This design comes from an exercise in tuning for small area and a short achievable clock period on the open sky130 flow, not from production work.
Where RTL was checked, it was by simulation tests only, not by an equivalence proof against the original.
Not every run is shown, and edits may drop behaviour that the tests do not exercise.
For run 7, only the layout was checked, not whether the RTL still works.
No activity file was given, so power comes from the tool's default toggle rates.

run_1/density.png
(2 px per um) The die is cut into 19 by 19 equal tiles; dark purple is low, yellow is high, 0 to 100% covered.
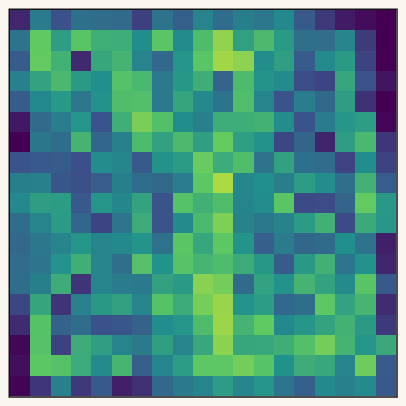
run_1/port_nets.png
(2 px per um)
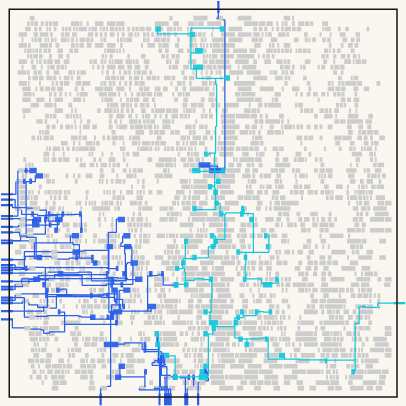
run_1/final_congestion.png
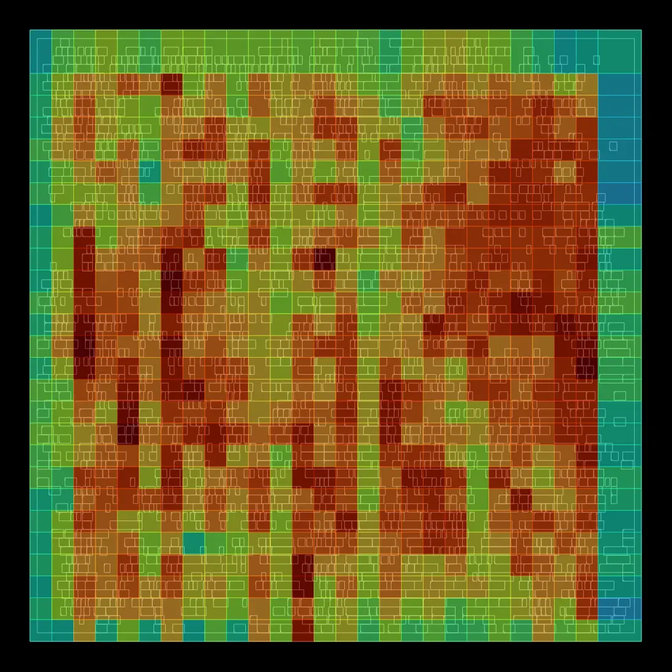
==> flow/design.v <==
`default_nettype none
module fadd_p2 (input wire [31:0] x1,
		input wire [31:0] x2,
		output reg [31:0] y,
		output reg 	  ovf,
		input wire 	  clk,
		input wire 	  rstn);
   wire s1 = x1[31];
    wire s2 = x2[31];
    wire [7:0] e1 = x1[30:23];
    wire [7:0] e2 = x2[30:23];
    wire [22:0] m1 = x1[22:0];
    wire [22:0] m2 = x2[22:0];
    wire [24:0] m1a = (e1 == 0) ? {2'b00, m1} : {2'b01, m1};
    wire [24:0] m2a = (e2 == 0) ? {2'b00, m2} : {2'b01, m2};
    wire [7:0] e1a = (e1 == 0) ? 1 : e1;
    wire [7:0] e2a = (e2 == 0) ? 1 : e2;
    wire [7:0] e2ai = ~e2a;
    wire [8:0] te = {1'b0, e1a} + {1'b0, e2ai};
    wire ce = te[8] ? 0 : 1;
    wire [7:0] te1 = te + 1; 
    wire [7:0] tde = (ce == 0) ? te1[7:0] : (~te[7:0]);
    wire [4:0] de = (|tde[7:5]) ? 31 : tde[4:0]; 
    wire sel = (de != 0) ? ce :
               (m1a > m2a) ? 0 : 1;
    wire [24:0] ms = sel ? m2a : m1a;
    wire [24:0] mi = sel ? m1a : m2a;
    wire [7:0] es = sel ? e2a : e1a;
    wire [7:0] ei = sel ? e1a : e2a;
    wire [55:0] mie = {mi, 31'b0};
    wire [55:0] mia = mie[55:0] >> de;
    wire [26:0] mye = (s1 == s2) ? {ms, 2'b0} + mia[55:29] : {ms, 2'b0} - mia[55:29];
    wire [7:0] esi = es + 1;
    wire [26:0] myd = (~mye[26]) ? mye :
                      (&esi) ? {2'b01, 25'b0} : (mye >> 1); 
    wire [7:0] eyd = (~mye[26]) ? es :
                     (&esi) ? 255 : esi; 
    wire tstck = |(mia[28:0]);
    wire stck = (~mye[26]) ? tstck :
                (&esi) ? 1'b0 : (tstck || mye[0]); 
    wire [4:0] se= myd[25] ? 0 :
                   myd[24] ? 1 :
                   myd[23] ? 2 :
                   myd[22] ? 3 :
                   myd[21] ? 4 :
                   myd[20] ? 5 :
                   myd[19] ? 6 :
                   myd[18] ? 7 :
                   myd[17] ? 8 :
                   myd[16] ? 9 :
                   myd[15] ? 10 :
                   myd[14] ? 11 :
                   myd[13] ? 12 :
                   myd[12] ? 13 :
                   myd[11] ? 14 :
                   myd[10] ? 15 :
                   myd[9] ? 16 :
                   myd[8] ? 17 :
                   myd[7] ? 18 :
                   myd[6] ? 19 :
                   myd[5] ? 20 :
                   myd[4] ? 21 :
                   myd[3] ? 22 :
                   myd[2] ? 23 :
                   myd[1] ? 24 :
                   myd[0] ? 25 : 26; 
    reg [7:0] eydreg;
    reg stckreg;
    reg selreg;
    reg [4:0] sereg;
    reg [26:0] mydreg;
    reg s1reg; 
    reg s2reg; 
    reg [7:0] e1reg;
    reg [7:0] e2reg;
    reg [22:0] m1reg;
    reg [22:0] m2reg;
    wire ss = selreg ? s2reg : s1reg;
    wire [8:0] eyf =  {1'b0, eydreg} - {4'b0, sereg};
    wire [7:0] eyr = (eyf[8] || (~(|eyf))) ? 8'b0 : eyf[7:0];
    wire [26:0] myf = (eyf[8] || (~(|eyf))) ? (mydreg << (eydreg[4:0] - 1)) : (mydreg << sereg);
    wire [24:0] myr = (myf[1] == 1 && myf[0] == 0 && stckreg == 0 && myf[2] == 1)
                    || (myf[1] == 1 && myf[0] == 0 && s1reg == s2reg && stckreg ==1)
                    || (myf[1] == 1 && myf[0] == 1)
                    ? myf[26:2] + 25'b1
                    : myf[26:2];
    wire [7:0] enri = eyr + 8'b1;
    wire [7:0] ey = (myr[24]) ? enri[7:0] :
                   (~(|myr[23:0]))  ? 0 : eyr;
    wire [22:0] my = (myr[24]) ? 23'b0 :
                   (~(|myr[23:0])) ? 23'b0 : myr[22:0];
    wire sy = ((ey == 0) && (my == 0)) ? (s1reg && s2reg) : ss;
    wire nzm1 = |(m1reg[22:0]);
    wire nzm2 = |(m2reg[22:0]);
    wire flag_e1 = (&e1reg) ? 1 : 0;  
    wire flag_e2 = (&e2reg) ? 1 : 0;
    reg [31:0] yr;
    assign yr = (flag_e1 && (~flag_e2)) ? {s1reg, 8'd255, nzm1, m1reg[21:0]} :
                       (flag_e2 && (~flag_e1)) ? {s2reg, 8'd255, nzm2, m2reg[21:0]} :
                       (flag_e1 && flag_e2 && nzm1) ? {s1reg, 8'd255, 1'b1, m1reg[21:0]} :
                       (flag_e1 && flag_e2 && nzm2) ? {s2reg, 8'd255, 1'b1, m2reg[21:0]} :
                       (flag_e1 && flag_e2 && (s1reg == s2reg)) ? {s1reg, 8'd255, 23'b0} :
                       (flag_e1 && flag_e2) ? {1'b1, 8'd255, 1'b1, 22'b0} : {sy, ey, my};
    reg ovfr;
    assign ovfr = ~(flag_e1) && ~(flag_e2) && (&ey) ? 1 : 0;
    always @(posedge clk) begin
        if (~rstn) begin
        y <= 0;
	    ovf <= 0;
        s1reg <= 0;
        s2reg <= 0;
        e1reg <= 0;
        e2reg <= 0;
        m1reg <= 0;
        m2reg <= 0;
        eydreg <= 0;
        stckreg <= 0;
        selreg <= 0;
        sereg <= 0;
        mydreg <= 0;
        end else begin
        s1reg <= s1;
        s2reg <= s2;
        e1reg <= e1;
        e2reg <= e2;
        m1reg <= m1;
        m2reg <= m2;
        eydreg <= eyd;
        stckreg <= stck;
        selreg <= sel;
        sereg <= se;
        mydreg <= myd;
        y <= yr;
        ovf <= ovfr;
        end
    end
endmodule
`default_nettype wire
==> flow/run.sh <==
#!/bin/bash
# synth_recipe.tcl (not shown) runs the flow's synth.tcl, then flattens the netlist and writes it again
# the make line also repeats each setting of config.mk as NAME=value (left out here)
make -C /OpenROAD-flow-scripts/flow DESIGN_CONFIG=/design/flow/config.mk WORK_HOME=/design/flow/orfs CLKGATE_MAP_FILE= SYNTH_SCRIPT=/design/flow/synth_recipe.tcl finish
==> flow/config.mk <==
export PLATFORM = sky130hd
export DESIGN_NAME = fadd_p2
export DESIGN_NICKNAME = fadd_p2
export VERILOG_FILES = /design/flow/design.v
export SDC_FILE = /design/flow/constraint.sdc
export NUM_CORES = 4
export LEC_CHECK = 0
export CAP_MARGIN = 20
export CORE_MARGIN = 2
export CORE_UTILIZATION = 45
export PLACE_DENSITY = 0.6
export SLEW_MARGIN = 20
==> flow/constraint.sdc <==
create_clock -name core_clock -period 15.0 [get_ports {clk}]
set_input_delay 3.0000 -clock core_clock [delete_from_list [all_inputs] [get_ports {clk}]]
set_output_delay 3.0000 -clock core_clock [all_outputs]
set_load 0.01 [all_outputs]
==> summary.txt, run 1 <==
outcome timing/DRC/antenna clean; Post-synth EDFFs 0; drt first pass iters 6; max FFs per register 32; Initial Utilization 45.5%; setup TNS 0 ns; CLK BUF 18; Yosys Warn Count 3; multi-input logic area 12400 um^2; worst vdd ir 0.0744 mV; static leakage just over 7 nW; Combinational Power Share roughly two thirds; DRT antenna net count 0; Req. time, crit path 15.36 ns; post-synthesis sequential area ratio 17.2%; Post-synth top cells 267 x nor2_1, 225 x nand2_1, 166 x a21oi_1, 154 x o21ai_0, 138 x dfxtp_1; compound-cell area share of the yosys netlist 30.6%; GR Layer Usage met1 46.3%; post-synthesis cell type count 123; Synth top area share between 15 and 20%; DR top layer met4; CTS tree yes; TAP cells 461; Least-Margin Pin Slew roughly 1.1 ns; r2r worst-path depth 28; worst hold start m2reg[12]; relative slew slack 25.5%; Die Y approximately 190 um; Final Instance Count excl. Fillers 2764; pwr/cell area 144 nW/um^2; ys async rst share 0%; Final Net Count 2453; critical path launch point type input pin; largest net degree at the start of global routing 70; row count 69; Crit. End Element flip-flop; count leader, synth nor2_1; first-pass GRT wire length 100 mm; dominant class by area multi-input combinational cells; n_diodes 0; Internal between 1 and 1.5 mW; flop2flop setup slack 6.24 ns; Switch Pwr around 1.3 mW; Hold Slack 0.542 ns; Synth area leader dfxtp_1; drc violations 0; cell mode on critical path nor2_1; post-synthesis mux area share under 10%; met3 GRT Util 3.51%; Reg-to-Reg End y[16]; Synth Area in XOR/XNOR about 4.4%; placed cell areas 17300 um^2; most frequent cells in the layout 267 x nor2_1, 225 x nand2_1, 166 x a21oi_1, 154 x o21ai_0, 138 x dfxtp_1; # hold bufs at CTS 0; drt total wl between 60 and 70 mm; cells after synthesis about 2300; Final GP Congestion around 1.0; crit path from x2[24]; Seq. pwr 0.462 mW; most common cell after layout, fill and taps aside nor2_1; largest family of logic cells by synthesized area compound AO/OA/AOI/OAI gates; FF-to-FF Start eydreg[0]; latest clock arrival within the worst-skew pair around 0.44 ns; post-DR vias/cell between 6 and 7; WP data arrival roughly 14 ns; Yosys reg bits 138; Seq/total area about 15%; WP depth 43; Plain + repair buffers about 130; Clock Sinks 138; DP HPWL 52.8 mm; Synth area leaders dfxtp_1 17%, ha_1 7.2%, nor2_1 6.2%; Detail Route met3 WL about 4.4 mm; via count 18200; worst-case clock buffer depth 2; top flop regs y x32, mydreg x26; comb_multi_in 1902; final setup vio count 0; fraction of area in multi-input gates 69.0%; Die X 193 um; Top delay family on crit path compound AO/OA/AOI/OAI gates; clk slew on worst S/H paths 0.06 ns; Critical path buffers and inverters 3; M1 wire length about 28 mm; initial drt markers 2189; Syn Nets 2434; fill count between 3000 and 4000; share of layout cells above drive strength 1 7.69%; final instance area 18000 um^2; sw frac approximately 50%; post_cts resized 0; Clock group around 0.44 mW; Wirelength per Cell around 24 um
-- density.png (at the start) --
The fullest tile reaches 87%. 2.2% of the tiles are nearly empty. The emptiest ninth of the die: upper right.
Core Footprint: 35400 um^2
Final Util: 50.8%

-- port_nets.png (at the start) --
Cyan shows rstn, direction input, edge right, end cells 61, wire 683 um. Blue shows x2, direction input, edge 22 left, 9 bottom, 1 top, end cells 79, wire 1660 um.
num ports: 99
count of input and output buffers: 98

-- final_congestion.png (at the start) --
GRT Overall Usage: 35.0%
layer with the highest usage: met2
met2 Use GR: 55.7%

run_1/registers.png
(3 px per um) Other sequential cells in the stronger grey, the rest of the logic in the fainter grey.
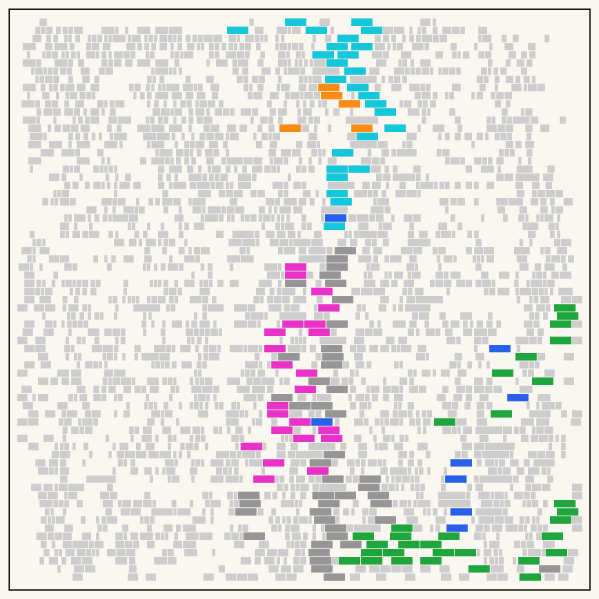

==> run 2: a larger rewrite; changed files in full <==
removed: flow/run.sh
==> flow/design.v <==
`default_nettype none
module fadd_p2 (input wire [31:0] x1,
                input wire [31:0] x2,
                output reg [31:0] y,
                output reg        ovf,
                input wire        clk,
                input wire        rstn);
   wire        s1 = x1[31];
   wire        s2 = x2[31];
   wire [7:0]  e1 = x1[30:23];
   wire [7:0]  e2 = x2[30:23];
   wire [22:0] m1 = x1[22:0];
   wire [22:0] m2 = x2[22:0];
   wire        h1 = |e1;
   wire        h2 = |e2;
   wire [7:0]  e1a = {e1[7:1], e1[0] | ~h1};
   wire [7:0]  e2a = {e2[7:1], e2[0] | ~h2};
   wire        f1 = &e1;
   wire        f2 = &e2;
   wire        spec = f1 | f2;
   wire        nz1 = |m1;
   wire        nz2 = |m2;
   wire        pick1 = f1 & (~f2 | nz1);
   wire        sub = s1 ^ s2;
   wire        infnan = f1 & f2 & ~nz1 & ~nz2 & sub;
   wire        nzp = pick1 ? nz1 : nz2;
   reg  [31:0] cg0, ce0;
   reg  [15:0] cg1, ce1;
   reg  [7:0]  cg2, ce2;
   reg  [3:0]  cg3, ce3;
   reg  [1:0]  cg4, ce4;
   integer     k;
   always @* begin
      for (k = 0; k < 32; k = k + 1) begin
         cg0[k] = (k < 31) ? (x2[k] & ~x1[k]) : 1'b0;
         ce0[k] = (k < 31) ? ~(x2[k] ^ x1[k]) : 1'b1;
      end
      for (k = 0; k < 16; k = k + 1) begin
         cg1[k] = cg0[2*k+1] | (ce0[2*k+1] & cg0[2*k]);
         ce1[k] = ce0[2*k+1] & ce0[2*k];
      end
      for (k = 0; k < 8; k = k + 1) begin
         cg2[k] = cg1[2*k+1] | (ce1[2*k+1] & cg1[2*k]);
         ce2[k] = ce1[2*k+1] & ce1[2*k];
      end
      for (k = 0; k < 4; k = k + 1) begin
         cg3[k] = cg2[2*k+1] | (ce2[2*k+1] & cg2[2*k]);
         ce3[k] = ce2[2*k+1] & ce2[2*k];
      end
      for (k = 0; k < 2; k = k + 1) begin
         cg4[k] = cg3[2*k+1] | (ce3[2*k+1] & cg3[2*k]);
         ce4[k] = ce3[2*k+1] & ce3[2*k];
      end
   end
   wire        ge21 = cg4[1] | (ce4[1] & (cg4[0] | ce4[0]));
   wire        sel = spec ? ~pick1 : ge21;
   wire [23:0] msx = sel ? {h2, m2} : {h1, m1};
   wire [23:0] ms = {msx[23], msx[22] | (spec & (nzp | infnan)), msx[21:0]};
   wire [23:0] mi = sel ? {h1, m1} : {h2, m2};
   wire        ss = (sel ? s2 : s1) | infnan;
   wire        ce = (e2 > e1);
   wire [7:0]  es = ce ? e2a : e1a;
   wire [7:0]  ei = ce ? e1a : e2a;
   wire [7:0]  tde = es - ei;
   wire [4:0]  de = (spec | (|tde[7:5])) ? 5'd31 : tde[4:0];
   wire [25:0] a0 = {mi, 2'b00};
   wire [25:0] a1 = de[4] ? {16'b0, a0[25:16]} : a0;
   wire        t1 = de[4] & (|a0[15:0]);
   wire [25:0] a2 = de[3] ? {8'b0, a1[25:8]} : a1;
   wire        t2 = de[3] & (|a1[7:0]);
   wire [25:0] a3 = de[2] ? {4'b0, a2[25:4]} : a2;
   wire        t3 = de[2] & (|a2[3:0]);
   wire [25:0] a4 = de[1] ? {2'b0, a3[25:2]} : a3;
   wire        t4 = de[1] & (|a3[1:0]);
   wire [25:0] a5 = de[0] ? {1'b0, a4[25:1]} : a4;
   wire        t5 = de[0] & a4[0];
   wire        tstck = t1 | t2 | t3 | t4 | t5;
   reg [23:0]  msr;
   reg [25:0]  miar;
   reg         stckr;
   reg         subr;
   reg         ssr;
   reg         specr;
   reg [7:0]   er;       
   always @(posedge clk) begin
      msr   <= ms;
      miar  <= a5;
      stckr <= tstck;
      subr  <= sub;
      ssr   <= ss;
      specr <= spec;
      er    <= es + 8'd1;
   end
   wire [26:0] aa = {1'b0, msr, 2'b00};
   wire [26:0] bb = {1'b0, miar} ^ {27{subr}};
   wire [26:0] p0 = aa ^ bb;
   wire [26:0] g0 = aa & bb;
   reg  [26:0] g, p;
   integer     i, l;
   always @* begin
      g = g0; p = p0;
      g[0] = g0[0] | (p0[0] & subr);
      for (l = 0; l < 5; l = l + 1)
        for (i = (2 << l) - 1; i < 27; i = i + (2 << l)) begin
           g[i] = g[i] | (p[i] & g[i - (1 << l)]);
           p[i] = p[i] & p[i - (1 << l)];
        end
      for (l = 3; l >= 0; l = l - 1)
        for (i = (3 << l) - 1; i < 27; i = i + (2 << l)) begin
           g[i] = g[i] | (p[i] & g[i - (1 << l)]);
           p[i] = p[i] & p[i - (1 << l)];
        end
   end
   wire [26:0] mye = p0 ^ {g[25:0], subr};
   reg  [26:0] sent;
   always @* begin
      for (i = 0; i < 27; i = i + 1)
        sent[i] = (er == 8'd27 - i[7:0]);
   end
   wire [26:0] n0 = mye | sent;
   wire [31:0] lzi = {n0, 5'b11111};
   reg  [15:0] v1;  reg [15:0] c1;
   reg  [7:0]  v2;  reg [15:0] c2;
   reg  [3:0]  v3;  reg [11:0] c3;
   reg  [1:0]  v4;  reg [7:0]  c4;
   reg  [4:0]  sh;
   always @* begin
      for (i = 0; i < 16; i = i + 1) begin
         v1[i] = lzi[2*i+1] | lzi[2*i];
         c1[i] = ~lzi[2*i+1];
      end
      for (i = 0; i < 8; i = i + 1) begin
         v2[i] = v1[2*i+1] | v1[2*i];
         c2[2*i +: 2] = v1[2*i+1] ? {1'b0, c1[2*i+1]} : {1'b1, c1[2*i]};
      end
      for (i = 0; i < 4; i = i + 1) begin
         v3[i] = v2[2*i+1] | v2[2*i];
         c3[3*i +: 3] = v2[2*i+1] ? {1'b0, c2[2*(2*i+1) +: 2]} : {1'b1, c2[2*(2*i) +: 2]};
      end
      for (i = 0; i < 2; i = i + 1) begin
         v4[i] = v3[2*i+1] | v3[2*i];
         c4[4*i +: 4] = v3[2*i+1] ? {1'b0, c3[3*(2*i+1) +: 3]} : {1'b1, c3[3*(2*i) +: 3]};
      end
      sh = v4[1] ? {1'b0, c4[7:4]} : {1'b1, c4[3:0]};
   end
   wire [26:0] k1 = sh[4] ? {mye[10:0], 16'b0} : mye;
   wire [26:0] k2 = sh[3] ? {k1[18:0], 8'b0} : k1;
   wire [26:0] k3 = sh[2] ? {k2[22:0], 4'b0} : k2;
   wire [26:0] k4 = sh[1] ? {k3[24:0], 2'b0} : k3;
   wire [26:0] myf = sh[0] ? {k4[25:0], 1'b0} : k4;
   wire        den = ~myf[26];
   wire [7:0]  eyr = den ? 8'd0 : (er - {3'b0, sh});
   wire        ovfp = (&er) & mye[26];
   wire        stk = stckr | myf[0];
   wire        up = ~ovfp & myf[2] & (myf[1] | (stk ? ~subr : myf[3]));
   wire        zero = ~|mye;
   wire        sy = ssr & (~subr | ~zero);
   reg         syr;
   reg [30:0]  yur;
   reg         upr;
   reg         nspr;
   always @(posedge clk) begin
      if (~rstn) begin
         syr  <= 1'b0;
         yur  <= 31'd0;
         upr  <= 1'b0;
         nspr <= 1'b0;
      end else begin
         syr  <= sy;
         yur  <= {eyr, myf[25:3] & {23{~ovfp}}};
         upr  <= up;
         nspr <= ~specr;
      end
   end
   wire [31:0] yu32 = {1'b0, yur};
   reg  [31:0] ic;
   reg  [7:0]  ibc;
   always @* begin
      ibc[0] = upr;
      for (i = 1; i < 8; i = i + 1)
        ibc[i] = ibc[i-1] & (&yu32[4*i-4 +: 4]);
      for (i = 0; i < 32; i = i + 1)
        ic[i] = (i % 4 == 0) ? ibc[i/4] : (ic[i-1] & yur[i-1]);
   end
   wire [30:0] yr = yur ^ ic[30:0];
   always @* begin
      y   = {syr, yr};
      ovf = nspr & (&yr[30:23]);
   end
endmodule
`default_nettype wire
==> flow/flow/run.sh <==
#!/bin/bash
# Standard ORFS layout with small port buffers and a tighter setup target for repair_timing.
set -euo pipefail
export BUFFER_PORTS_ARGS="-buffer_cell sky130_fd_sc_hd__buf_1"
export SETUP_SLACK_MARGIN=7.5
bash standard.sh > standard.log 2>&1
==> flow/standard.sh <==
#!/bin/bash
# synth_recipe.tcl (not shown) runs the flow's synth.tcl, then flattens the netlist and writes it again
# the make line also repeats each setting of config.mk as NAME=value (left out here)
make -C /OpenROAD-flow-scripts/flow DESIGN_CONFIG=/design/flow/config.mk WORK_HOME=/design/flow/orfs CLKGATE_MAP_FILE= SYNTH_SCRIPT=/design/flow/synth_recipe.tcl "${@:-finish}"
==> flow/config.mk <==
export PLATFORM = sky130hd
export DESIGN_NAME = fadd_p2
export DESIGN_NICKNAME = fadd_p2
export VERILOG_FILES = /design/flow/design.v
export SDC_FILE = /design/flow/constraint.sdc
export NUM_CORES = 4
export LEC_CHECK = 0
export ABC_AREA = 1
export CAP_MARGIN = 20
export CORE_MARGIN = 2
export CORE_UTILIZATION = 45
export PLACE_DENSITY = 0.6
export SLEW_MARGIN = 20
run_2/registers.png
(4 px per um) Other sequential cells in the stronger grey, the rest of the logic in the fainter grey.
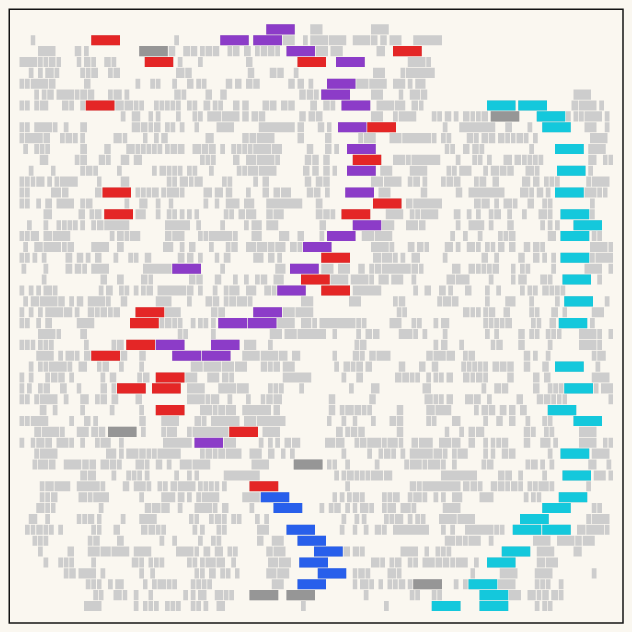
Purple shows miar, flops 26. Cyan shows yur, flops 31, where a column on the right. Blue shows er, flops 8, where bottom centre. Red shows msr, flops 24.
Seq. pwr: 0.364 mW
Final Util: 49.4%
Seq/total area: 17.8%

run_2/density.png
(2 px per um) The die is cut into 15 by 15 equal tiles; dark purple is low, yellow is high, 0 to 100% covered.
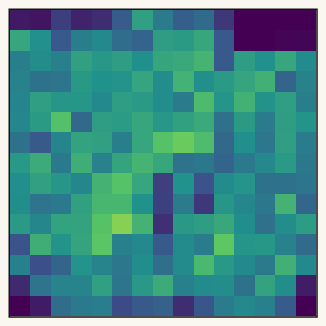
The fullest tile reaches 81%. 4.4% of the tiles are nearly empty. 0.90% of the tiles are over 75% full. The emptiest ninth of the die: upper right. The mean over all tiles is 45%.
Initial Utilization: 45.8%
Core Footprint: 21800 um^2

run_2/port_nets.png
(2 px per um)
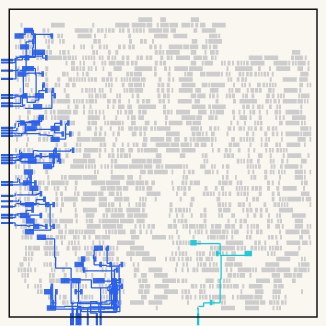
Cyan shows rstn, direction input, edge bottom, end cells 4, wire 76.7 um. Blue shows x2, direction input, edge 24 left, 8 bottom, end cells 92, wire 1240 um.

==> run 2 against run 1 <==
  * Die area fell by 37%
  * Still clean
  * Non-clock buffer count is 24 lower
  * Clock-buffer cell count decreased by 9
  * Register-to-register slack improved by 2.1 ns
  * Hold slack got worse by 0.13 ns
==> summary.txt, run 2 <==
Synth top area share 19.2%; largest net degree at the start of global routing 81; synthesis-to-finish area growth 7.69%; M1 wire length around 14 mm; largest family of logic cells by synthesized area simple AND/OR/NAND/NOR gates; WP data arrival 7.21 ns; Combinational Power Share 66.6%; Synth area leader dfxtp_1; final setup vio count 0; count of input and output buffers 98; clk slew on worst S/H paths 0.07 ns; most common cell after layout, fill and taps aside nand2_1; buffer share of cell area 4.02%; most frequent cells in the layout 414 x nand2_1, 197 x nand3_1, 169 x inv_1, 112 x nor2_1, 98 x buf_1; Clock group 0.235 mW; FF+latch count 96; Die Y about 150 um; Internal 0.842 mW; Top delay family on crit path simple AND/OR/NAND/NOR gates; Wirelength per Cell 14.9 um; DRT antenna net count 0; num ports 99; Die X about 150 um; Clock Sinks 96; Final Instance Count excl. Fillers 1909; placed cell areas about 10000 um^2; initial antenna violation count 0; final worst slack 8.02 ns; Synth area leaders dfxtp_1 19%, nand2_1 16%, ha_1 11%; Die ar. 23400 um^2; largest reg by FF count yur; drc violations 0; via count 10200; worst hold start specr; TAP cells 280; Post-synth top cells 415 x nand2_1, 197 x nand3_1, 169 x inv_1, 112 x nor2_1, 96 x dfxtp_1; Plain + repair buffers 105; RSZ-0062 raised after global routing false; CP max stage cell nor2_4; Clk network pwr share 13.1%; post-synthesis sequential area ratio 19.2%; Post-CTS Setup Repair Bufs 0; Detail Route met3 WL approximately 1.1 mm; Yosys reg bits 96; Critical path buffers and inverters 5; ys async rst share 0%; Synth Area in XOR/XNOR 5.17%; r2r worst-path depth 31; Post-synth EDFFs 0; GRT Overall Usage 23.8%; Least-Margin Pin Slew 0.887 ns; FF-to-FF Start subr; layer with the highest usage met2; worst-case clock buffer depth 2; post-synthesis mux area share less than 1%; Hold Path Sink nspr; Switch Pwr approximately 0.95 mW; post-DR vias/cell 5.35; Final Net Count 1791; fraction of area in multi-input gates 66.0%; Crit. End Element flip-flop; Yosys Warn Count 1; WP depth 22; WL met2 roughly 13 mm; final instance area approximately 11000 um^2; initial drt markers about 690; GR Layer Usage met1 33.4%; Req. time, crit path 15.23 ns; fill count 2329; met2 Use GR a little under 40%; met3 GRT Util ~2.2%; comb_multi_in roughly 1200; row count between 50 and 60; latest clock arrival within the worst-skew pair approximately 0.36 ns; n_diodes 0; compound-cell area share of the yosys netlist a little over an eighth; # hold bufs at CTS 0; max FFs per register 31; Final GP Congestion 0.922; drt total wl 28.5 mm; top flop regs yur x31, miar x26, msr x24; DR top layer met4; outcome timing/DRC/antenna clean; Reg-to-Reg End yur[29]; CTS tree yes; Hold Slack 0.412 ns; relative slew slack between 40% and 50%; multi-input logic area a little over 7000 um^2; vias in the first global route 9033; static leakage about 5.5 nW; post_cts resized 0; Setup WS pre-CTS 7.39 ns; share of layout cells above drive strength 1 5.28%; first-pass GRT wire length between 40 and 50 mm; setup TNS 0 ns; post-synthesis cell type count 56; final hold violation count 0; DP HPWL 23.2 mm; register area 1920 um^2; critical path launch point type input pin; sw frac 53.1%; count leader, synth nand2_1; pwr/cell area 167 nW/um^2; dominant class by area multi-input combinational cells; crit path to miar[25]; worst vdd ir 0.0587 mV; crit path from x1[29]; flop2flop setup slack between 8 and 9 ns; drt first pass iters 6; CLK BUF 9; cells after synthesis about 1600; Syn Nets around 1700
run_2/final_congestion.png
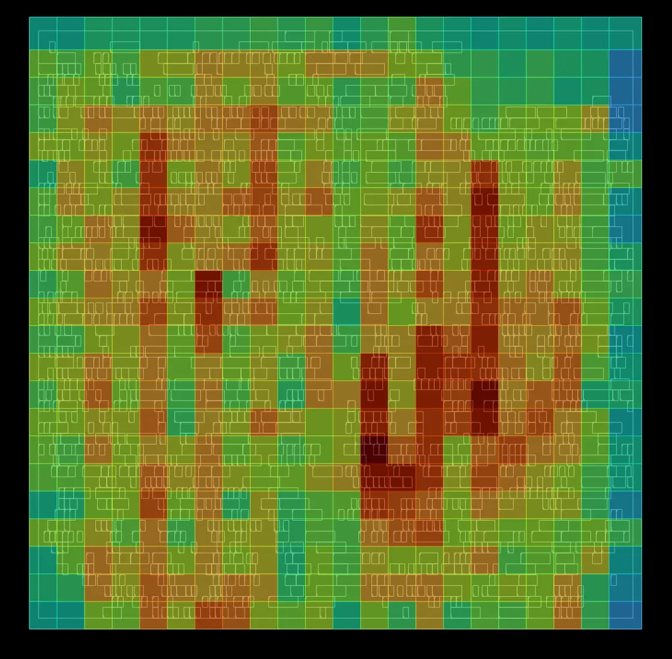

==> inputs of run 3 (changes only) <==
--- a/flow/flow/run.sh
+++ b/flow/flow/run.sh
@@ -3,4 +3,4 @@
 set -euo pipefail
 export BUFFER_PORTS_ARGS="-buffer_cell sky130_fd_sc_hd__buf_1"
-export SETUP_SLACK_MARGIN=7.5
+export SETUP_SLACK_MARGIN=8.5
 bash standard.sh > standard.log 2>&1
run_3/final_congestion.png
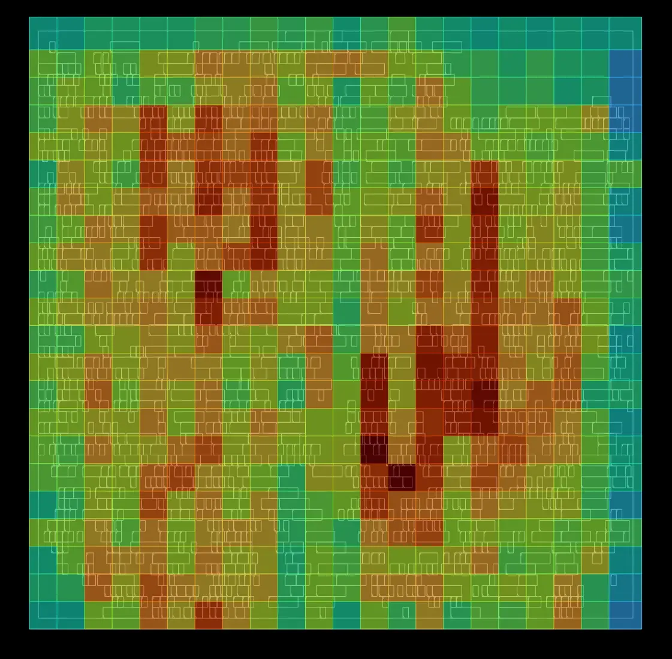
GR Layer Usage met1: 34.5%
Final Util: 51.7%

run_3/density.png
(2 px per um) The die is cut into 15 by 15 equal tiles; dark purple is low, yellow is high, 0 to 100% covered.
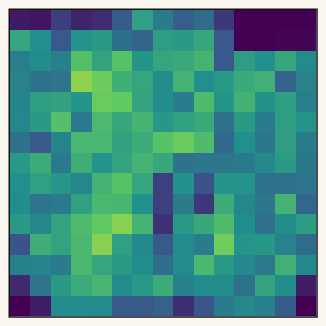
The mean over all tiles is 47%. The emptiest ninth of the die: upper right. 4.0% of the tiles are over 75% full. The fullest tile reaches 83%. 4.4% of the tiles are nearly empty.

==> run 3 against run 2 <==
  * Still clean on timing, DRC and antenna
  * Sequential cell count stayed put
  * Critical path depth up 4
  * Final cell count grew 1.6%
==> summary.txt, run 3 <==
clk slew on worst S/H paths 0.08 ns; drt first pass iters 6; Hold Path Sink nspr; # hold bufs at CTS 0; initial drt markers approximately 790; setup TNS 0 ns; crit path from x2[27]; WP data arrival 6.57 ns; WL met2 13.8 mm; largest net degree at the start of global routing a little over 80; Crit. End Element flip-flop; Setup WS pre-CTS 7.39 ns; post-synthesis cell type count 56; first-pass GRT wire length 47.6 mm; most frequent cells in the layout 413 x nand2_1, 195 x nand3_1, 167 x inv_1, 109 x nor2_1, 96 x dfxtp_1; Syn Nets 1728; Internal about 0.87 mW; post_cts resized 17; Critical path buffers and inverters 5; Req. time, crit path 15.32 ns; static leakage 5.64 nW; Combinational Power Share just under 70%; cell mode on critical path nand2_1; Inverters excl. clock 183; Post-CTS Setup Repair Bufs 7; flop2flop setup slack 9.05 ns; n_diodes 0; crit path time final 6.25 ns; final setup vio count 0; fill count 2283; post-synthesis sequential area ratio 19.2%; Post-synth EDFFs 0; top flop regs yur x31, miar x26, msr x24; count leader, synth nand2_1; Switch Pwr 0.985 mW; outcome timing/DRC/antenna clean; dpl cells between 1500 and 2000; Top delay family on crit path simple AND/OR/NAND/NOR gates; Die ar. approximately 23000 um^2; layer with the highest usage met2; Clk network pwr share 12.7%; Seq. pwr 0.364 mW; largest reg by FF count yur; Clock group 0.236 mW; FF-to-FF Start subr; CTS tree yes; Wirelength per Cell around 15 um; Hold Path Class reg -> reg; cells after synthesis roughly 1600; vias in the first global route 9266; crit-path max FO 9; Synth area leaders dfxtp_1 19%, nand2_1 16%, ha_1 11%; max FFs per register 31; pwr/cell area ~160 nW/um^2; WP depth 26; critical path launch point type input pin; drc violations 0; CP max stage cell ha_4; Least-Margin Pin Slew 0.809 ns; Synth Area in XOR/XNOR 5.17%; comb_multi_in 1241; Flop pwr share 19.7%; DP HPWL 23.2 mm; DRT antenna net count 0; Critical Path Max Stage Delay ~0.37 ns; Reg-to-Reg End yur[30]; worst vdd ir slightly below 0.06 mV; initial antenna violation count 0; r2r worst-path depth 28; GRT Overall Usage 24.8%; drt total wl around 30 mm; multi-input logic area 7370 um^2; Layout clock area frac under 10%; Yosys Warn Count 1; period utilisation layout 41.7%; largest family of logic cells by synthesized area simple AND/OR/NAND/NOR gates; placed cell areas 10400 um^2; CTS root buf clkbuf_16; Final GP Congestion between 0.9 and 1; row count 54; synthesis-to-finish area growth 12.9%; ys async rst share 0%; Die X 153 um; worst hold start specr; buffer share of cell area 5.43%; Plain + repair buffers 123; CLK BUF 9; worst hold path cell count 1; crit path to miar[13]; syn avg cell area 6.41 um^2; DR top layer met4; Hold Slack 0.414 ns; Initial Utilization ~46%; clock skew 0.00977 ns; Final Instance Count excl. Fillers roughly 1900; via count about 11000; met3 GRT Util around 2.3%; post-synthesis mux area share 0.100%; register area 1920 um^2; Final Net Count around 1800; Most used DFF post-synth dfxtp_1; Yosys reg bits 96; max-cap violations 0; Post-synth top cells 415 x nand2_1, 197 x nand3_1, 169 x inv_1, 112 x nor2_1, 96 x dfxtp_1; FF+latch count 96; TritonCTS Buffers 9; Detail Route met3 WL roughly 1.6 mm; compound-cell area share of the yosys netlist 13.5%; Synth area leader dfxtp_1; RSZ-0062 raised after global routing false; worst-case clock buffer depth 2; PnR Total Power approximately 1.9 mW; final instance area 11300 um^2; Die Y 153 um; fraction of area in multi-input gates roughly 65%; Seq/total area 17.0%; Mapped Area 10000 um^2; most common cell after layout, fill and taps aside nand2_1; gr ovfl total 0; latest clock arrival within the worst-skew pair 0.37 ns; dominant class by area multi-input combinational cells; Setup CP Type in -> reg; highest-power group combinational cells; final hold violation count 0; post-DR vias/cell 5.44; met2 Use GR 41.0%; share of layout cells above drive strength 1 9.04%; sw frac 53.2%; count of input and output buffers roughly 100; Comb group 1.25 mW; num ports 99; M1 wire length approximately 14 mm; Core Footprint roughly 22000 um^2; final worst slack approximately 9 ns; Clock Sinks 96; CTS HTree Levels 3; Synth top area share roughly a fifth; Synth Area in Simple Gates 38.4%; relative slew slack 45.8%; Max Freq 0.160 GHz; max-slew violations 0; TAP cells 280; Post-Synth Adder-Cell Area 13.6%
run_3/port_nets.png
(2 px per um)
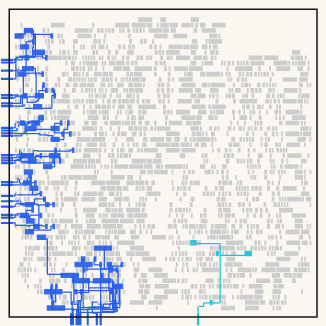
Cyan shows rstn, direction input, edge bottom, end cells 4, wire 75.8 um. Blue shows x2, direction input, edge 24 left, 8 bottom, end cells 92, wire 1250 um.

run_3/cell_classes.png
(4 px per um) Fill, decap, tap and diode cells in grey.
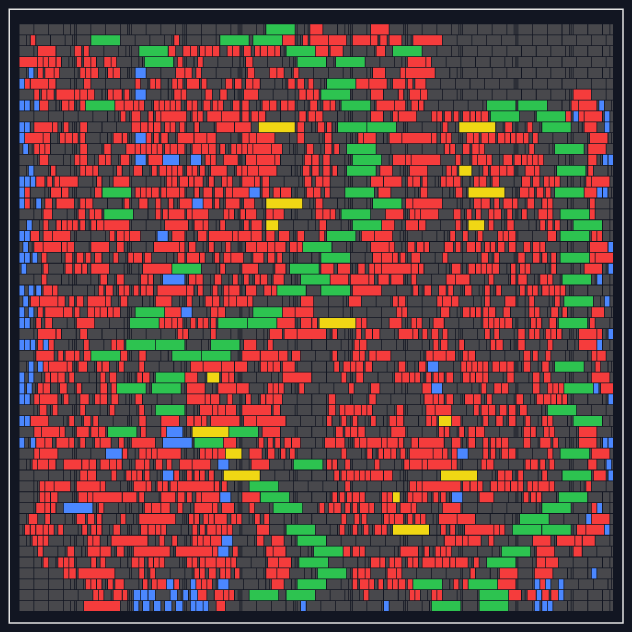

==> inputs of run 4 (changes only) <==
--- a/flow/flow/run.sh
+++ b/flow/flow/run.sh
@@ -3,4 +3,4 @@
 set -euo pipefail
 export BUFFER_PORTS_ARGS="-buffer_cell sky130_fd_sc_hd__buf_1"
-export SETUP_SLACK_MARGIN=8.5
+export SETUP_SLACK_MARGIN=9
 bash standard.sh > standard.log 2>&1
run_4/cell_classes.png
(4 px per um) Fill, decap, tap and diode cells in grey.
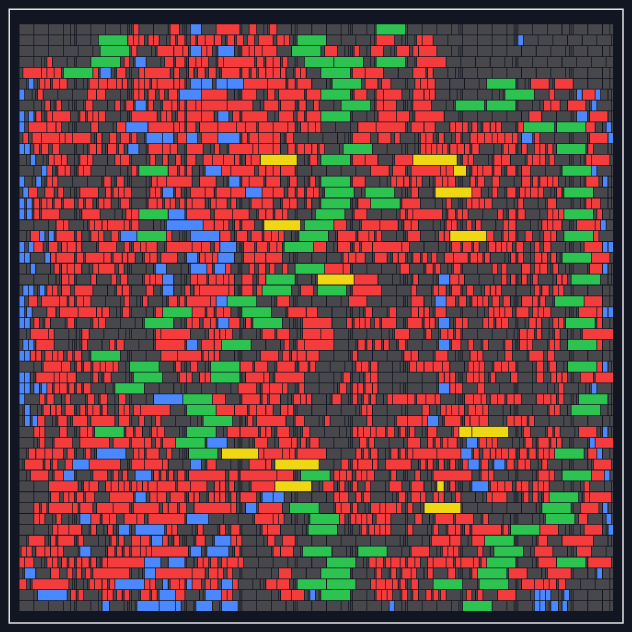
Blue shows other buffers and delay cells, cells 167, share of their area 9.6%. Green shows flops, cells 96, share of their area 16%. Red shows all other logic, cells 1426, share of their area 72%. Yellow shows clock drivers and dummy loads, cells 14, share of their area 2.5%.
Seq/total area: 15.5%
final instance area: 12400 um^2
row count: 54
Final Util: 56.9%

run_4/final_congestion.png
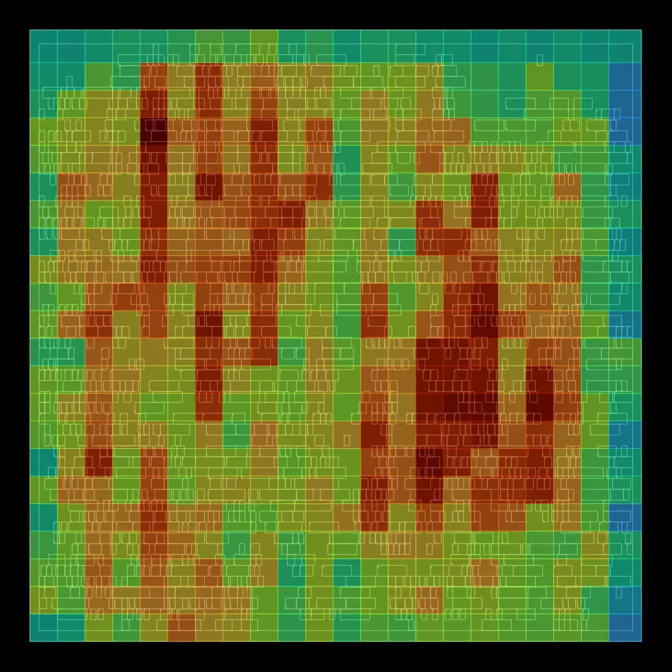
GR Layer Usage met1: 33.3%
Wirelength per Cell: 16.2 um

==> run 4 against run 3 <==
  * Largest cell class unchanged
  * Sequential cell count unchanged
  * Still clean
  * Final area up 10%
  * Synthesized cell count unchanged
  * Setup slack improved by 0.23 ns
  * Final cell count up 2.3%
  * Power increased by 6.2%
  * Critical path depth rose by 4
  * Die area unchanged
  * Via count up 2.7%
  * Sequential share of layout area down 1.5 points
==> summary.txt, run 4 <==
Post-synth EDFFs 0; cells after synthesis 1561; Flop pwr share 18.6%; sw frac 51.9%; TritonCTS Buffers 9; num ports 99; Post-Synth Adder-Cell Area 13.6%; Yosys Warn Count 1; Detail Route met3 WL 1.35 mm; TAP cells between 200 and 300; Seq. pwr 0.365 mW; worst hold path cell count 1; Hold Slack 0.421 ns; most frequent cells in the layout 386 x nand2_1, 169 x nand3_1, 154 x inv_1, 106 x nor2_1, 95 x dfxtp_1; drt total wl ~32 mm; WP data arrival 6.32 ns; post-synthesis mux area share 0.100%; FF-to-FF Start subr; drc violations 0; drt first pass iters 6; CTS tree yes; FF+latch count 96; WL met2 between 15 and 20 mm; comb_multi_in 1244; Setup CP Type in -> reg; post-synthesis sequential area ratio 19.2%; CP max stage cell ha_4; post-DR vias/cell 5.47; Die Y 153 um; Clock group around 0.25 mW; Hold Path Class reg -> reg; PnR Total Power about 2.0 mW; Top delay family on crit path simple AND/OR/NAND/NOR gates; register area a little under 2000 um^2; outcome timing/DRC/antenna clean; Layout clock area frac 2.48%; Least-Margin Pin Slew 0.809 ns; critical path launch point type input pin; CTS root buf clkbuf_16; Setup WS pre-CTS 7.66 ns; r2r worst-path depth 29; Final GP Congestion 0.915; crit-path max FO 6; DP HPWL 23.7 mm; Comb group roughly 1.4 mW; dpl cells 1888; Final Instance Count excl. Fillers ~2000; max-cap violations 0; Die ar. around 23000 um^2; static leakage between 6 and 7 nW; CLK BUF 9; final setup vio count 0; Synth Area in XOR/XNOR 5.17%; compound-cell area share of the yosys netlist 13.5%; crit path time final 6.02 ns; met2 Use GR 44.6%; synthesis-to-finish area growth 24.3%; max-slew violations 0; worst hold start specr; pwr/cell area 158 nW/um^2; Post-synth top cells 415 x nand2_1, 197 x nand3_1, 169 x inv_1, 112 x nor2_1, 96 x dfxtp_1; ys async rst share 0%; top flop regs yur x31, miar x26, msr x24; Reg-to-Reg End yur[29]; Plain + repair buffers 167; DR top layer met4; RSZ-0062 raised after global routing true; Yosys reg bits 96; Synth area leader dfxtp_1; cell mode on critical path nand2_1; Combinational Power Share between 60 and 70%; clk slew on worst S/H paths about 0.070 ns; flop2flop setup slack about 9.5 ns; buffer share of cell area 9.36%; relative slew slack 45.8%; DRT antenna net count 0; Critical Path Max Stage Delay 0.27 ns; Internal 0.947 mW; layer with the highest usage met2; Crit. End Element flip-flop; Post-CTS Setup Repair Bufs 18; Req. time, crit path about 15 ns; setup TNS 0 ns; Final Net Count 1867; Initial Utilization 45.8%; Synth top area share between 10% and 20%; Synth Area in Simple Gates between 30% and 40%; M1 wire length 14.2 mm; syn avg cell area 6.41 um^2; worst-case clock buffer depth 2; Syn Nets between 1500 and 2000; initial drt markers ~840; vias in the first global route 9818; placed cell areas 10600 um^2; final hold violation count 0; crit path to miar[20]; final worst slack 8.98 ns; # hold bufs at CTS 0; Critical path buffers and inverters 7; period utilisation layout 40.1%; Mapped Area around 10000 um^2; Synth area leaders dfxtp_1 19%, nand2_1 16%, ha_1 11%; largest net degree at the start of global routing 81; clock skew 0.00718 ns; count leader, synth nand2_1; highest-power group combinational cells; via count 10800; Core Footprint 21800 um^2; Inverters excl. clock 182; initial antenna violation count 0
run_4/port_nets.png
(2 px per um)
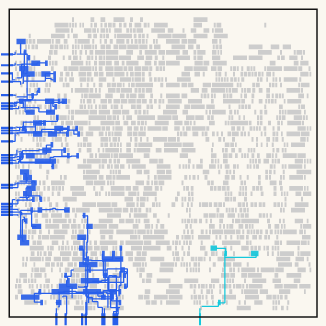
Cyan shows rstn, direction input, edge bottom, end cells 4, wire 67.6 um. Blue shows x2, direction input, edge 23 left, 9 bottom, end cells 92, wire 1210 um.

run_4/density.png
(2 px per um) The die is cut into 15 by 15 equal tiles; dark purple is low, yellow is high, 0 to 100% covered.
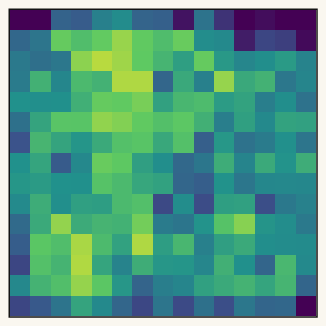

==> inputs of run 5 (changes only) <==
--- a/flow/flow/run.sh
+++ b/flow/flow/run.sh
@@ -3,4 +3,4 @@
 set -euo pipefail
 export BUFFER_PORTS_ARGS="-buffer_cell sky130_fd_sc_hd__buf_1"
-export SETUP_SLACK_MARGIN=9
+export SETUP_SLACK_MARGIN=8.5
 bash standard.sh > standard.log 2>&1
--- a/flow/config.mk
+++ b/flow/config.mk
@@ -10,4 +10,5 @@
 export CORE_MARGIN = 2
 export CORE_UTILIZATION = 45
+export CTS_BUF_LIST = sky130_fd_sc_hd__clkbuf_8
 export PLACE_DENSITY = 0.6
 export SLEW_MARGIN = 20
run_5/density.png
(2 px per um) The die is cut into 15 by 15 equal tiles; dark purple is low, yellow is high, 0 to 100% covered.
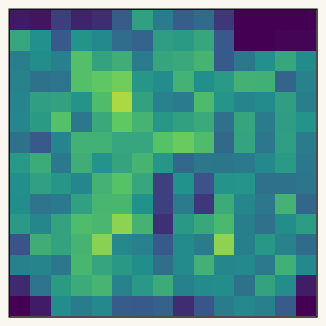
The mean over all tiles is 46%. The emptiest ninth of the die: upper right. 4.4% of the tiles are nearly empty. The fullest tile reaches 87%.
Final Util: 51.1%

run_5/port_nets.png
(2 px per um)
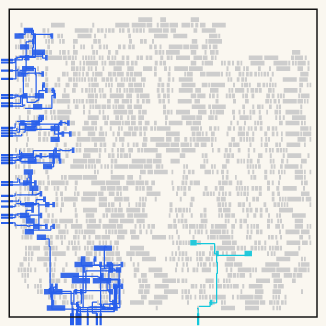
Cyan shows rstn, direction input, edge bottom, end cells 4, wire 73.7 um. Blue shows x2, direction input, edge 24 left, 8 bottom, end cells 92, wire 1260 um.

run_5/final_congestion.png
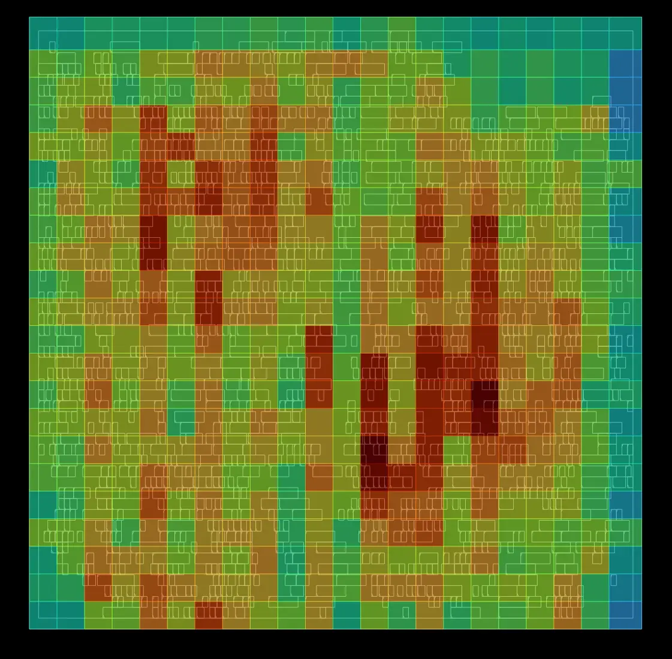
GRT Overall Usage: 24.6%
met3 GRT Util: 3.23%

==> run 5 against run 4 <==
  * Critical endpoint is now stckr
  * Highest routed layer unchanged
  * Setup slack worse by 0.24 ns
  * Register-to-register slack worse by 0.41 ns
  * Critical path type unchanged
  * Sequential power about the same
  * Largest cell class unchanged
  * Hold slack worse by 0.0017 ns
  * Non-clock buffer count down 45
  * Still clean
==> summary.txt, run 5 <==
largest net degree at the start of global routing 81; count of input and output buffers 98; sw frac 54.5%; Post-CTS Setup Repair Bufs 7; via count 10500; WP depth 27; dpl cells around 1900; clk slew on worst S/H paths roughly 0.11 ns; Crit. End Element flip-flop; met2 Use GR ~41%; worst-case clock buffer depth 2; TAP cells 280; Yosys reg bits 96; Critical Path Max Stage Delay ~0.31 ns; initial drt markers 720; Most used DFF post-synth dfxtp_1; post_cts resized 15; final hold violation count 0; CTS tree yes; Switch Pwr 0.972 mW; share of layout cells above drive strength 1 8.45%; Wirelength per Cell about 15 um; Die X 153 um; Synth top area share about 19%; compound-cell area share of the yosys netlist a little over an eighth; num ports 99; Core Footprint roughly 22000 um^2; Post-synth EDFFs 0; Syn Nets 1728; setup TNS 0 ns; Req. time, crit path 15.34 ns; Plain + repair buffers 122; static leakage 5.57 nW; Hold Slack 0.420 ns; largest family of logic cells by synthesized area simple AND/OR/NAND/NOR gates; drt total wl just under 30 mm; ys async rst share 0%; Comb group between 1 and 1.5 mW; layer with the highest usage met2; max-slew violations 0; DRT antenna net count 0; Synth area leaders dfxtp_1 19%, nand2_1 16%, ha_1 11%; Internal between 0.8 and 0.9 mW; first-pass GRT wire length 47.4 mm; crit-path max FO 9; Top delay family on crit path simple AND/OR/NAND/NOR gates; initial antenna violation count 0; register area 1920 um^2; Final GP Congestion 0.922; Critical path buffers and inverters 6; Max Freq 0.160 GHz; Inverters excl. clock 182; TritonCTS Buffers 9; synthesis-to-finish area growth 11.6%; PnR Total Power 1.78 mW; post-synthesis cell type count between 50 and 60; Layout clock area frac 1.67%; worst hold path cell count 1; cell mode on critical path nand3_1; dominant class by area multi-input combinational cells; count leader, synth nand2_1; vias in the first global route 9271; clock skew 0.0142 ns; Hold Path Class reg -> reg; drc violations 0; syn avg cell area 6.41 um^2; buffer share of cell area 5.41%; Seq/total area 17.2%; post-synthesis sequential area ratio 19.2%; cells after synthesis 1561; gr ovfl total 0; Detail Route met3 WL 1.64 mm; critical path launch point type input pin; max FFs per register 31; drt first pass iters 7; Combinational Power Share 69.9%; most common cell after layout, fill and taps aside nand2_1; comb_multi_in 1240; WL met2 around 14 mm; Seq. pwr 0.364 mW; worst hold start specr; WP data arrival approximately 6.6 ns; largest reg by FF count yur; row count 54; max-cap violations 0; Post-synth top cells 415 x nand2_1, 197 x nand3_1, 169 x inv_1, 112 x nor2_1, 96 x dfxtp_1; pwr/cell area about 160 nW/um^2; latest clock arrival within the worst-skew pair 0.40 ns; period utilisation layout 41.7%; crit path time final 6.26 ns; final setup vio count 0; Final Instance Count excl. Fillers ~1900; Reg-to-Reg End yur[30]; CLK BUF 9; DR top layer met4; M1 wire length 13.5 mm; Clock Sinks 96; Flop pwr share between 20% and 30%; Clock group roughly 0.17 mW; Synth Area in Simple Gates 38.4%; Post-Synth Adder-Cell Area 13.6%; fraction of area in multi-input gates 65.9%; Die ar. approximately 23000 um^2; most frequent cells in the layout 412 x nand2_1, 196 x nand3_1, 167 x inv_1, 108 x nor2_1, 96 x dfxtp_1; Setup CP Type in -> reg; Synth area leader dfxtp_1; Clk network pwr share 9.7%; Synth Area in XOR/XNOR a little over 5%; fill count between 2000 and 2500; Mapped Area 10000 um^2; GR Layer Usage met1 33.6%; highest-power group combinational cells; final instance area approximately 11000 um^2; RSZ-0062 raised after global routing true; placed cell areas 10400 um^2; Setup WS pre-CTS around 7.4 ns; post-synthesis mux area share less than 1%; Final Net Count 1818; CP max stage cell or2_1; FF+latch count 96; Hold Path Sink nspr; final worst slack 8.74 ns; CTS root buf clkbuf_8; top flop regs yur x31, miar x26, msr x24; Initial Utilization 45.8%; CTS HTree Levels 3; outcome timing/DRC/antenna clean; DP HPWL approximately 23 mm; r2r worst-path depth 28
run_5/cell_classes.png
(4 px per um) Fill, decap, tap and diode cells in grey.
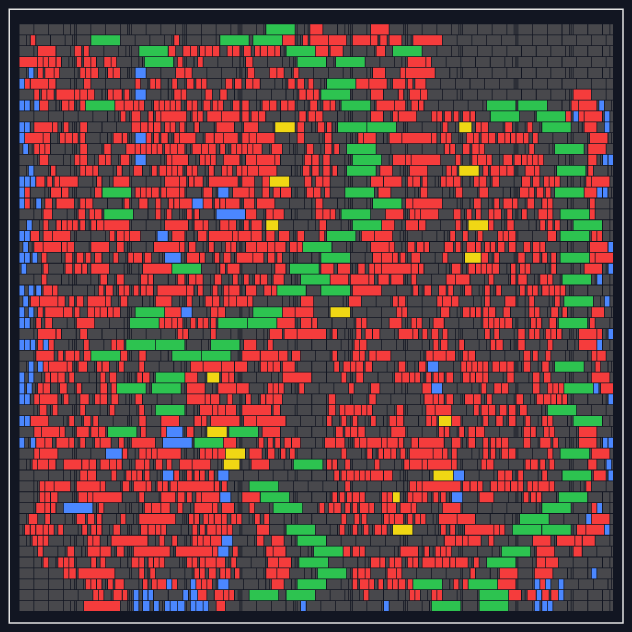

==> inputs of run 6 (changes only) <==
--- a/flow/config.mk
+++ b/flow/config.mk
@@ -9,6 +9,5 @@
 export CAP_MARGIN = 20
 export CORE_MARGIN = 2
-export CORE_UTILIZATION = 45
-export CTS_BUF_LIST = sky130_fd_sc_hd__clkbuf_8
-export PLACE_DENSITY = 0.6
+export CORE_UTILIZATION = 65
+export PLACE_DENSITY = 0.8
 export SLEW_MARGIN = 20
run_6/cell_classes.png
(4 px per um) Fill, decap, tap and diode cells in grey.
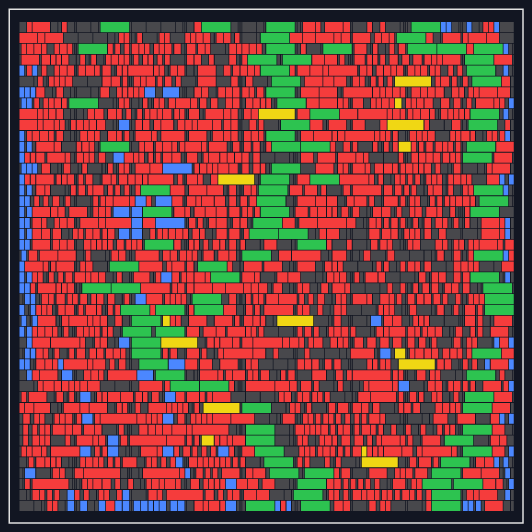
Yellow shows clock drivers and dummy loads, cells 15, share of their area 2.4%. Red shows all other logic, cells 1419, share of their area 74%. Green shows flops, cells 96, share of their area 18%. Blue shows other buffers and delay cells, cells 132, share of their area 6.2%.
final instance area: 11200 um^2
row count: 45
Final Util: 73.9%
Seq/total area: 17.2%
Core Footprint: 15100 um^2

run_6/density.png
(3 px per um) The die is cut into 13 by 13 equal tiles; dark purple is low, yellow is high, 0 to 100% covered.
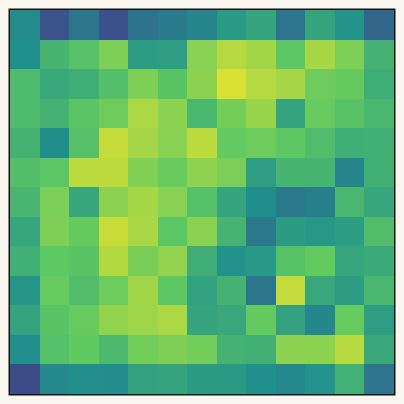
The fullest tile reaches 94%. The mean over all tiles is 67%. 36% of the tiles are over 75% full.
Initial Utilization: 66.0%

run_6/port_nets.png
(3 px per um)
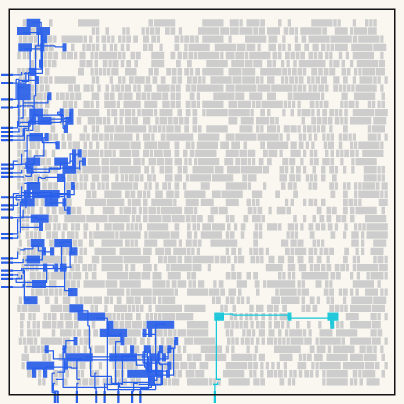
Blue shows x2, direction input, edge 24 left, 8 bottom, end cells 92, wire 1200 um. Cyan shows rstn, direction input, edge bottom, end cells 4, wire 72.0 um.

==> run 6 against run 5 <==
  * Maximum frequency decreased by 1.0%
  * Sequential cell count unchanged
  * Global-route usage increased by 9.4 points
  * Sequential power about the same
  * Power increased by 1.9%
  * Synthesized cell count unchanged
  * Setup slack got worse by 0.065 ns
  * Clock power increased by 24%
  * Critical path type unchanged
  * Highest routed layer unchanged
==> summary.txt, run 6 <==
crit path to miar[23]; syn avg cell area 6.41 um^2; CLK BUF 10; Post-CTS Setup Repair Bufs 15; relative slew slack about 43%; # hold bufs at CTS 0; Mapped Area 10000 um^2; DRT antenna net count 0; CP max stage cell ha_4; Final Instance Count excl. Fillers 1850; Post-synth EDFFs 0; Internal between 0.8 and 0.9 mW; most frequent cells in the layout 409 x nand2_1, 195 x nand3_1, 164 x inv_1, 109 x nor2_1, 96 x dfxtp_1; worst-case clock buffer depth 2; max FFs per register 31; Hold Slack between 0.4 and 0.5 ns; Synth Area in Simple Gates about two fifths; cells after synthesis 1561; met3 GRT Util 4.92%; CTS tree yes; pwr/cell area 162 nW/um^2; Wirelength per Cell 15.5 um; via count 10800; first-pass GRT wire length 45.0 mm; multi-input logic area around 7400 um^2; Setup WS pre-CTS 7.41 ns; Flop pwr share 20.0%; drt total wl 28.6 mm; Critical Path Max Stage Delay 0.34 ns; worst hold path cell count 1; Comb group 1.24 mW; Clock Sinks 96; largest family of logic cells by synthesized area simple AND/OR/NAND/NOR gates; Top delay family on crit path simple AND/OR/NAND/NOR gates; clk slew on worst S/H paths 0.06 ns; worst hold start specr; Synth area leaders dfxtp_1 19%, nand2_1 16%, ha_1 11%; fill count 1272; crit-path max FO 9; latest clock arrival within the worst-skew pair 0.36 ns; TritonCTS Buffers 9; Clk network pwr share 11.8%; post-DR vias/cell 5.86; Req. time, crit path 15.28 ns; largest reg by FF count yur; synthesis-to-finish area growth 12.0%; Die Y 128 um; DP HPWL 21.8 mm; post-synthesis mux area share less than 1%; Most used DFF post-synth dfxtp_1; placed cell areas slightly above 10000 um^2; dpl cells 1796; Die X 128 um; initial drt markers roughly 1300; num ports 99; WP depth 29; buffer share of cell area 6.10%; Die ar. 16400 um^2; max-slew violations 0; setup TNS 0 ns; largest net degree at the start of global routing 81; GR Layer Usage met1 a little over two fifths; WP data arrival roughly 6.6 ns; share of layout cells above drive strength 1 under 10%; Reg-to-Reg End yur[29]; final hold violation count 0; Final GP Congestion ~0.98; n_diodes 0; worst vdd ir just over 0.08 mV; comb_multi_in 1239; critical path launch point type input pin; PnR Total Power 1.82 mW; count of input and output buffers 98; Detail Route met3 WL 1.85 mm; Hold Path Class reg -> reg; gr ovfl total 0; final worst slack 8.68 ns; TAP cells 188; Clock group 0.214 mW; drt first pass iters 6; fraction of area in multi-input gates 65.8%; vias in the first global route 9519; Inverters excl. clock 180; static leakage approximately 5.7 nW; final setup vio count 0; CTS HTree Levels 3; crit path time final approximately 6.3 ns; clock skew between 0.009 and 0.01 ns; M1 wire length 12.1 mm; post_cts resized 19; Seq. pwr between 0.3 and 0.4 mW; post-synthesis sequential area ratio 19.2%; top flop regs yur x31, miar x26, msr x24; Critical path buffers and inverters 7; count leader, synth nand2_1; sw frac 52.6%; Layout clock area frac under 10%; ys async rst share 0%; Crit. End Element flip-flop; Setup CP Type in -> reg; r2r worst-path depth 28; Plain + repair buffers 132; drc violations 0; Max Freq between 0.15 and 0.2 GHz; Final Net Count 1825; Post-synth top cells 415 x nand2_1, 197 x nand3_1, 169 x inv_1, 112 x nor2_1, 96 x dfxtp_1; layer with the highest usage met2; Combinational Power Share 68.2%; compound-cell area share of the yosys netlist 13.5%; RSZ-0062 raised after global routing false; Least-Margin Pin Slew 0.858 ns; GRT Overall Usage between 30% and 40%; highest-power group combinational cells; cell mode on critical path nand2_1; outcome timing/DRC/antenna clean; Yosys reg bits 96; Synth top area share 19.2%; Switch Pwr around 0.96 mW; Synth Area in XOR/XNOR 5.17%; dominant class by area multi-input combinational cells; max-cap violations 0; Synth area leader dfxtp_1; register area 1920 um^2; crit path from x2[26]; period utilisation layout 42.1%; DR top layer met4; post-synthesis cell type count 56; WL met2 13.2 mm; CTS root buf clkbuf_16; most common cell after layout, fill and taps aside nand2_1; initial antenna violation count 0; met2 Use GR 59.0%; Syn Nets about 1700; Yosys Warn Count 1; FF-to-FF Start subr; flop2flop setup slack about 9.0 ns; Post-Synth Adder-Cell Area between 10% and 20%; Hold Path Sink nspr; FF+latch count between 90 and 100
run_6/registers.png
(4 px per um) Other sequential cells in the stronger grey, the rest of the logic in the fainter grey.
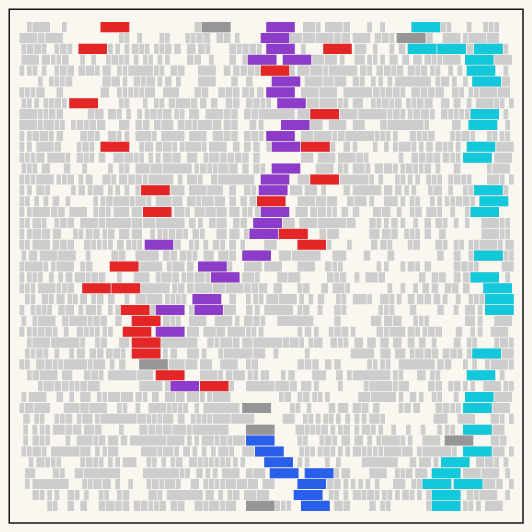

==> inputs of run 7 (changes only) <==
--- a/flow/design.v
+++ b/flow/design.v
@@ -59,10 +59,10 @@
    wire [23:0] mi = sel ? {h1, m1} : {h2, m2};
    wire        ss = (sel ? s2 : s1) | infnan;
-   wire        ce = (e2 > e1);
-   wire [7:0]  es = ce ? e2a : e1a;
-   wire [7:0]  ei = ce ? e1a : e2a;
-   wire [7:0]  tde = es - ei;
+   wire [8:0]  t9 = {1'b0, e1a} + {1'b0, ~e2a};
+   wire        cx = t9[8];
+   wire [7:0]  es = cx ? e1a : e2a;
+   wire [7:0]  tde = cx ? t9[7:0] : ~t9[7:0];
    wire [4:0]  de = (spec | (|tde[7:5])) ? 5'd31 : tde[4:0];
-   wire [25:0] a0 = {mi, 2'b00};
+   wire [25:0] a0 = cx ? {1'b0, h2, m2, 1'b0} : {mi, 2'b00};
    wire [25:0] a1 = de[4] ? {16'b0, a0[25:16]} : a0;
    wire        t1 = de[4] & (|a0[15:0]);
--- a/flow/config.mk
+++ b/flow/config.mk
@@ -9,5 +9,6 @@
 export CAP_MARGIN = 20
 export CORE_MARGIN = 2
-export CORE_UTILIZATION = 65
-export PLACE_DENSITY = 0.8
+export CORE_UTILIZATION = 45
+export CTS_BUF_LIST = sky130_fd_sc_hd__clkbuf_8
+export PLACE_DENSITY = 0.6
 export SLEW_MARGIN = 20
run_7/registers.png
(4 px per um) Other sequential cells in the stronger grey, the rest of the logic in the fainter grey.
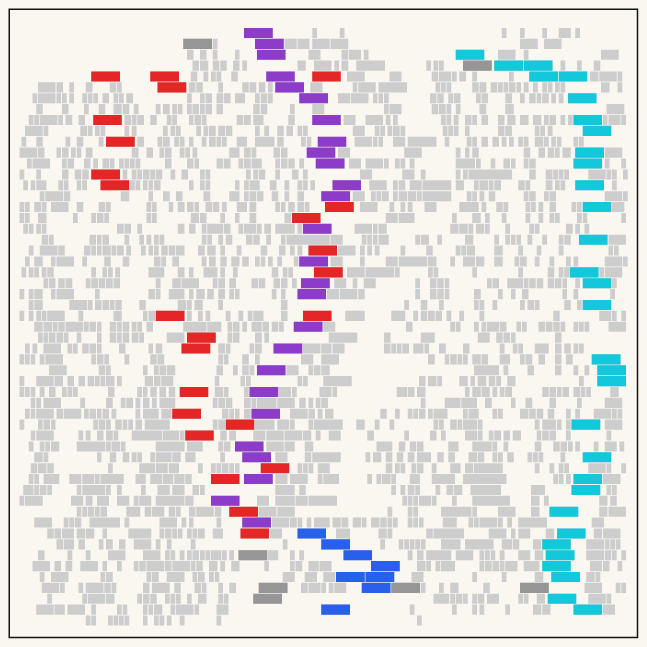
Cyan shows yur, flops 31, where a column on the right. Purple shows miar, flops 26. Blue shows er, flops 8, where bottom centre. Red shows msr, flops 24.
register area: 1920 um^2
Final Util: 50.7%
Seq. pwr: 0.371 mW
Seq/total area: 16.6%

run_7/cell_classes.png
(4 px per um) Fill, decap, tap and diode cells in grey.
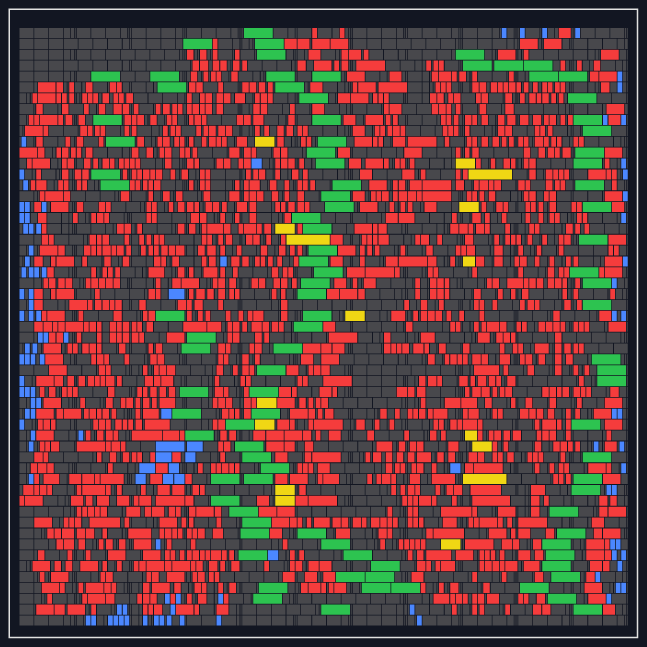
Green shows flops, cells 96, share of their area 17%. Red shows all other logic, cells 1506, share of their area 76%. Yellow shows clock drivers and dummy loads, cells 16, share of their area 2.3%. Blue shows other buffers and delay cells, cells 113, share of their area 4.5%.
row count: 55
Core Footprint: 22800 um^2
final instance area: 11600 um^2

run_7/final_congestion.png
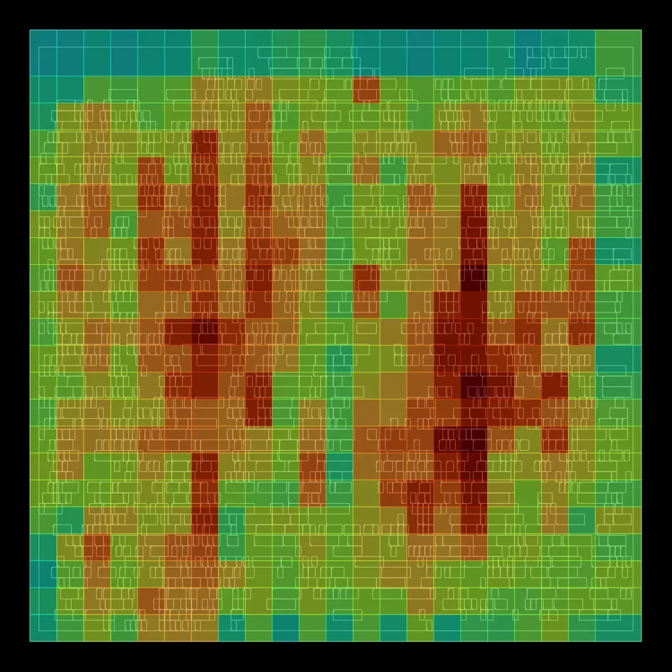
GRT Overall Usage: 26.1%
GR Layer Usage met1: 32.4%
met2 Use GR: 45.8%
Wirelength per Cell: 15.5 um
met3 GRT Util: 2.35%

==> run 7 against run 6 <==
  * Still clean
  * Synthesized cell count up 6.1%
  * Global-route usage fell by 7.9 points
  * Sequential cell count unchanged
  * Power grew 12%
  * Maximum frequency grew 0.80%
  * Non-clock buffer count decreased by 19
  * Routed wire length grew 11%
  * First-iteration DRC count is 51% lower
  * Critical path type unchanged
==> summary.txt, run 7 <==
outcome timing/DRC/antenna clean; Top delay family on crit path simple AND/OR/NAND/NOR gates; Final GP Congestion between 0.9 and 1; highest-power group combinational cells; Layout clock area frac under 10%; Hold Slack 0.468 ns; Synth Area in Simple Gates 42.0%; Mapped Area 10500 um^2; Clk network pwr share between 10% and 20%; DP HPWL 25.6 mm; r2r worst-path depth 30; ys async rst share 0%; DR top layer met4; WP depth 20; most common cell after layout, fill and taps aside nand2_1; Synth area leader dfxtp_1; Setup CP Type in -> reg; Max Freq 0.160 GHz; crit path to miar[21]; sw frac 54.0%; Clock Sinks 96; drt total wl between 30 and 40 mm; Yosys Warn Count 1; pwr/cell area 176 nW/um^2; max-slew violations 0; Final Net Count roughly 1900; Detail Route met3 WL 1.13 mm; via count 10900; final setup vio count 0; Die Y 157 um; flop2flop setup slack 9.02 ns; post_cts resized 20; cells after synthesis 1657; dpl cells approximately 2000; TAP cells 313; FF+latch count 96; layer with the highest usage met2; max FFs per register 31; # hold bufs at CTS 0; post-synthesis mux area share 0%; final worst slack 8.73 ns; Post-synth top cells 443 x nand2_1, 254 x nand3_1, 163 x inv_1, 116 x nor2_1, 96 x dfxtp_1; Syn Nets 1830; most frequent cells in the layout 439 x nand2_1, 253 x nand3_1, 161 x inv_1, 115 x nor2_1, 98 x buf_1; CTS HTree Levels 3; Switch Pwr 1.10 mW; crit-path max FO 7; drc violations 0; clk slew on worst S/H paths about 0.10 ns; post-synthesis cell type count 55; Yosys reg bits 96; M1 wire length 14.2 mm; RSZ-0062 raised after global routing true; Post-CTS Setup Repair Bufs 1; Die X about 160 um; comb_multi_in approximately 1300; DRT antenna net count 0; crit path time final around 6.3 ns; Combinational Power Share ~71%; Reg-to-Reg End yur[29]; CLK BUF 11; Critical path buffers and inverters 3; crit path from x2[28]; buffer share of cell area 4.38%; Synth top area share a little under a fifth; Critical Path Max Stage Delay roughly 0.40 ns; static leakage 5.71 nW; fill count 2412; drt first pass iters 5; Setup WS pre-CTS 7.40 ns; top flop regs yur x31, miar x26, msr x24; count leader, synth nand2_1; Plain + repair buffers about 110; compound-cell area share of the yosys netlist between 10% and 20%; Synth area leaders dfxtp_1 18%, nand2_1 16%, nand3_1 12%; dominant class by area multi-input combinational cells; Final Instance Count excl. Fillers 2044; Post-synth EDFFs 0
run_7/density.png
(2 px per um) The die is cut into 16 by 16 equal tiles; dark purple is low, yellow is high, 0 to 100% covered.
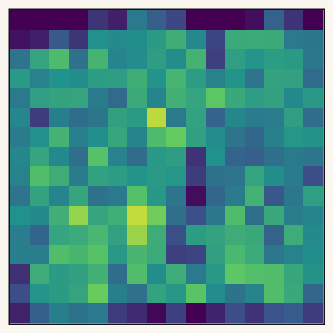

==> inputs of run 8 (changes only) <==
--- a/flow/design.v
+++ b/flow/design.v
@@ -55,14 +55,14 @@
    wire        ge21 = cg4[1] | (ce4[1] & (cg4[0] | ce4[0]));
    wire        sel = spec ? ~pick1 : ge21;
+   wire [7:0]  es = sel ? e2a : e1a;
    wire [23:0] msx = sel ? {h2, m2} : {h1, m1};
    wire [23:0] ms = {msx[23], msx[22] | (spec & (nzp | infnan)), msx[21:0]};
    wire [23:0] mi = sel ? {h1, m1} : {h2, m2};
    wire        ss = (sel ? s2 : s1) | infnan;
-   wire [8:0]  t9 = {1'b0, e1a} + {1'b0, ~e2a};
-   wire        cx = t9[8];
-   wire [7:0]  es = cx ? e1a : e2a;
-   wire [7:0]  tde = cx ? t9[7:0] : ~t9[7:0];
+   wire [8:0]  d12 = {1'b0, e1a} - {1'b0, e2a};
+   wire [7:0]  d21 = e2a - e1a;
+   wire [7:0]  tde = d12[8] ? d21 : d12[7:0];
    wire [4:0]  de = (spec | (|tde[7:5])) ? 5'd31 : tde[4:0];
-   wire [25:0] a0 = cx ? {1'b0, h2, m2, 1'b0} : {mi, 2'b00};
+   wire [25:0] a0 = {mi, 2'b00};
    wire [25:0] a1 = de[4] ? {16'b0, a0[25:16]} : a0;
    wire        t1 = de[4] & (|a0[15:0]);
run_8/density.png
(2 px per um) The die is cut into 15 by 15 equal tiles; dark purple is low, yellow is high, 0 to 100% covered.
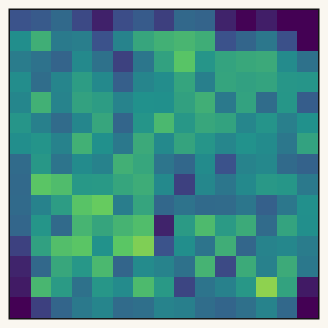
The fullest tile reaches 83%. The mean over all tiles is 45%. The emptiest ninth of the die: upper right. 2.7% of the tiles are nearly empty.
Core Footprint: 22000 um^2
Final Util: 49.8%
Initial Utilization: 46.1%

run_8/final_congestion.png
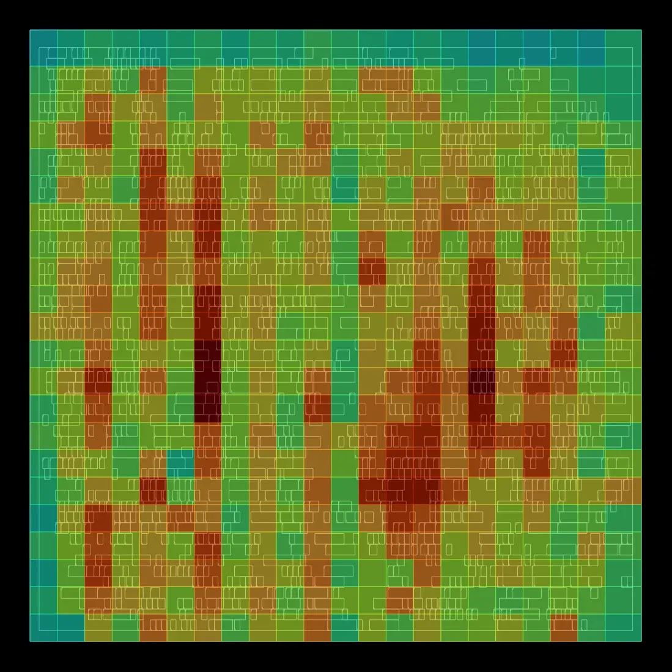
GRT Overall Usage: 24.1%
met3 GRT Util: 2.51%
Wirelength per Cell: 14.8 um
met2 Use GR: 40.4%
GR Layer Usage met1: 32.5%

==> run 8 against run 7 <==
  * Still clean
  * Synthesized cell count decreased by 3.4%
  * Global-route usage decreased by 2.0 points
  * Final cell count down 4.5%
  * Final area shrank 5.3%
  * Largest power group unchanged
==> summary.txt, run 8 <==
outcome timing/DRC/antenna clean; Flop pwr share 19.9%; flop2flop setup slack 9.12 ns; Switch Pwr between 1 and 1.5 mW; final setup vio count 0; Mapped Area a little over 10000 um^2; CTS HTree Levels 3; CLK BUF 11; syn avg cell area 6.33 um^2; comb_multi_in approximately 1300; crit path to stckr; first-pass GRT wire length ~47 mm; num ports 99; crit-path max FO 17; Critical Path Max Stage Delay 0.30 ns; placed cell areas between 10000 and 15000 um^2; TritonCTS Buffers 9; crit path from x2[25]; cells after synthesis between 1500 and 2000; M1 wire length about 14 mm; final instance area roughly 11000 um^2; Most used DFF post-synth dfxtp_1; Yosys reg bits 96; static leakage 5.44 nW; max FFs per register 31; max-slew violations 0; Die Y 154 um; Synth Area in XOR/XNOR 5.53%; Synth area leader dfxtp_1; initial drt markers ~640; dpl cells 1927; count of input and output buffers 98; most common cell after layout, fill and taps aside nand2_1; CP max stage cell nor4_1; fraction of area in multi-input gates 66.6%; Max Freq 0.161 GHz; ys async rst share 0%; FF-to-FF Start subr; clk slew on worst S/H paths around 0.10 ns; worst-case clock buffer depth 2; final hold violation count 0; Combinational Power Share ~70%; Post-synth EDFFs 0; final worst slack 8.79 ns; Synth top area share about a fifth; WL met2 approximately 13 mm; Top delay family on crit path simple AND/OR/NAND/NOR gates; Final Instance Count excl. Fillers 1953; RSZ-0062 raised after global routing true; Req. time, crit path 15.26 ns; DP HPWL 23.8 mm; Critical path buffers and inverters 6; Clk network pwr share 10.0%; period utilisation layout between 40 and 50%; post-synthesis cell type count 56; post-synthesis mux area share less than 1%; synthesis-to-finish area growth 8.06%; WP depth 28; Final GP Congestion 0.932; register area roughly 1900 um^2; row count 54; share of layout cells above drive strength 1 5.92%; CTS root buf clkbuf_8; Final Net Count between 1500 and 2000; largest family of logic cells by synthesized area simple AND/OR/NAND/NOR gates; Clock group 0.185 mW; Detail Route met3 WL 1.15 mm; initial antenna violation count 0; fill count 2394; Plain + repair buffers 112; Die X approximately 150 um; DR top layer met4; Comb group 1.30 mW; highest-power group combinational cells; critical path launch point type input pin; DRT antenna net count 0; count leader, synth nand2_1; dominant class by area multi-input combinational cells; Syn Nets around 1800; drc violations 0; pwr/cell area 170 nW/um^2; gr ovfl total 0; top flop regs yur x31, miar x26, msr x24; latest clock arrival within the worst-skew pair 0.39 ns; CTS tree yes; Reg-to-Reg End yur[29]; layer with the highest usage met2; PnR Total Power 1.86 mW; Synth Area in Simple Gates 38.4%; crit path time final 6.21 ns; TAP cells 280; drt total wl just under 30 mm; relative slew slack 42.3%; Setup CP Type in -> reg; WP data arrival 6.46 ns; Crit. End Element flip-flop; Internal 0.856 mW; max-cap violations 0; multi-input logic area 7290 um^2; Inverters excl. clock 174; Post-Synth Adder-Cell Area 14.6%; Die ar. around 24000 um^2; FF+latch count 96; Hold Slack 0.424 ns; Hold Path Class reg -> reg; drt first pass iters 5; via count between 10000 and 15000; sw frac between 50% and 60%; r2r worst-path depth 32; worst hold start specr; Yosys Warn Count 1; Clock Sinks 96; worst vdd ir between 0.05 and 0.06 mV; post_cts resized 0; Least-Margin Pin Slew 0.856 ns; post-DR vias/cell roughly 5.3; n_diodes 0; post-synthesis sequential area ratio about a fifth; largest net degree at the start of global routing 88; Synth area leaders dfxtp_1 19%, nand2_1 16%, ha_1 12%; vias in the first global route 9336; # hold bufs at CTS 0; largest reg by FF count yur; clock skew ~0.024 ns; buffer share of cell area 4.65%; Hold Path Sink nspr; setup TNS 0 ns; compound-cell area share of the yosys netlist 12.7%; cell mode on critical path nand2_1; Layout clock area frac under 10%; Post-CTS Setup Repair Bufs 0; Post-synth top cells 439 x nand2_1, 173 x nand3_1, 160 x inv_1, 131 x nor2_1, 96 x dfxtp_1; Setup WS pre-CTS approximately 8.2 ns; worst hold path cell count 1; most frequent cells in the layout 439 x nand2_1, 173 x nand3_1, 159 x inv_1, 131 x nor2_1, 98 x buf_1
run_8/registers.png
(4 px per um) Other sequential cells in the stronger grey, the rest of the logic in the fainter grey.
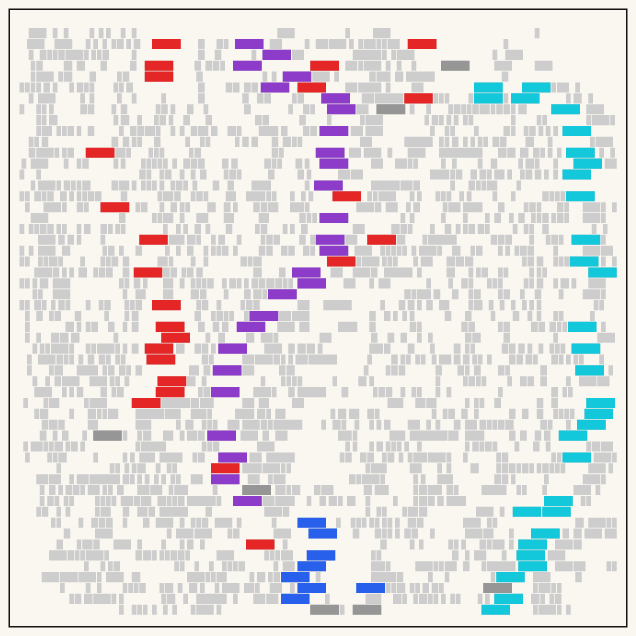
Cyan shows yur, flops 31, where a column on the right. Red shows msr, flops 24. Purple shows miar, flops 26. Blue shows er, flops 8, where bottom centre.
Seq/total area: 17.6%
Seq. pwr: 0.370 mW

run_8/port_nets.png
(2 px per um)
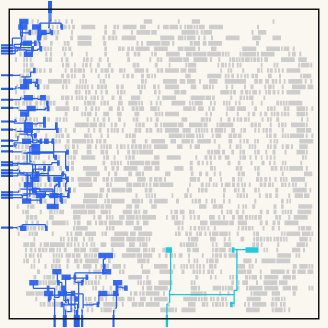

==> inputs of run 9 (changes only) <==
--- a/flow/flow/run.sh
+++ b/flow/flow/run.sh
@@ -4,3 +4,4 @@
 export BUFFER_PORTS_ARGS="-buffer_cell sky130_fd_sc_hd__buf_1"
 export SETUP_SLACK_MARGIN=8.5
+export RECOVER_POWER=50
 bash standard.sh > standard.log 2>&1
run_9/port_nets.png
(2 px per um)
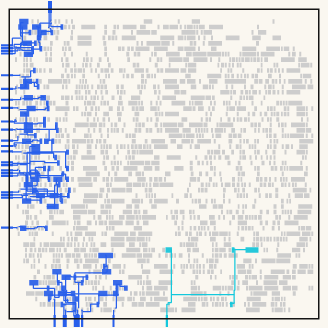
Blue shows x2, direction input, edge 22 left, 8 bottom, 2 top, end cells 89, wire 1020 um. Cyan shows rstn, direction input, edge bottom, end cells 4, wire 105 um.

run_9/cell_classes.png
(4 px per um) Fill, decap, tap and diode cells in grey.
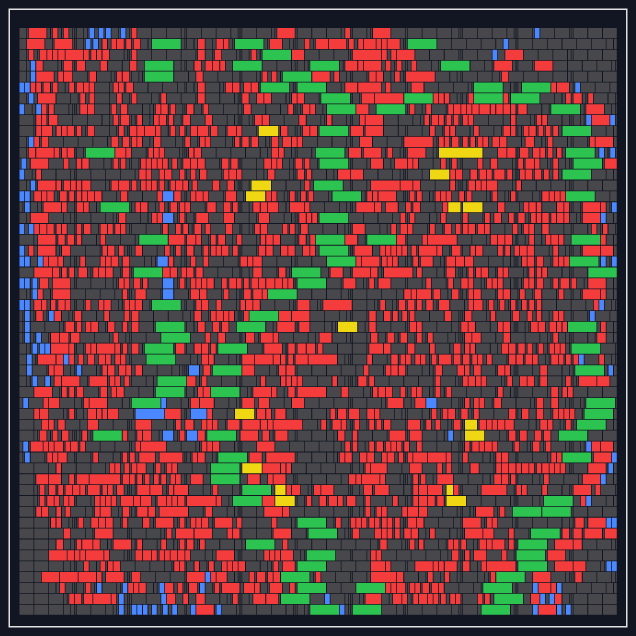
Yellow shows clock drivers and dummy loads, cells 16, share of their area 2.0%. Blue shows other buffers and delay cells, cells 112, share of their area 4.5%. Red shows all other logic, cells 1449, share of their area 75%. Green shows flops, cells 96, share of their area 18%.
Seq/total area: 17.7%
Final Util: 49.4%
final instance area: 10900 um^2
row count: 54

==> run 9 against run 8 <==
  * Register-to-register slack lost 1.8 ns
  * Hold slack is essentially flat
  * Critical path type unchanged
  * Synthesized cell count unchanged
  * Combinational power about the same
  * Non-clock buffer count unchanged
  * Routed wire length up 0.24%
  * Highest routed layer unchanged
  * Global-route usage did not move
  * The layout now fails its checks (max-capacitance violations, max-slew violations)
  * Largest power group unchanged
==> summary.txt, run 9 <==
cells after synthesis 1601; FF-to-FF Start subr; r2r worst-path depth 28; max-cap violations 2; DR top layer met4; TritonCTS Buffers 9; CTS HTree Levels 3; post-DR vias/cell approximately 5.2; Die X 154 um; highest-power group combinational cells; Combinational Power Share 70.0%; RSZ-0062 raised after global routing true; post_cts resized 0; pwr/cell area ~170 nW/um^2; Layout clock area frac slightly below 2%; worst-case clock buffer depth 2; Synth top area share between 10% and 20%; FF+latch count 96; flop2flop setup slack 7.29 ns; Final Instance Count excl. Fillers 1953; Detail Route met3 WL 951 um; PnR Total Power around 1.8 mW; Hold Path Sink nspr; outcome finished with violations; Synth Area in XOR/XNOR ~5.5%; post-synthesis sequential area ratio 19.0%; most common cell after layout, fill and taps aside nand2_1; Internal ~0.85 mW; relative slew slack -78.8%; final worst slack 6.25 ns; Least-Margin Pin Slew 2.68 ns; largest family of logic cells by synthesized area simple AND/OR/NAND/NOR gates; initial antenna violation count 0; Failed Checks max-capacitance violations, max-slew violations; Die Y 154 um; drt total wl between 20 and 30 mm; Syn Nets 1776; largest net degree at the start of global routing between 80 and 90; clock skew 0.0227 ns; layer with the highest usage met2; Clock group 0.185 mW; post-synthesis cell type count 56; DP HPWL 23.8 mm; critical path launch point type input pin; Final Net Count between 1500 and 2000; crit path from x1[24]; Die ar. roughly 24000 um^2; Crit. End Element flip-flop; fraction of area in multi-input gates 66.6%; Inverters excl. clock 174; Final GP Congestion 0.932; latest clock arrival within the worst-skew pair 0.39 ns; syn avg cell area 6.33 um^2; Synth area leader dfxtp_1; Req. time, crit path 15.32 ns; worst vdd ir between 0.05 and 0.06 mV; dpl cells ~1900; Post-Synth Adder-Cell Area about 15%; largest reg by FF count yur; max-slew violations around 120; clk slew on worst S/H paths 0.10 ns
run_9/registers.png
(4 px per um) Other sequential cells in the stronger grey, the rest of the logic in the fainter grey.
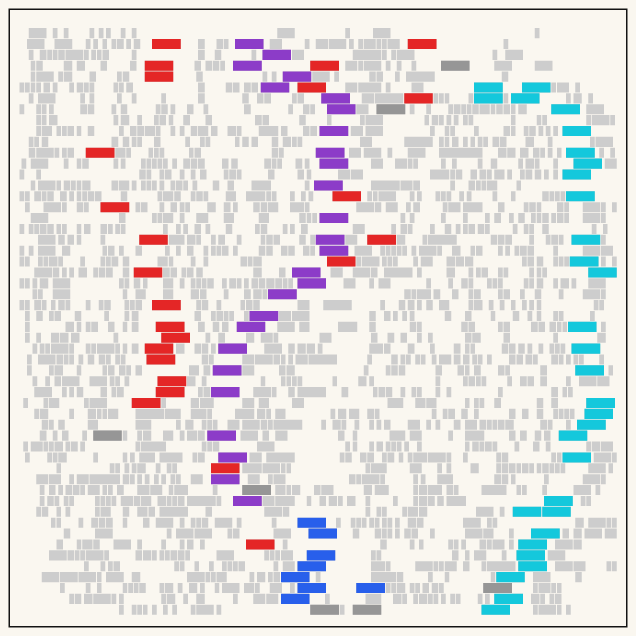
Cyan shows yur, flops 31, where a column on the right. Red shows msr, flops 24. Blue shows er, flops 8, where bottom centre. Purple shows miar, flops 26.
Another 7 sequential cells are not coloured.

run_9/final_congestion.png
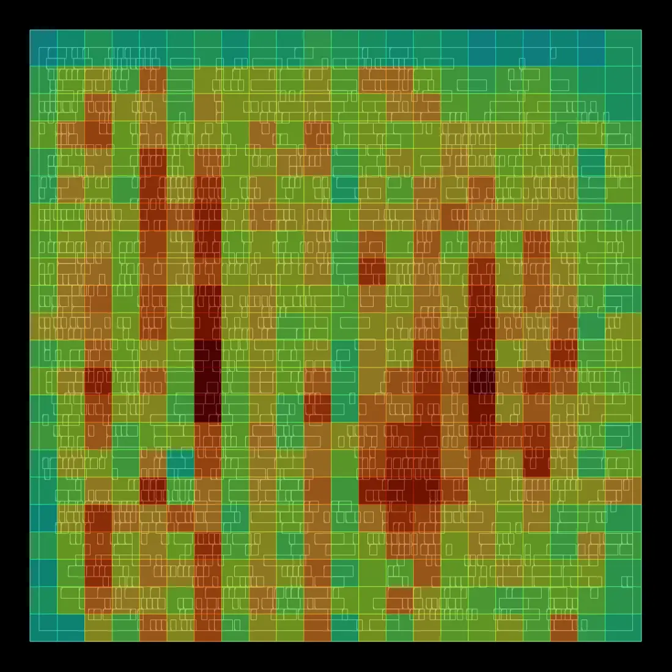

==> inputs of run 10 (changes only) <==
--- a/flow/flow/run.sh
+++ b/flow/flow/run.sh
@@ -4,4 +4,4 @@
 export BUFFER_PORTS_ARGS="-buffer_cell sky130_fd_sc_hd__buf_1"
 export SETUP_SLACK_MARGIN=8.5
-export RECOVER_POWER=50
+export RECOVER_POWER=100
 bash standard.sh > standard.log 2>&1
run_10/final_congestion.png
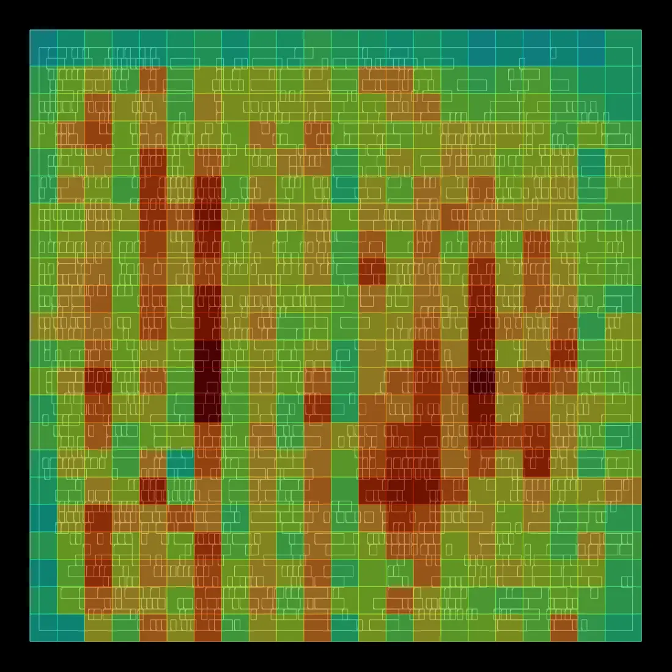
Final Util: 49.4%
Wirelength per Cell: 14.8 um

run_10/port_nets.png
(2 px per um)
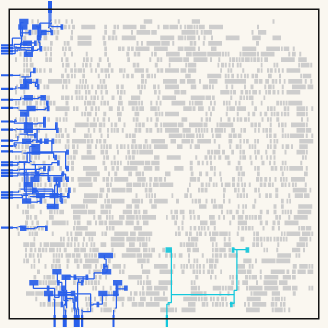
Blue shows x2, direction input, edge 22 left, 8 bottom, 2 top, end cells 89, wire 998 um. Cyan shows rstn, direction input, edge bottom, end cells 4, wire 106 um.

run_10/cell_classes.png
(4 px per um) Fill, decap, tap and diode cells in grey.
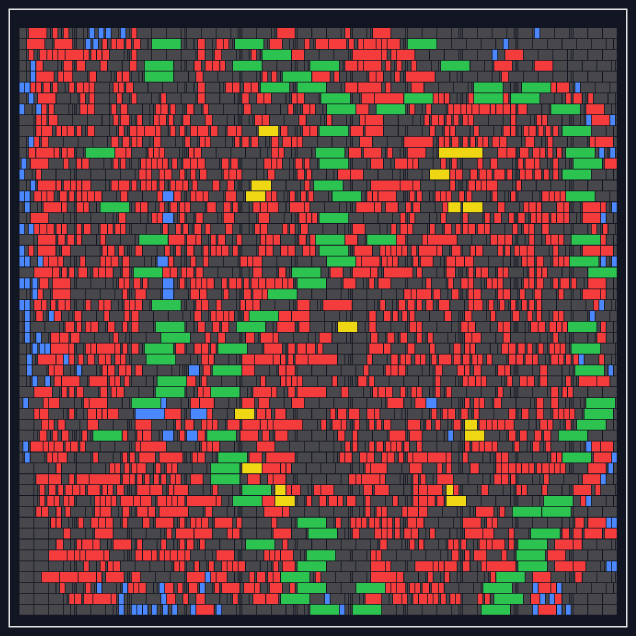
Red shows all other logic, cells 1449, share of their area 75%. Green shows flops, cells 96, share of their area 18%. Yellow shows clock drivers and dummy loads, cells 16, share of their area 2.0%. Blue shows other buffers and delay cells, cells 112, share of their area 4.6%.
Seq/total area: 17.7%
final instance area: 10800 um^2

==> run 10 against run 9 <==
  * The layout still fails its checks (max-capacitance violations, max-slew violations)
  * Global-route usage did not move
  * Clock skew increased by 0.0018 ns
  * Register-to-register slack got worse by 0.15 ns
  * Sequential cell count is the same
  * Final area decreased by 0.15%
  * Via count barely moved
  * Critical endpoint is now miar[10]
  * Final cell count stayed put
  * Clock power about the same
  * Critical path type unchanged
==> summary.txt, run 10 <==
via count 10200; clk slew on worst S/H paths ~0.10 ns; worst hold start specr; Final Net Count 1843; max FFs per register 31; CTS HTree Levels 3; layer with the highest usage met2; static leakage 5.41 nW; post_cts resized 0; final hold violation count 0; share of layout cells above drive strength 1 roughly 5.0%; largest reg by FF count yur; Max Freq 0.114 GHz; gr ovfl total 0; CTS tree yes; drt total wl between 20 and 30 mm; n_diodes 0; Setup CP Type in -> reg; cells after synthesis approximately 1600; Mapped Area 10100 um^2; Crit. End Element flip-flop; most common cell after layout, fill and taps aside nand2_1; Post-synth EDFFs 0; max-slew violations roughly 120; Synth Area in XOR/XNOR 5.53%; GR Layer Usage met1 32.5%; latest clock arrival within the worst-skew pair 0.39 ns; ys async rst share 0%; CP max stage cell clkbuf_1; GRT Overall Usage 24.1%; Clock Sinks 96; row count 54; Top delay family on crit path buffers and inverters; clock skew 0.0245 ns; r2r worst-path depth 24; WL met2 ~13 mm; syn avg cell area 6.33 um^2; Post-Synth Adder-Cell Area about 15%; max-cap violations 2; Post-synth top cells 439 x nand2_1, 173 x nand3_1, 160 x inv_1, 131 x nor2_1, 96 x dfxtp_1; Yosys Warn Count 1; Die X 154 um; dpl cells 1927; pwr/cell area 170 nW/um^2; outcome finished with violations; setup TNS 0 ns; WP depth 15; Clock group 0.185 mW; Detail Route met3 WL a little over 1 mm; Hold Path Sink nspr; Die ar. 23700 um^2; Hold Path Class reg -> reg; Final Instance Count excl. Fillers between 1500 and 2000; initial antenna violation count 0; post-synthesis mux area share 0.297%; placed cell areas 10600 um^2; compound-cell area share of the yosys netlist 12.7%; first-pass GRT wire length 46.6 mm; CTS root buf clkbuf_8; Hold Slack 0.423 ns; TAP cells 280; Setup WS pre-CTS about 8.2 ns; Critical Path Max Stage Delay 1.95 ns; Reg-to-Reg End yur[27]; Synth top area share a little under a fifth; post-synthesis cell type count 56; Synth Area in Simple Gates 38.4%; TritonCTS Buffers 9; most frequent cells in the layout 442 x nand2_1, 176 x nand3_1, 161 x inv_1, 131 x nor2_1, 101 x o21ai_0; Plain + repair buffers 112; Internal 0.850 mW; register area 1920 um^2; WP data arrival 9.04 ns; Layout clock area frac 1.95%; Syn Nets 1776; DRT antenna net count 0; Inverters excl. clock 174; synthesis-to-finish area growth 7.03%; worst vdd ir 0.0573 mV; DR top layer met4; initial drt markers 661; Failed Checks max-capacitance violations, max-slew violations; Die Y 154 um; FF+latch count between 90 and 100; Initial Utilization 46.1%; drt first pass iters 6; met3 GRT Util under 10%; final worst slack 6.24 ns; Switch Pwr 0.992 mW; buffer share of cell area 4.41%; Core Footprint 22000 um^2; post-synthesis sequential area ratio 19.0%; Req. time, crit path 15.28 ns; Clk network pwr share about a tenth; vias in the first global route about 9300; largest family of logic cells by synthesized area simple AND/OR/NAND/NOR gates; comb_multi_in 1275; Synth area leaders dfxtp_1 19%, nand2_1 16%, ha_1 12%; dominant class by area multi-input combinational cells; Final GP Congestion 0.932; sw frac around 54%; Synth area leader dfxtp_1; Most used DFF post-synth dfxtp_1; crit path to miar[10]; Combinational Power Share between 60% and 70%; num ports 99; critical path launch point type input pin; M1 wire length approximately 14 mm; fraction of area in multi-input gates around two thirds; post-DR vias/cell 5.23; relative slew slack -78.1%; top flop regs yur x31, miar x26, msr x24; fill count approximately 2400; largest net degree at the start of global routing 88; Yosys reg bits 96; worst-case clock buffer depth 2; crit path from x1[24]; count of input and output buffers 98; flop2flop setup slack 7.14 ns; drc violations 0; cell mode on critical path nand2_1; Seq. pwr 0.369 mW; Post-CTS Setup Repair Bufs 0; highest-power group combinational cells; Critical path buffers and inverters 4; PnR Total Power approximately 1.8 mW; # hold bufs at CTS 0; DP HPWL 23.8 mm; multi-input logic area 7220 um^2; crit-path max FO just under 90; Flop pwr share 20.1%; final setup vio count 0
run_10/registers.png
(4 px per um) Other sequential cells in the stronger grey, the rest of the logic in the fainter grey.
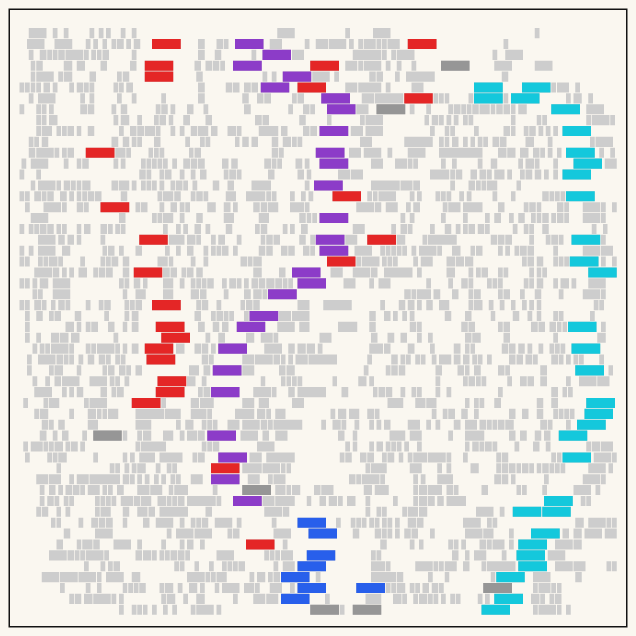

==> inputs of run 11 (changes only) <==
==> flow/flow/run.sh (replaced) <==
#!/bin/bash
# Standard ORFS layout with small port buffers and a tighter setup target for repair_timing.
set -euo pipefail
export BUFFER_PORTS_ARGS="-buffer_cell sky130_fd_sc_hd__buf_1"
export SETUP_SLACK_MARGIN=8.0
bash standard.sh > standard.log 2>&1
run_11/registers.png
(4 px per um) Other sequential cells in the stronger grey, the rest of the logic in the fainter grey.
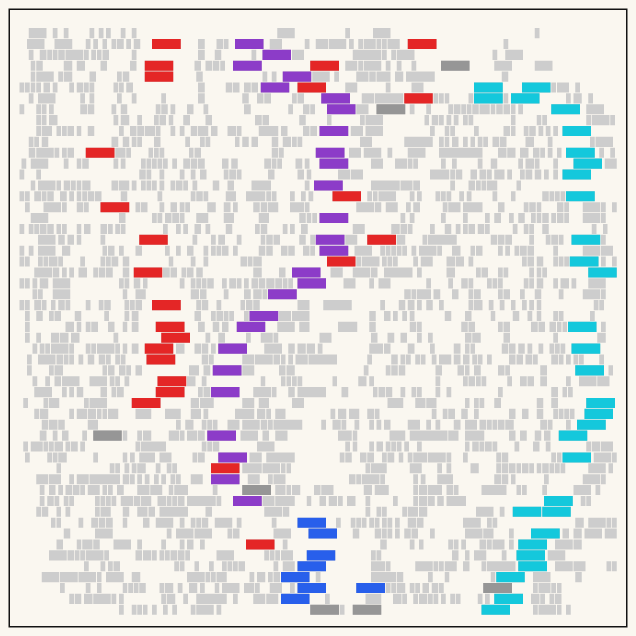
Red shows msr, flops 24. Purple shows miar, flops 26. Cyan shows yur, flops 31, where a column on the right. Blue shows er, flops 8, where bottom centre.
Another 7 sequential cells are not coloured.
Seq. pwr: 0.369 mW
Seq/total area: 17.8%
Final Util: 49.2%

run_11/final_congestion.png
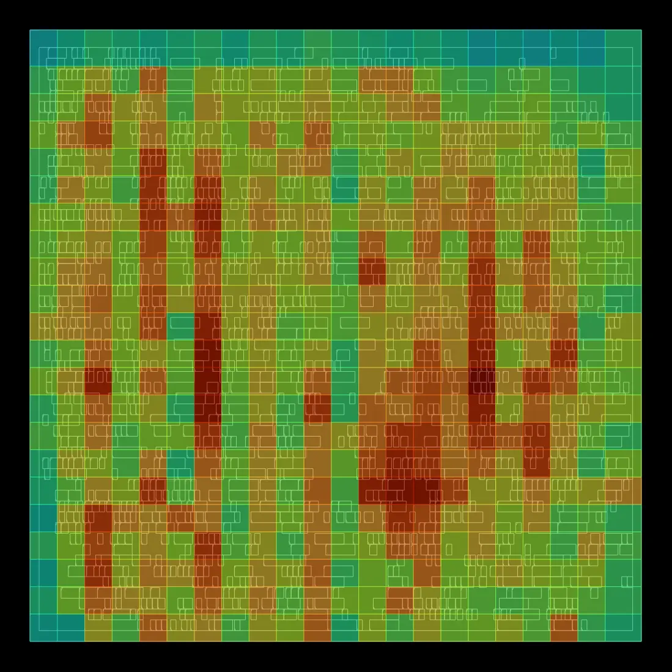
Wirelength per Cell: 14.6 um

==> run 11 against run 10 <==
  * Now clean on timing, DRC and antenna
  * Core utilization fell by 0.18 points
  * Sequential share of layout area is 0.064 points higher
  * Clock skew fell by 0.0021 ns
  * Final cell count is 0.51% lower
  * Global-route usage unchanged
  * Critical endpoint is now stckr
==> summary.txt, run 11 <==
outcome timing/DRC/antenna clean; Max Freq between 0.15 and 0.2 GHz; Final Net Count 1833; initial drt markers ~570; Clock Sinks 96; post-synthesis mux area share 0.297%; worst-case clock buffer depth 2; num ports around 100; Final GP Congestion a little over 0.9; Plain + repair buffers 105; Least-Margin Pin Slew 0.830 ns; Post-Synth Adder-Cell Area 14.6%; TritonCTS Buffers 9; Hold Path Sink nspr; M1 wire length approximately 14 mm; fraction of area in multi-input gates 67.1%; clk slew on worst S/H paths 0.10 ns; vias in the first global route between 9000 and 10000; Reg-to-Reg End yur[29]; count leader, synth nand2_1; setup TNS 0 ns; drc violations 0; post-DR vias/cell 5.21; GRT Overall Usage approximately 24%; max-slew violations 0; via count 10100; Post-synth top cells 439 x nand2_1, 173 x nand3_1, 160 x inv_1, 131 x nor2_1, 96 x dfxtp_1; crit path from x2[25]; CTS HTree Levels 3; Synth Area in Simple Gates 38.4%; Synth Area in XOR/XNOR between 5 and 6%; # hold bufs at CTS 0; max FFs per register 31; Switch Pwr 0.990 mW; Detail Route met3 WL around 970 um; Hold Slack roughly 0.42 ns; post-synthesis sequential area ratio 19.0%; CTS tree yes; Yosys reg bits 96; Hold Path Class reg -> reg; GR Layer Usage met1 32.5%; Setup CP Type in -> reg; r2r worst-path depth 31; Final Instance Count excl. Fillers slightly below 2000; RSZ-0062 raised after global routing false; met2 Use GR 40.4%; layer with the highest usage met2; FF-to-FF Start subr; CTS root buf clkbuf_8; crit path to stckr; most common cell after layout, fill and taps aside nand2_1; placed cell areas 10600 um^2; Combinational Power Share about 70%; gr ovfl total 0; Clk network pwr share 10.0%; count of input and output buffers 98; DP HPWL 23.8 mm; n_diodes 0; largest net degree at the start of global routing 88; register area around 1900 um^2; flop2flop setup slack 8.77 ns; final hold violation count 0; Layout clock area frac between 1.5 and 2%; Critical path buffers and inverters 5; CLK BUF 11; Initial Utilization 46.1%; Internal 0.846 mW; worst hold start specr; Mapped Area just over 10000 um^2; clock skew 0.0225 ns; DR top layer met4; WP data arrival 6.77 ns; worst vdd ir around 0.057 mV; worst hold path cell count 1; first-pass GRT wire length approximately 47 mm; relative slew slack 44.1%; Post-synth EDFFs 0; CP max stage cell nor2_4; Syn Nets 1776; compound-cell area share of the yosys netlist 12.7%; Synth top area share 19.0%; Die ar. approximately 24000 um^2; multi-input logic area 7240 um^2; drt first pass iters 5; share of layout cells above drive strength 1 5.11%; Die X 154 um; dominant class by area multi-input combinational cells; largest family of logic cells by synthesized area simple AND/OR/NAND/NOR gates; Crit. End Element flip-flop; Clock group 0.184 mW; initial antenna violation count 0; Critical Path Max Stage Delay 0.56 ns; most frequent cells in the layout 439 x nand2_1, 173 x nand3_1, 160 x inv_1, 131 x nor2_1, 98 x buf_1; Comb group 1.28 mW; final setup vio count 0; WP depth 27; syn avg cell area 6.33 um^2; crit-path max FO 35; WL met2 13.0 mm; largest reg by FF count yur; cell mode on critical path nand2_1; Flop pwr share about a fifth; Synth area leader dfxtp_1; crit path time final 6.52 ns; highest-power group combinational cells; period utilisation layout a little over two fifths; cells after synthesis 1601; Req. time, crit path 15.25 ns; Setup WS pre-CTS ~8.2 ns; synthesis-to-finish area growth 6.65%; dpl cells 1927; fill count between 2000 and 2500; top flop regs yur x31, miar x26, msr x24; Synth area leaders dfxtp_1 19%, nand2_1 16%, ha_1 12%; Die Y 154 um; post_cts resized 0; post-synthesis cell type count 56; drt total wl 28.4 mm; static leakage 5.40 nW; met3 GRT Util 2.51%; max-cap violations 0; Most used DFF post-synth dfxtp_1; buffer share of cell area 3.89%; PnR Total Power 1.84 mW; Core Footprint between 20000 and 25000 um^2; final worst slack 8.48 ns; TAP cells 280; latest clock arrival within the worst-skew pair a little under 0.4 ns; row count 54; Post-CTS Setup Repair Bufs 0; Inverters excl. clock 174; Yosys Warn Count 1; sw frac 53.9%; ys async rst share 0%; FF+latch count 96; comb_multi_in 1272; pwr/cell area 170 nW/um^2; DRT antenna net count 0; critical path launch point type input pin; Top delay family on crit path simple AND/OR/NAND/NOR gates
run_11/cell_classes.png
(4 px per um) Fill, decap, tap and diode cells in grey.
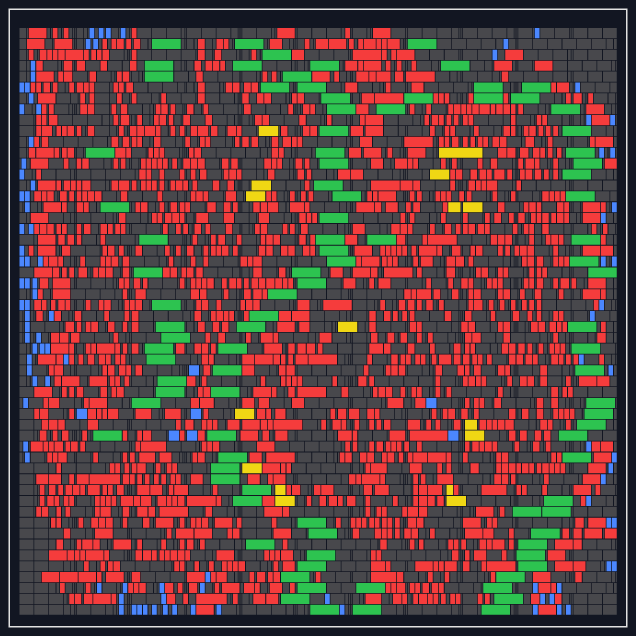
Red shows all other logic, cells 1446, share of their area 76%. Yellow shows clock drivers and dummy loads, cells 16, share of their area 2.0%. Green shows flops, cells 96, share of their area 18%. Blue shows other buffers and delay cells, cells 105, share of their area 4.0%.
final instance area: 10800 um^2

run_11/density.png
(2 px per um) The die is cut into 15 by 15 equal tiles; dark purple is low, yellow is high, 0 to 100% covered.
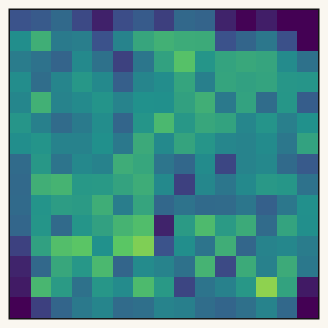

==> inputs of run 12 (changes only) <==
--- a/flow/flow/run.sh
+++ b/flow/flow/run.sh
@@ -3,4 +3,4 @@
 set -euo pipefail
 export BUFFER_PORTS_ARGS="-buffer_cell sky130_fd_sc_hd__buf_1"
-export SETUP_SLACK_MARGIN=8.0
+export SETUP_SLACK_MARGIN=8.8
 bash standard.sh > standard.log 2>&1
run_12/density.png
(2 px per um) The die is cut into 15 by 15 equal tiles; dark purple is low, yellow is high, 0 to 100% covered.
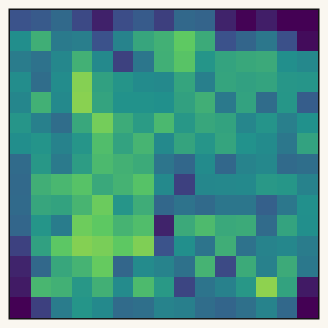
The mean over all tiles is 47%. The fullest tile reaches 83%. 2.2% of the tiles are nearly empty. 4.4% of the tiles are over 75% full.
Final Util: 52.6%

run_12/cell_classes.png
(4 px per um) Fill, decap, tap and diode cells in grey.
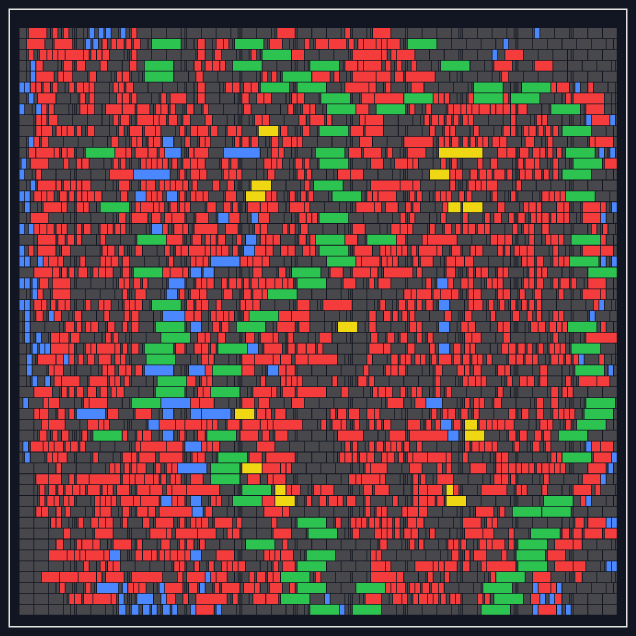
Red shows all other logic, cells 1450, share of their area 73%. Blue shows other buffers and delay cells, cells 141, share of their area 7.6%. Green shows flops, cells 96, share of their area 17%. Yellow shows clock drivers and dummy loads, cells 16, share of their area 1.9%.
final instance area: 11500 um^2
Seq/total area: 16.7%

==> run 12 against run 11 <==
  * Still clean on timing, DRC and antenna
  * Hold slack about the same
  * Core utilization rose by 3.4 points
  * First-iteration DRC count up 17%
  * Setup slack improved by 0.48 ns
  * Clock skew grew 0.0024 ns
  * Register-to-register slack better by 0.49 ns
  * Power up 4.5%
  * Final area is 6.9% higher
  * Die area unchanged
  * Combinational power up 6%
  * Sequential cell count unchanged
  * Largest cell class unchanged
  * Highest routed layer unchanged
==> summary.txt, run 12 <==
max FFs per register 31; first-pass GRT wire length 47.1 mm; max-cap violations 0; register area 1920 um^2; Top delay family on crit path simple AND/OR/NAND/NOR gates; most common cell after layout, fill and taps aside nand2_1; Layout clock area frac under 10%; Post-Synth Adder-Cell Area roughly 15%; worst-case clock buffer depth 2; max-slew violations 0; period utilisation layout 40.3%; Core Footprint 22000 um^2; met3 GRT Util 2.51%; post-synthesis mux area share 0.297%; initial drt markers 666; multi-input logic area around 7500 um^2; via count about 10000; WP data arrival approximately 6.4 ns; Seq. pwr 0.370 mW; count leader, synth nand2_1; Yosys reg bits 96; Final Net Count around 1900; Switch Pwr 1.03 mW; compound-cell area share of the yosys netlist 12.7%; r2r worst-path depth 32; Least-Margin Pin Slew 0.891 ns; drt first pass iters 5; Crit. End Element flip-flop; Comb group approximately 1.4 mW; dpl cells 1927; CTS tree yes; setup TNS 0 ns; comb_multi_in 1275; num ports 99; WL met2 14.0 mm; row count 54; worst hold path cell count 1; largest net degree at the start of global routing 88; Inverters excl. clock ~180; Synth top area share 19.0%; latest clock arrival within the worst-skew pair 0.39 ns; worst hold start specr; Hold Path Sink nspr; Clock group roughly 0.19 mW; clock skew 0.0249 ns; Clock Sinks 96; highest-power group combinational cells; drc violations 0; Detail Route met3 WL ~1.1 mm; Syn Nets 1776; TAP cells 280; pwr/cell area 166 nW/um^2; vias in the first global route 9436; crit path from x2[30]; Req. time, crit path 15.34 ns; Setup CP Type in -> reg; critical path launch point type input pin; Most used DFF post-synth dfxtp_1; initial antenna violation count 0; crit path to miar[7]; Critical path buffers and inverters 7; DR top layer met4; Critical Path Max Stage Delay 0.25 ns; largest family of logic cells by synthesized area simple AND/OR/NAND/NOR gates; post-synthesis cell type count 56; gr ovfl total 0; Synth area leader dfxtp_1; GRT Overall Usage 24.4%; Final Instance Count excl. Fillers between 1500 and 2000; CLK BUF 11; final hold violation count 0; CTS root buf clkbuf_8; share of layout cells above drive strength 1 10.4%; Setup WS pre-CTS 8.18 ns; FF+latch count 96; Max Freq approximately 0.17 GHz; buffer share of cell area ~7.4%; Internal 0.888 mW; dominant class by area multi-input combinational cells; Hold Slack 0.424 ns; layer with the highest usage met2; CTS HTree Levels 3; count of input and output buffers 98; PnR Total Power 1.92 mW; Yosys Warn Count 1; Synth Area in Simple Gates 38.4%; Die ar. 23700 um^2; Clk network pwr share 9.7%; n_diodes 0; Initial Utilization 46.1%; post-DR vias/cell 5.22; Flop pwr share about a fifth; crit path time final ~6 ns; TritonCTS Buffers 9; FF-to-FF Start subr; met2 Use GR 41.3%; Hold Path Class reg -> reg; Plain + repair buffers 141; fraction of area in multi-input gates 65.3%; Final GP Congestion 0.932; DRT antenna net count 0; DP HPWL 23.8 mm; sw frac 53.7%; top flop regs yur x31, miar x26, msr x24; flop2flop setup slack 9.26 ns; Wirelength per Cell 15.1 um; final setup vio count 0; Mapped Area approximately 10000 um^2; cells after synthesis between 1500 and 2000; outcome timing/DRC/antenna clean; relative slew slack about two fifths; clk slew on worst S/H paths 0.10 ns; Synth area leaders dfxtp_1 19%, nand2_1 16%, ha_1 12%; Reg-to-Reg End yur[29]; post-synthesis sequential area ratio a little under a fifth; crit-path max FO 8; post_cts resized 5; GR Layer Usage met1 32.5%; most frequent cells in the layout 429 x nand2_1, 171 x nand3_1, 158 x inv_1, 124 x nor2_1, 96 x dfxtp_1; # hold bufs at CTS 0; Synth Area in XOR/XNOR between 5 and 6%; Post-synth EDFFs 0; ys async rst share 0%; M1 wire length 14.0 mm; synthesis-to-finish area growth 14.0%; final worst slack 8.96 ns; drt total wl 30.0 mm; WP depth 27; Die X 154 um; cell mode on critical path nor2_4; RSZ-0062 raised after global routing true; Die Y about 150 um; CP max stage cell nor4_4; Combinational Power Share just over 70%; fill count about 2300; largest reg by FF count yur; static leakage about 5.7 nW; syn avg cell area around 6.3 um^2; Post-CTS Setup Repair Bufs 6; placed cell areas 10600 um^2; Post-synth top cells 439 x nand2_1, 173 x nand3_1, 160 x inv_1, 131 x nor2_1, 96 x dfxtp_1; worst vdd ir 0.0575 mV
run_12/port_nets.png
(2 px per um)
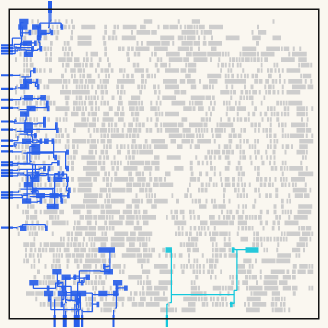
Blue shows x2, direction input, edge 22 left, 8 bottom, 2 top, end cells 89, wire 1040 um. Cyan shows rstn, direction input, edge bottom, end cells 4, wire 104 um.

run_12/registers.png
(4 px per um) Other sequential cells in the stronger grey, the rest of the logic in the fainter grey.
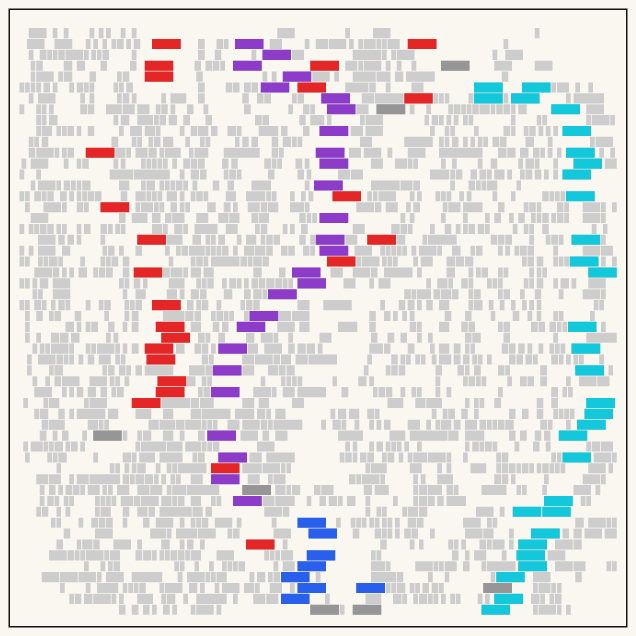

==> inputs of run 13 (changes only) <==
--- a/flow/flow/run.sh
+++ b/flow/flow/run.sh
@@ -3,4 +3,4 @@
 set -euo pipefail
 export BUFFER_PORTS_ARGS="-buffer_cell sky130_fd_sc_hd__buf_1"
-export SETUP_SLACK_MARGIN=8.8
+export SETUP_SLACK_MARGIN=8.3
 bash standard.sh > standard.log 2>&1
run_13/registers.png
(4 px per um) Other sequential cells in the stronger grey, the rest of the logic in the fainter grey.
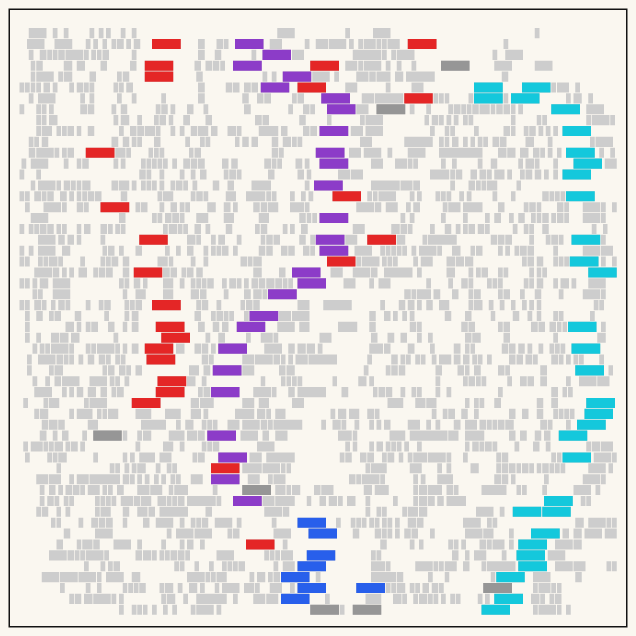
Purple shows miar, flops 26. Blue shows er, flops 8, where bottom centre. Red shows msr, flops 24. Cyan shows yur, flops 31, where a column on the right.
Another 7 sequential cells are not coloured.
Seq/total area: 17.7%
Final Util: 49.5%

run_13/final_congestion.png
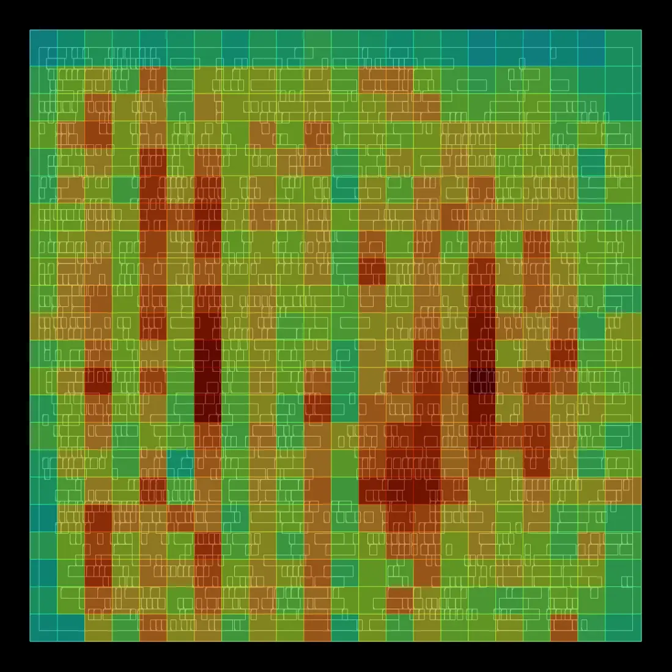
Wirelength per Cell: 14.8 um

==> run 13 against run 12 <==
  * Largest power group unchanged
  * Setup slack got worse by 0.35 ns
  * Clock-buffer cell count did not move
  * Die area did not move
  * First-iteration DRC count fell by 14%
  * Area after synthesis did not move
  * Hold slack barely moved
  * Critical path depth fell by 3
==> summary.txt, run 13 <==
outcome timing/DRC/antenna clean; Hold Slack 0.424 ns; CLK BUF 11; dpl cells ~1900; WP depth 24; Clk network pwr share 10.0%; CTS root buf clkbuf_8; CTS tree yes; max-slew violations 0; Synth top area share 19.0%; syn avg cell area about 6.3 um^2; Layout clock area frac 1.95%; TritonCTS Buffers 9; cells after synthesis 1601; Flop pwr share between 20% and 30%; cell mode on critical path nand2_1; DR top layer met4; Comb group around 1.3 mW; sw frac a little over half; comb_multi_in 1275; placed cell areas 10600 um^2; WL met2 between 10 and 15 mm; # hold bufs at CTS 0; largest family of logic cells by synthesized area simple AND/OR/NAND/NOR gates; Inverters excl. clock 174; Critical path buffers and inverters 5; Hold Path Class reg -> reg; worst hold path cell count 1; largest net degree at the start of global routing just under 90; Die Y 154 um; Core Footprint ~22000 um^2; period utilisation layout roughly 43%; Clock Sinks 96; worst hold start specr; worst-case clock buffer depth 2; CTS HTree Levels 3; Setup CP Type in -> reg; share of layout cells above drive strength 1 between 5 and 6%; Synth Area in XOR/XNOR 5.53%; Post-Synth Adder-Cell Area about 15%; Die ar. between 20000 and 25000 um^2; register area about 1900 um^2; Post-synth top cells 439 x nand2_1, 173 x nand3_1, 160 x inv_1, 131 x nor2_1, 96 x dfxtp_1; top flop regs yur x31, miar x26, msr x24; Yosys Warn Count 1; largest reg by FF count yur; Critical Path Max Stage Delay 0.62 ns; gr ovfl total 0; most common cell after layout, fill and taps aside nand2_1; final worst slack ~8.6 ns; Post-CTS Setup Repair Bufs 0; final setup vio count 0; drc violations 0; count leader, synth nand2_1; drt first pass iters 5; post-synthesis mux area share 0.297%; initial antenna violation count 0; buffer share of cell area under 10%; pwr/cell area 170 nW/um^2; final hold violation count 0; Final Instance Count excl. Fillers 1951; post_cts resized 0
run_13/port_nets.png
(2 px per um)
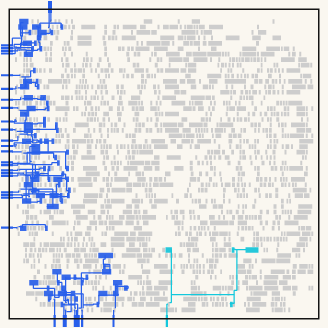
Cyan shows rstn, direction input, edge bottom, end cells 4, wire 104 um. Blue shows x2, direction input, edge 22 left, 8 bottom, 2 top, end cells 89, wire 1010 um.


==> gallery <==
Cell classes on the final placement.
image #1
(3 px per um) Fill, decap, tap and diode cells in grey.
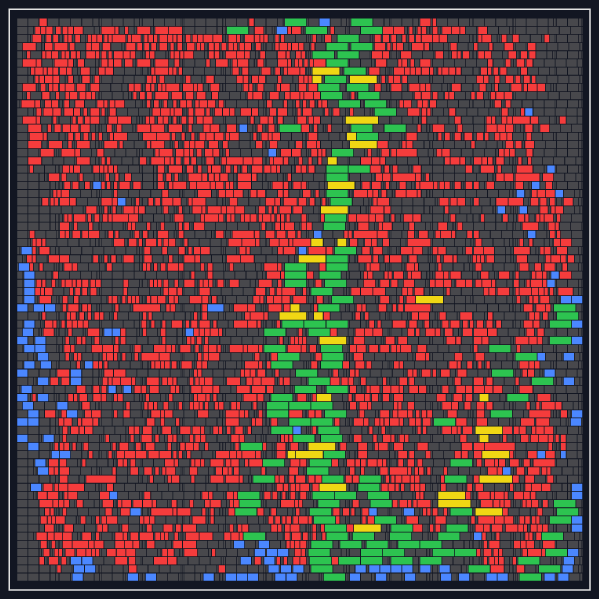
image #2
(4 px per um) Fill, decap, tap and diode cells in grey.
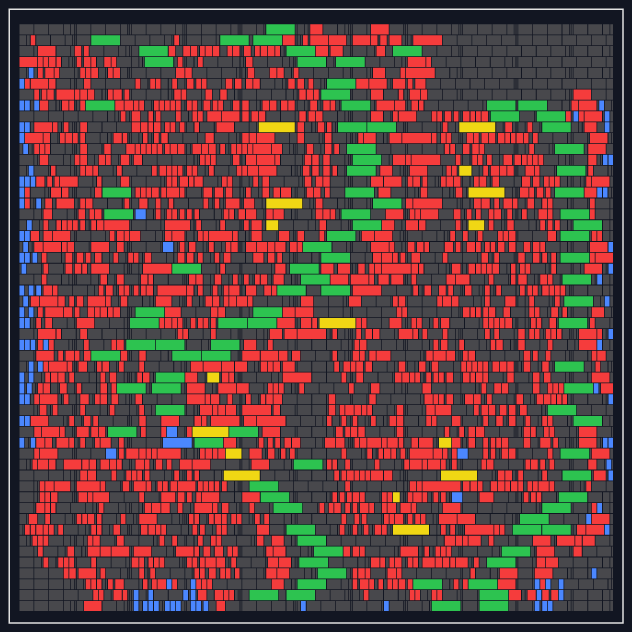
| picture | from |
|---|---|
| image #1 | run 1 |
| image #2 | run 2 |
The one with the largest die is image #1.
The one with the most sequential cells is image #1.

-- re-timing with driven ports --
In the flow no input, the clock included, has a driving cell. The finished layouts below were timed again as built, in two steps. Step 1 assumes that a clkbuf_16 drives the clock port and a buf_2 every other input. Step 2, shift: input delay + t, output delay - t, t = (earliest + latest rising clock arrival at the registers) / 2. This alone moves slack from input paths to output paths. Slacks: ideal / step 1 / step 2; pairs: ideal / step 1.
run | shift t [ns] | setup WS [ns] | worst hold slack (ns) | worst setup path at the end | slew at the worst register clock pin (ns)
run 1 | 0.481 | 1.392 / 1.424 / 0.943 | 0.542 / 0.542 / 0.542 | input to register | 0.06 / 0.06
run 2 | 0.400 | 8.020 / 8.038 / 7.638 | 0.412 / 0.412 / 0.412 | input to register | 0.08 / 0.08
run 3 | 0.404 | 8.748 / 8.772 / 8.368 | 0.414 / 0.414 / 0.414 | input to register | 0.08 / 0.08
run 4 | 0.391 | 8.980 / 8.971 / 8.580 | 0.421 / 0.421 / 0.421 | input to register | 0.07 / 0.07
run 5 | 0.425 | 8.745 / 8.750 / 8.325 | 0.420 / 0.420 / 0.420 | input to register | 0.12 / 0.12
run 6 | 0.392 | 8.680 / 8.696 / 8.304 | 0.461 / 0.461 / 0.461 | input to register | 0.07 / 0.07
run 7 | 0.431 | 8.731 / 8.751 / 8.319 | 0.468 / 0.468 / 0.468 | input to register | 0.10 / 0.10
run 8 | 0.412 | 8.791 / 8.807 / 8.395 | 0.424 / 0.424 / 0.424 | input to register | 0.11 / 0.11
run 9 | 0.414 | 6.246 / 6.259 / 5.845 | 0.424 / 0.424 / 0.424 | input to register | 0.11 / 0.11
run 10 | 0.414 | 6.242 / 6.256 / 5.841 | 0.423 / 0.423 / 0.423 | input to register | 0.11 / 0.11
run 11 | 0.412 | 8.480 / 8.496 / 8.084 | 0.424 / 0.424 / 0.424 | input to register | 0.11 / 0.11
run 12 | 0.416 | 8.957 / 8.953 / 8.537 | 0.424 / 0.424 / 0.424 | input to register | 0.11 / 0.11
run 13 | 0.413 | 8.612 / 8.628 / 8.214 | 0.424 / 0.424 / 0.424 | input to register | 0.11 / 0.11
The setup slack of run 1, which loses most, moves by +0.032 ns with the drivers and by -0.449 ns with both steps.
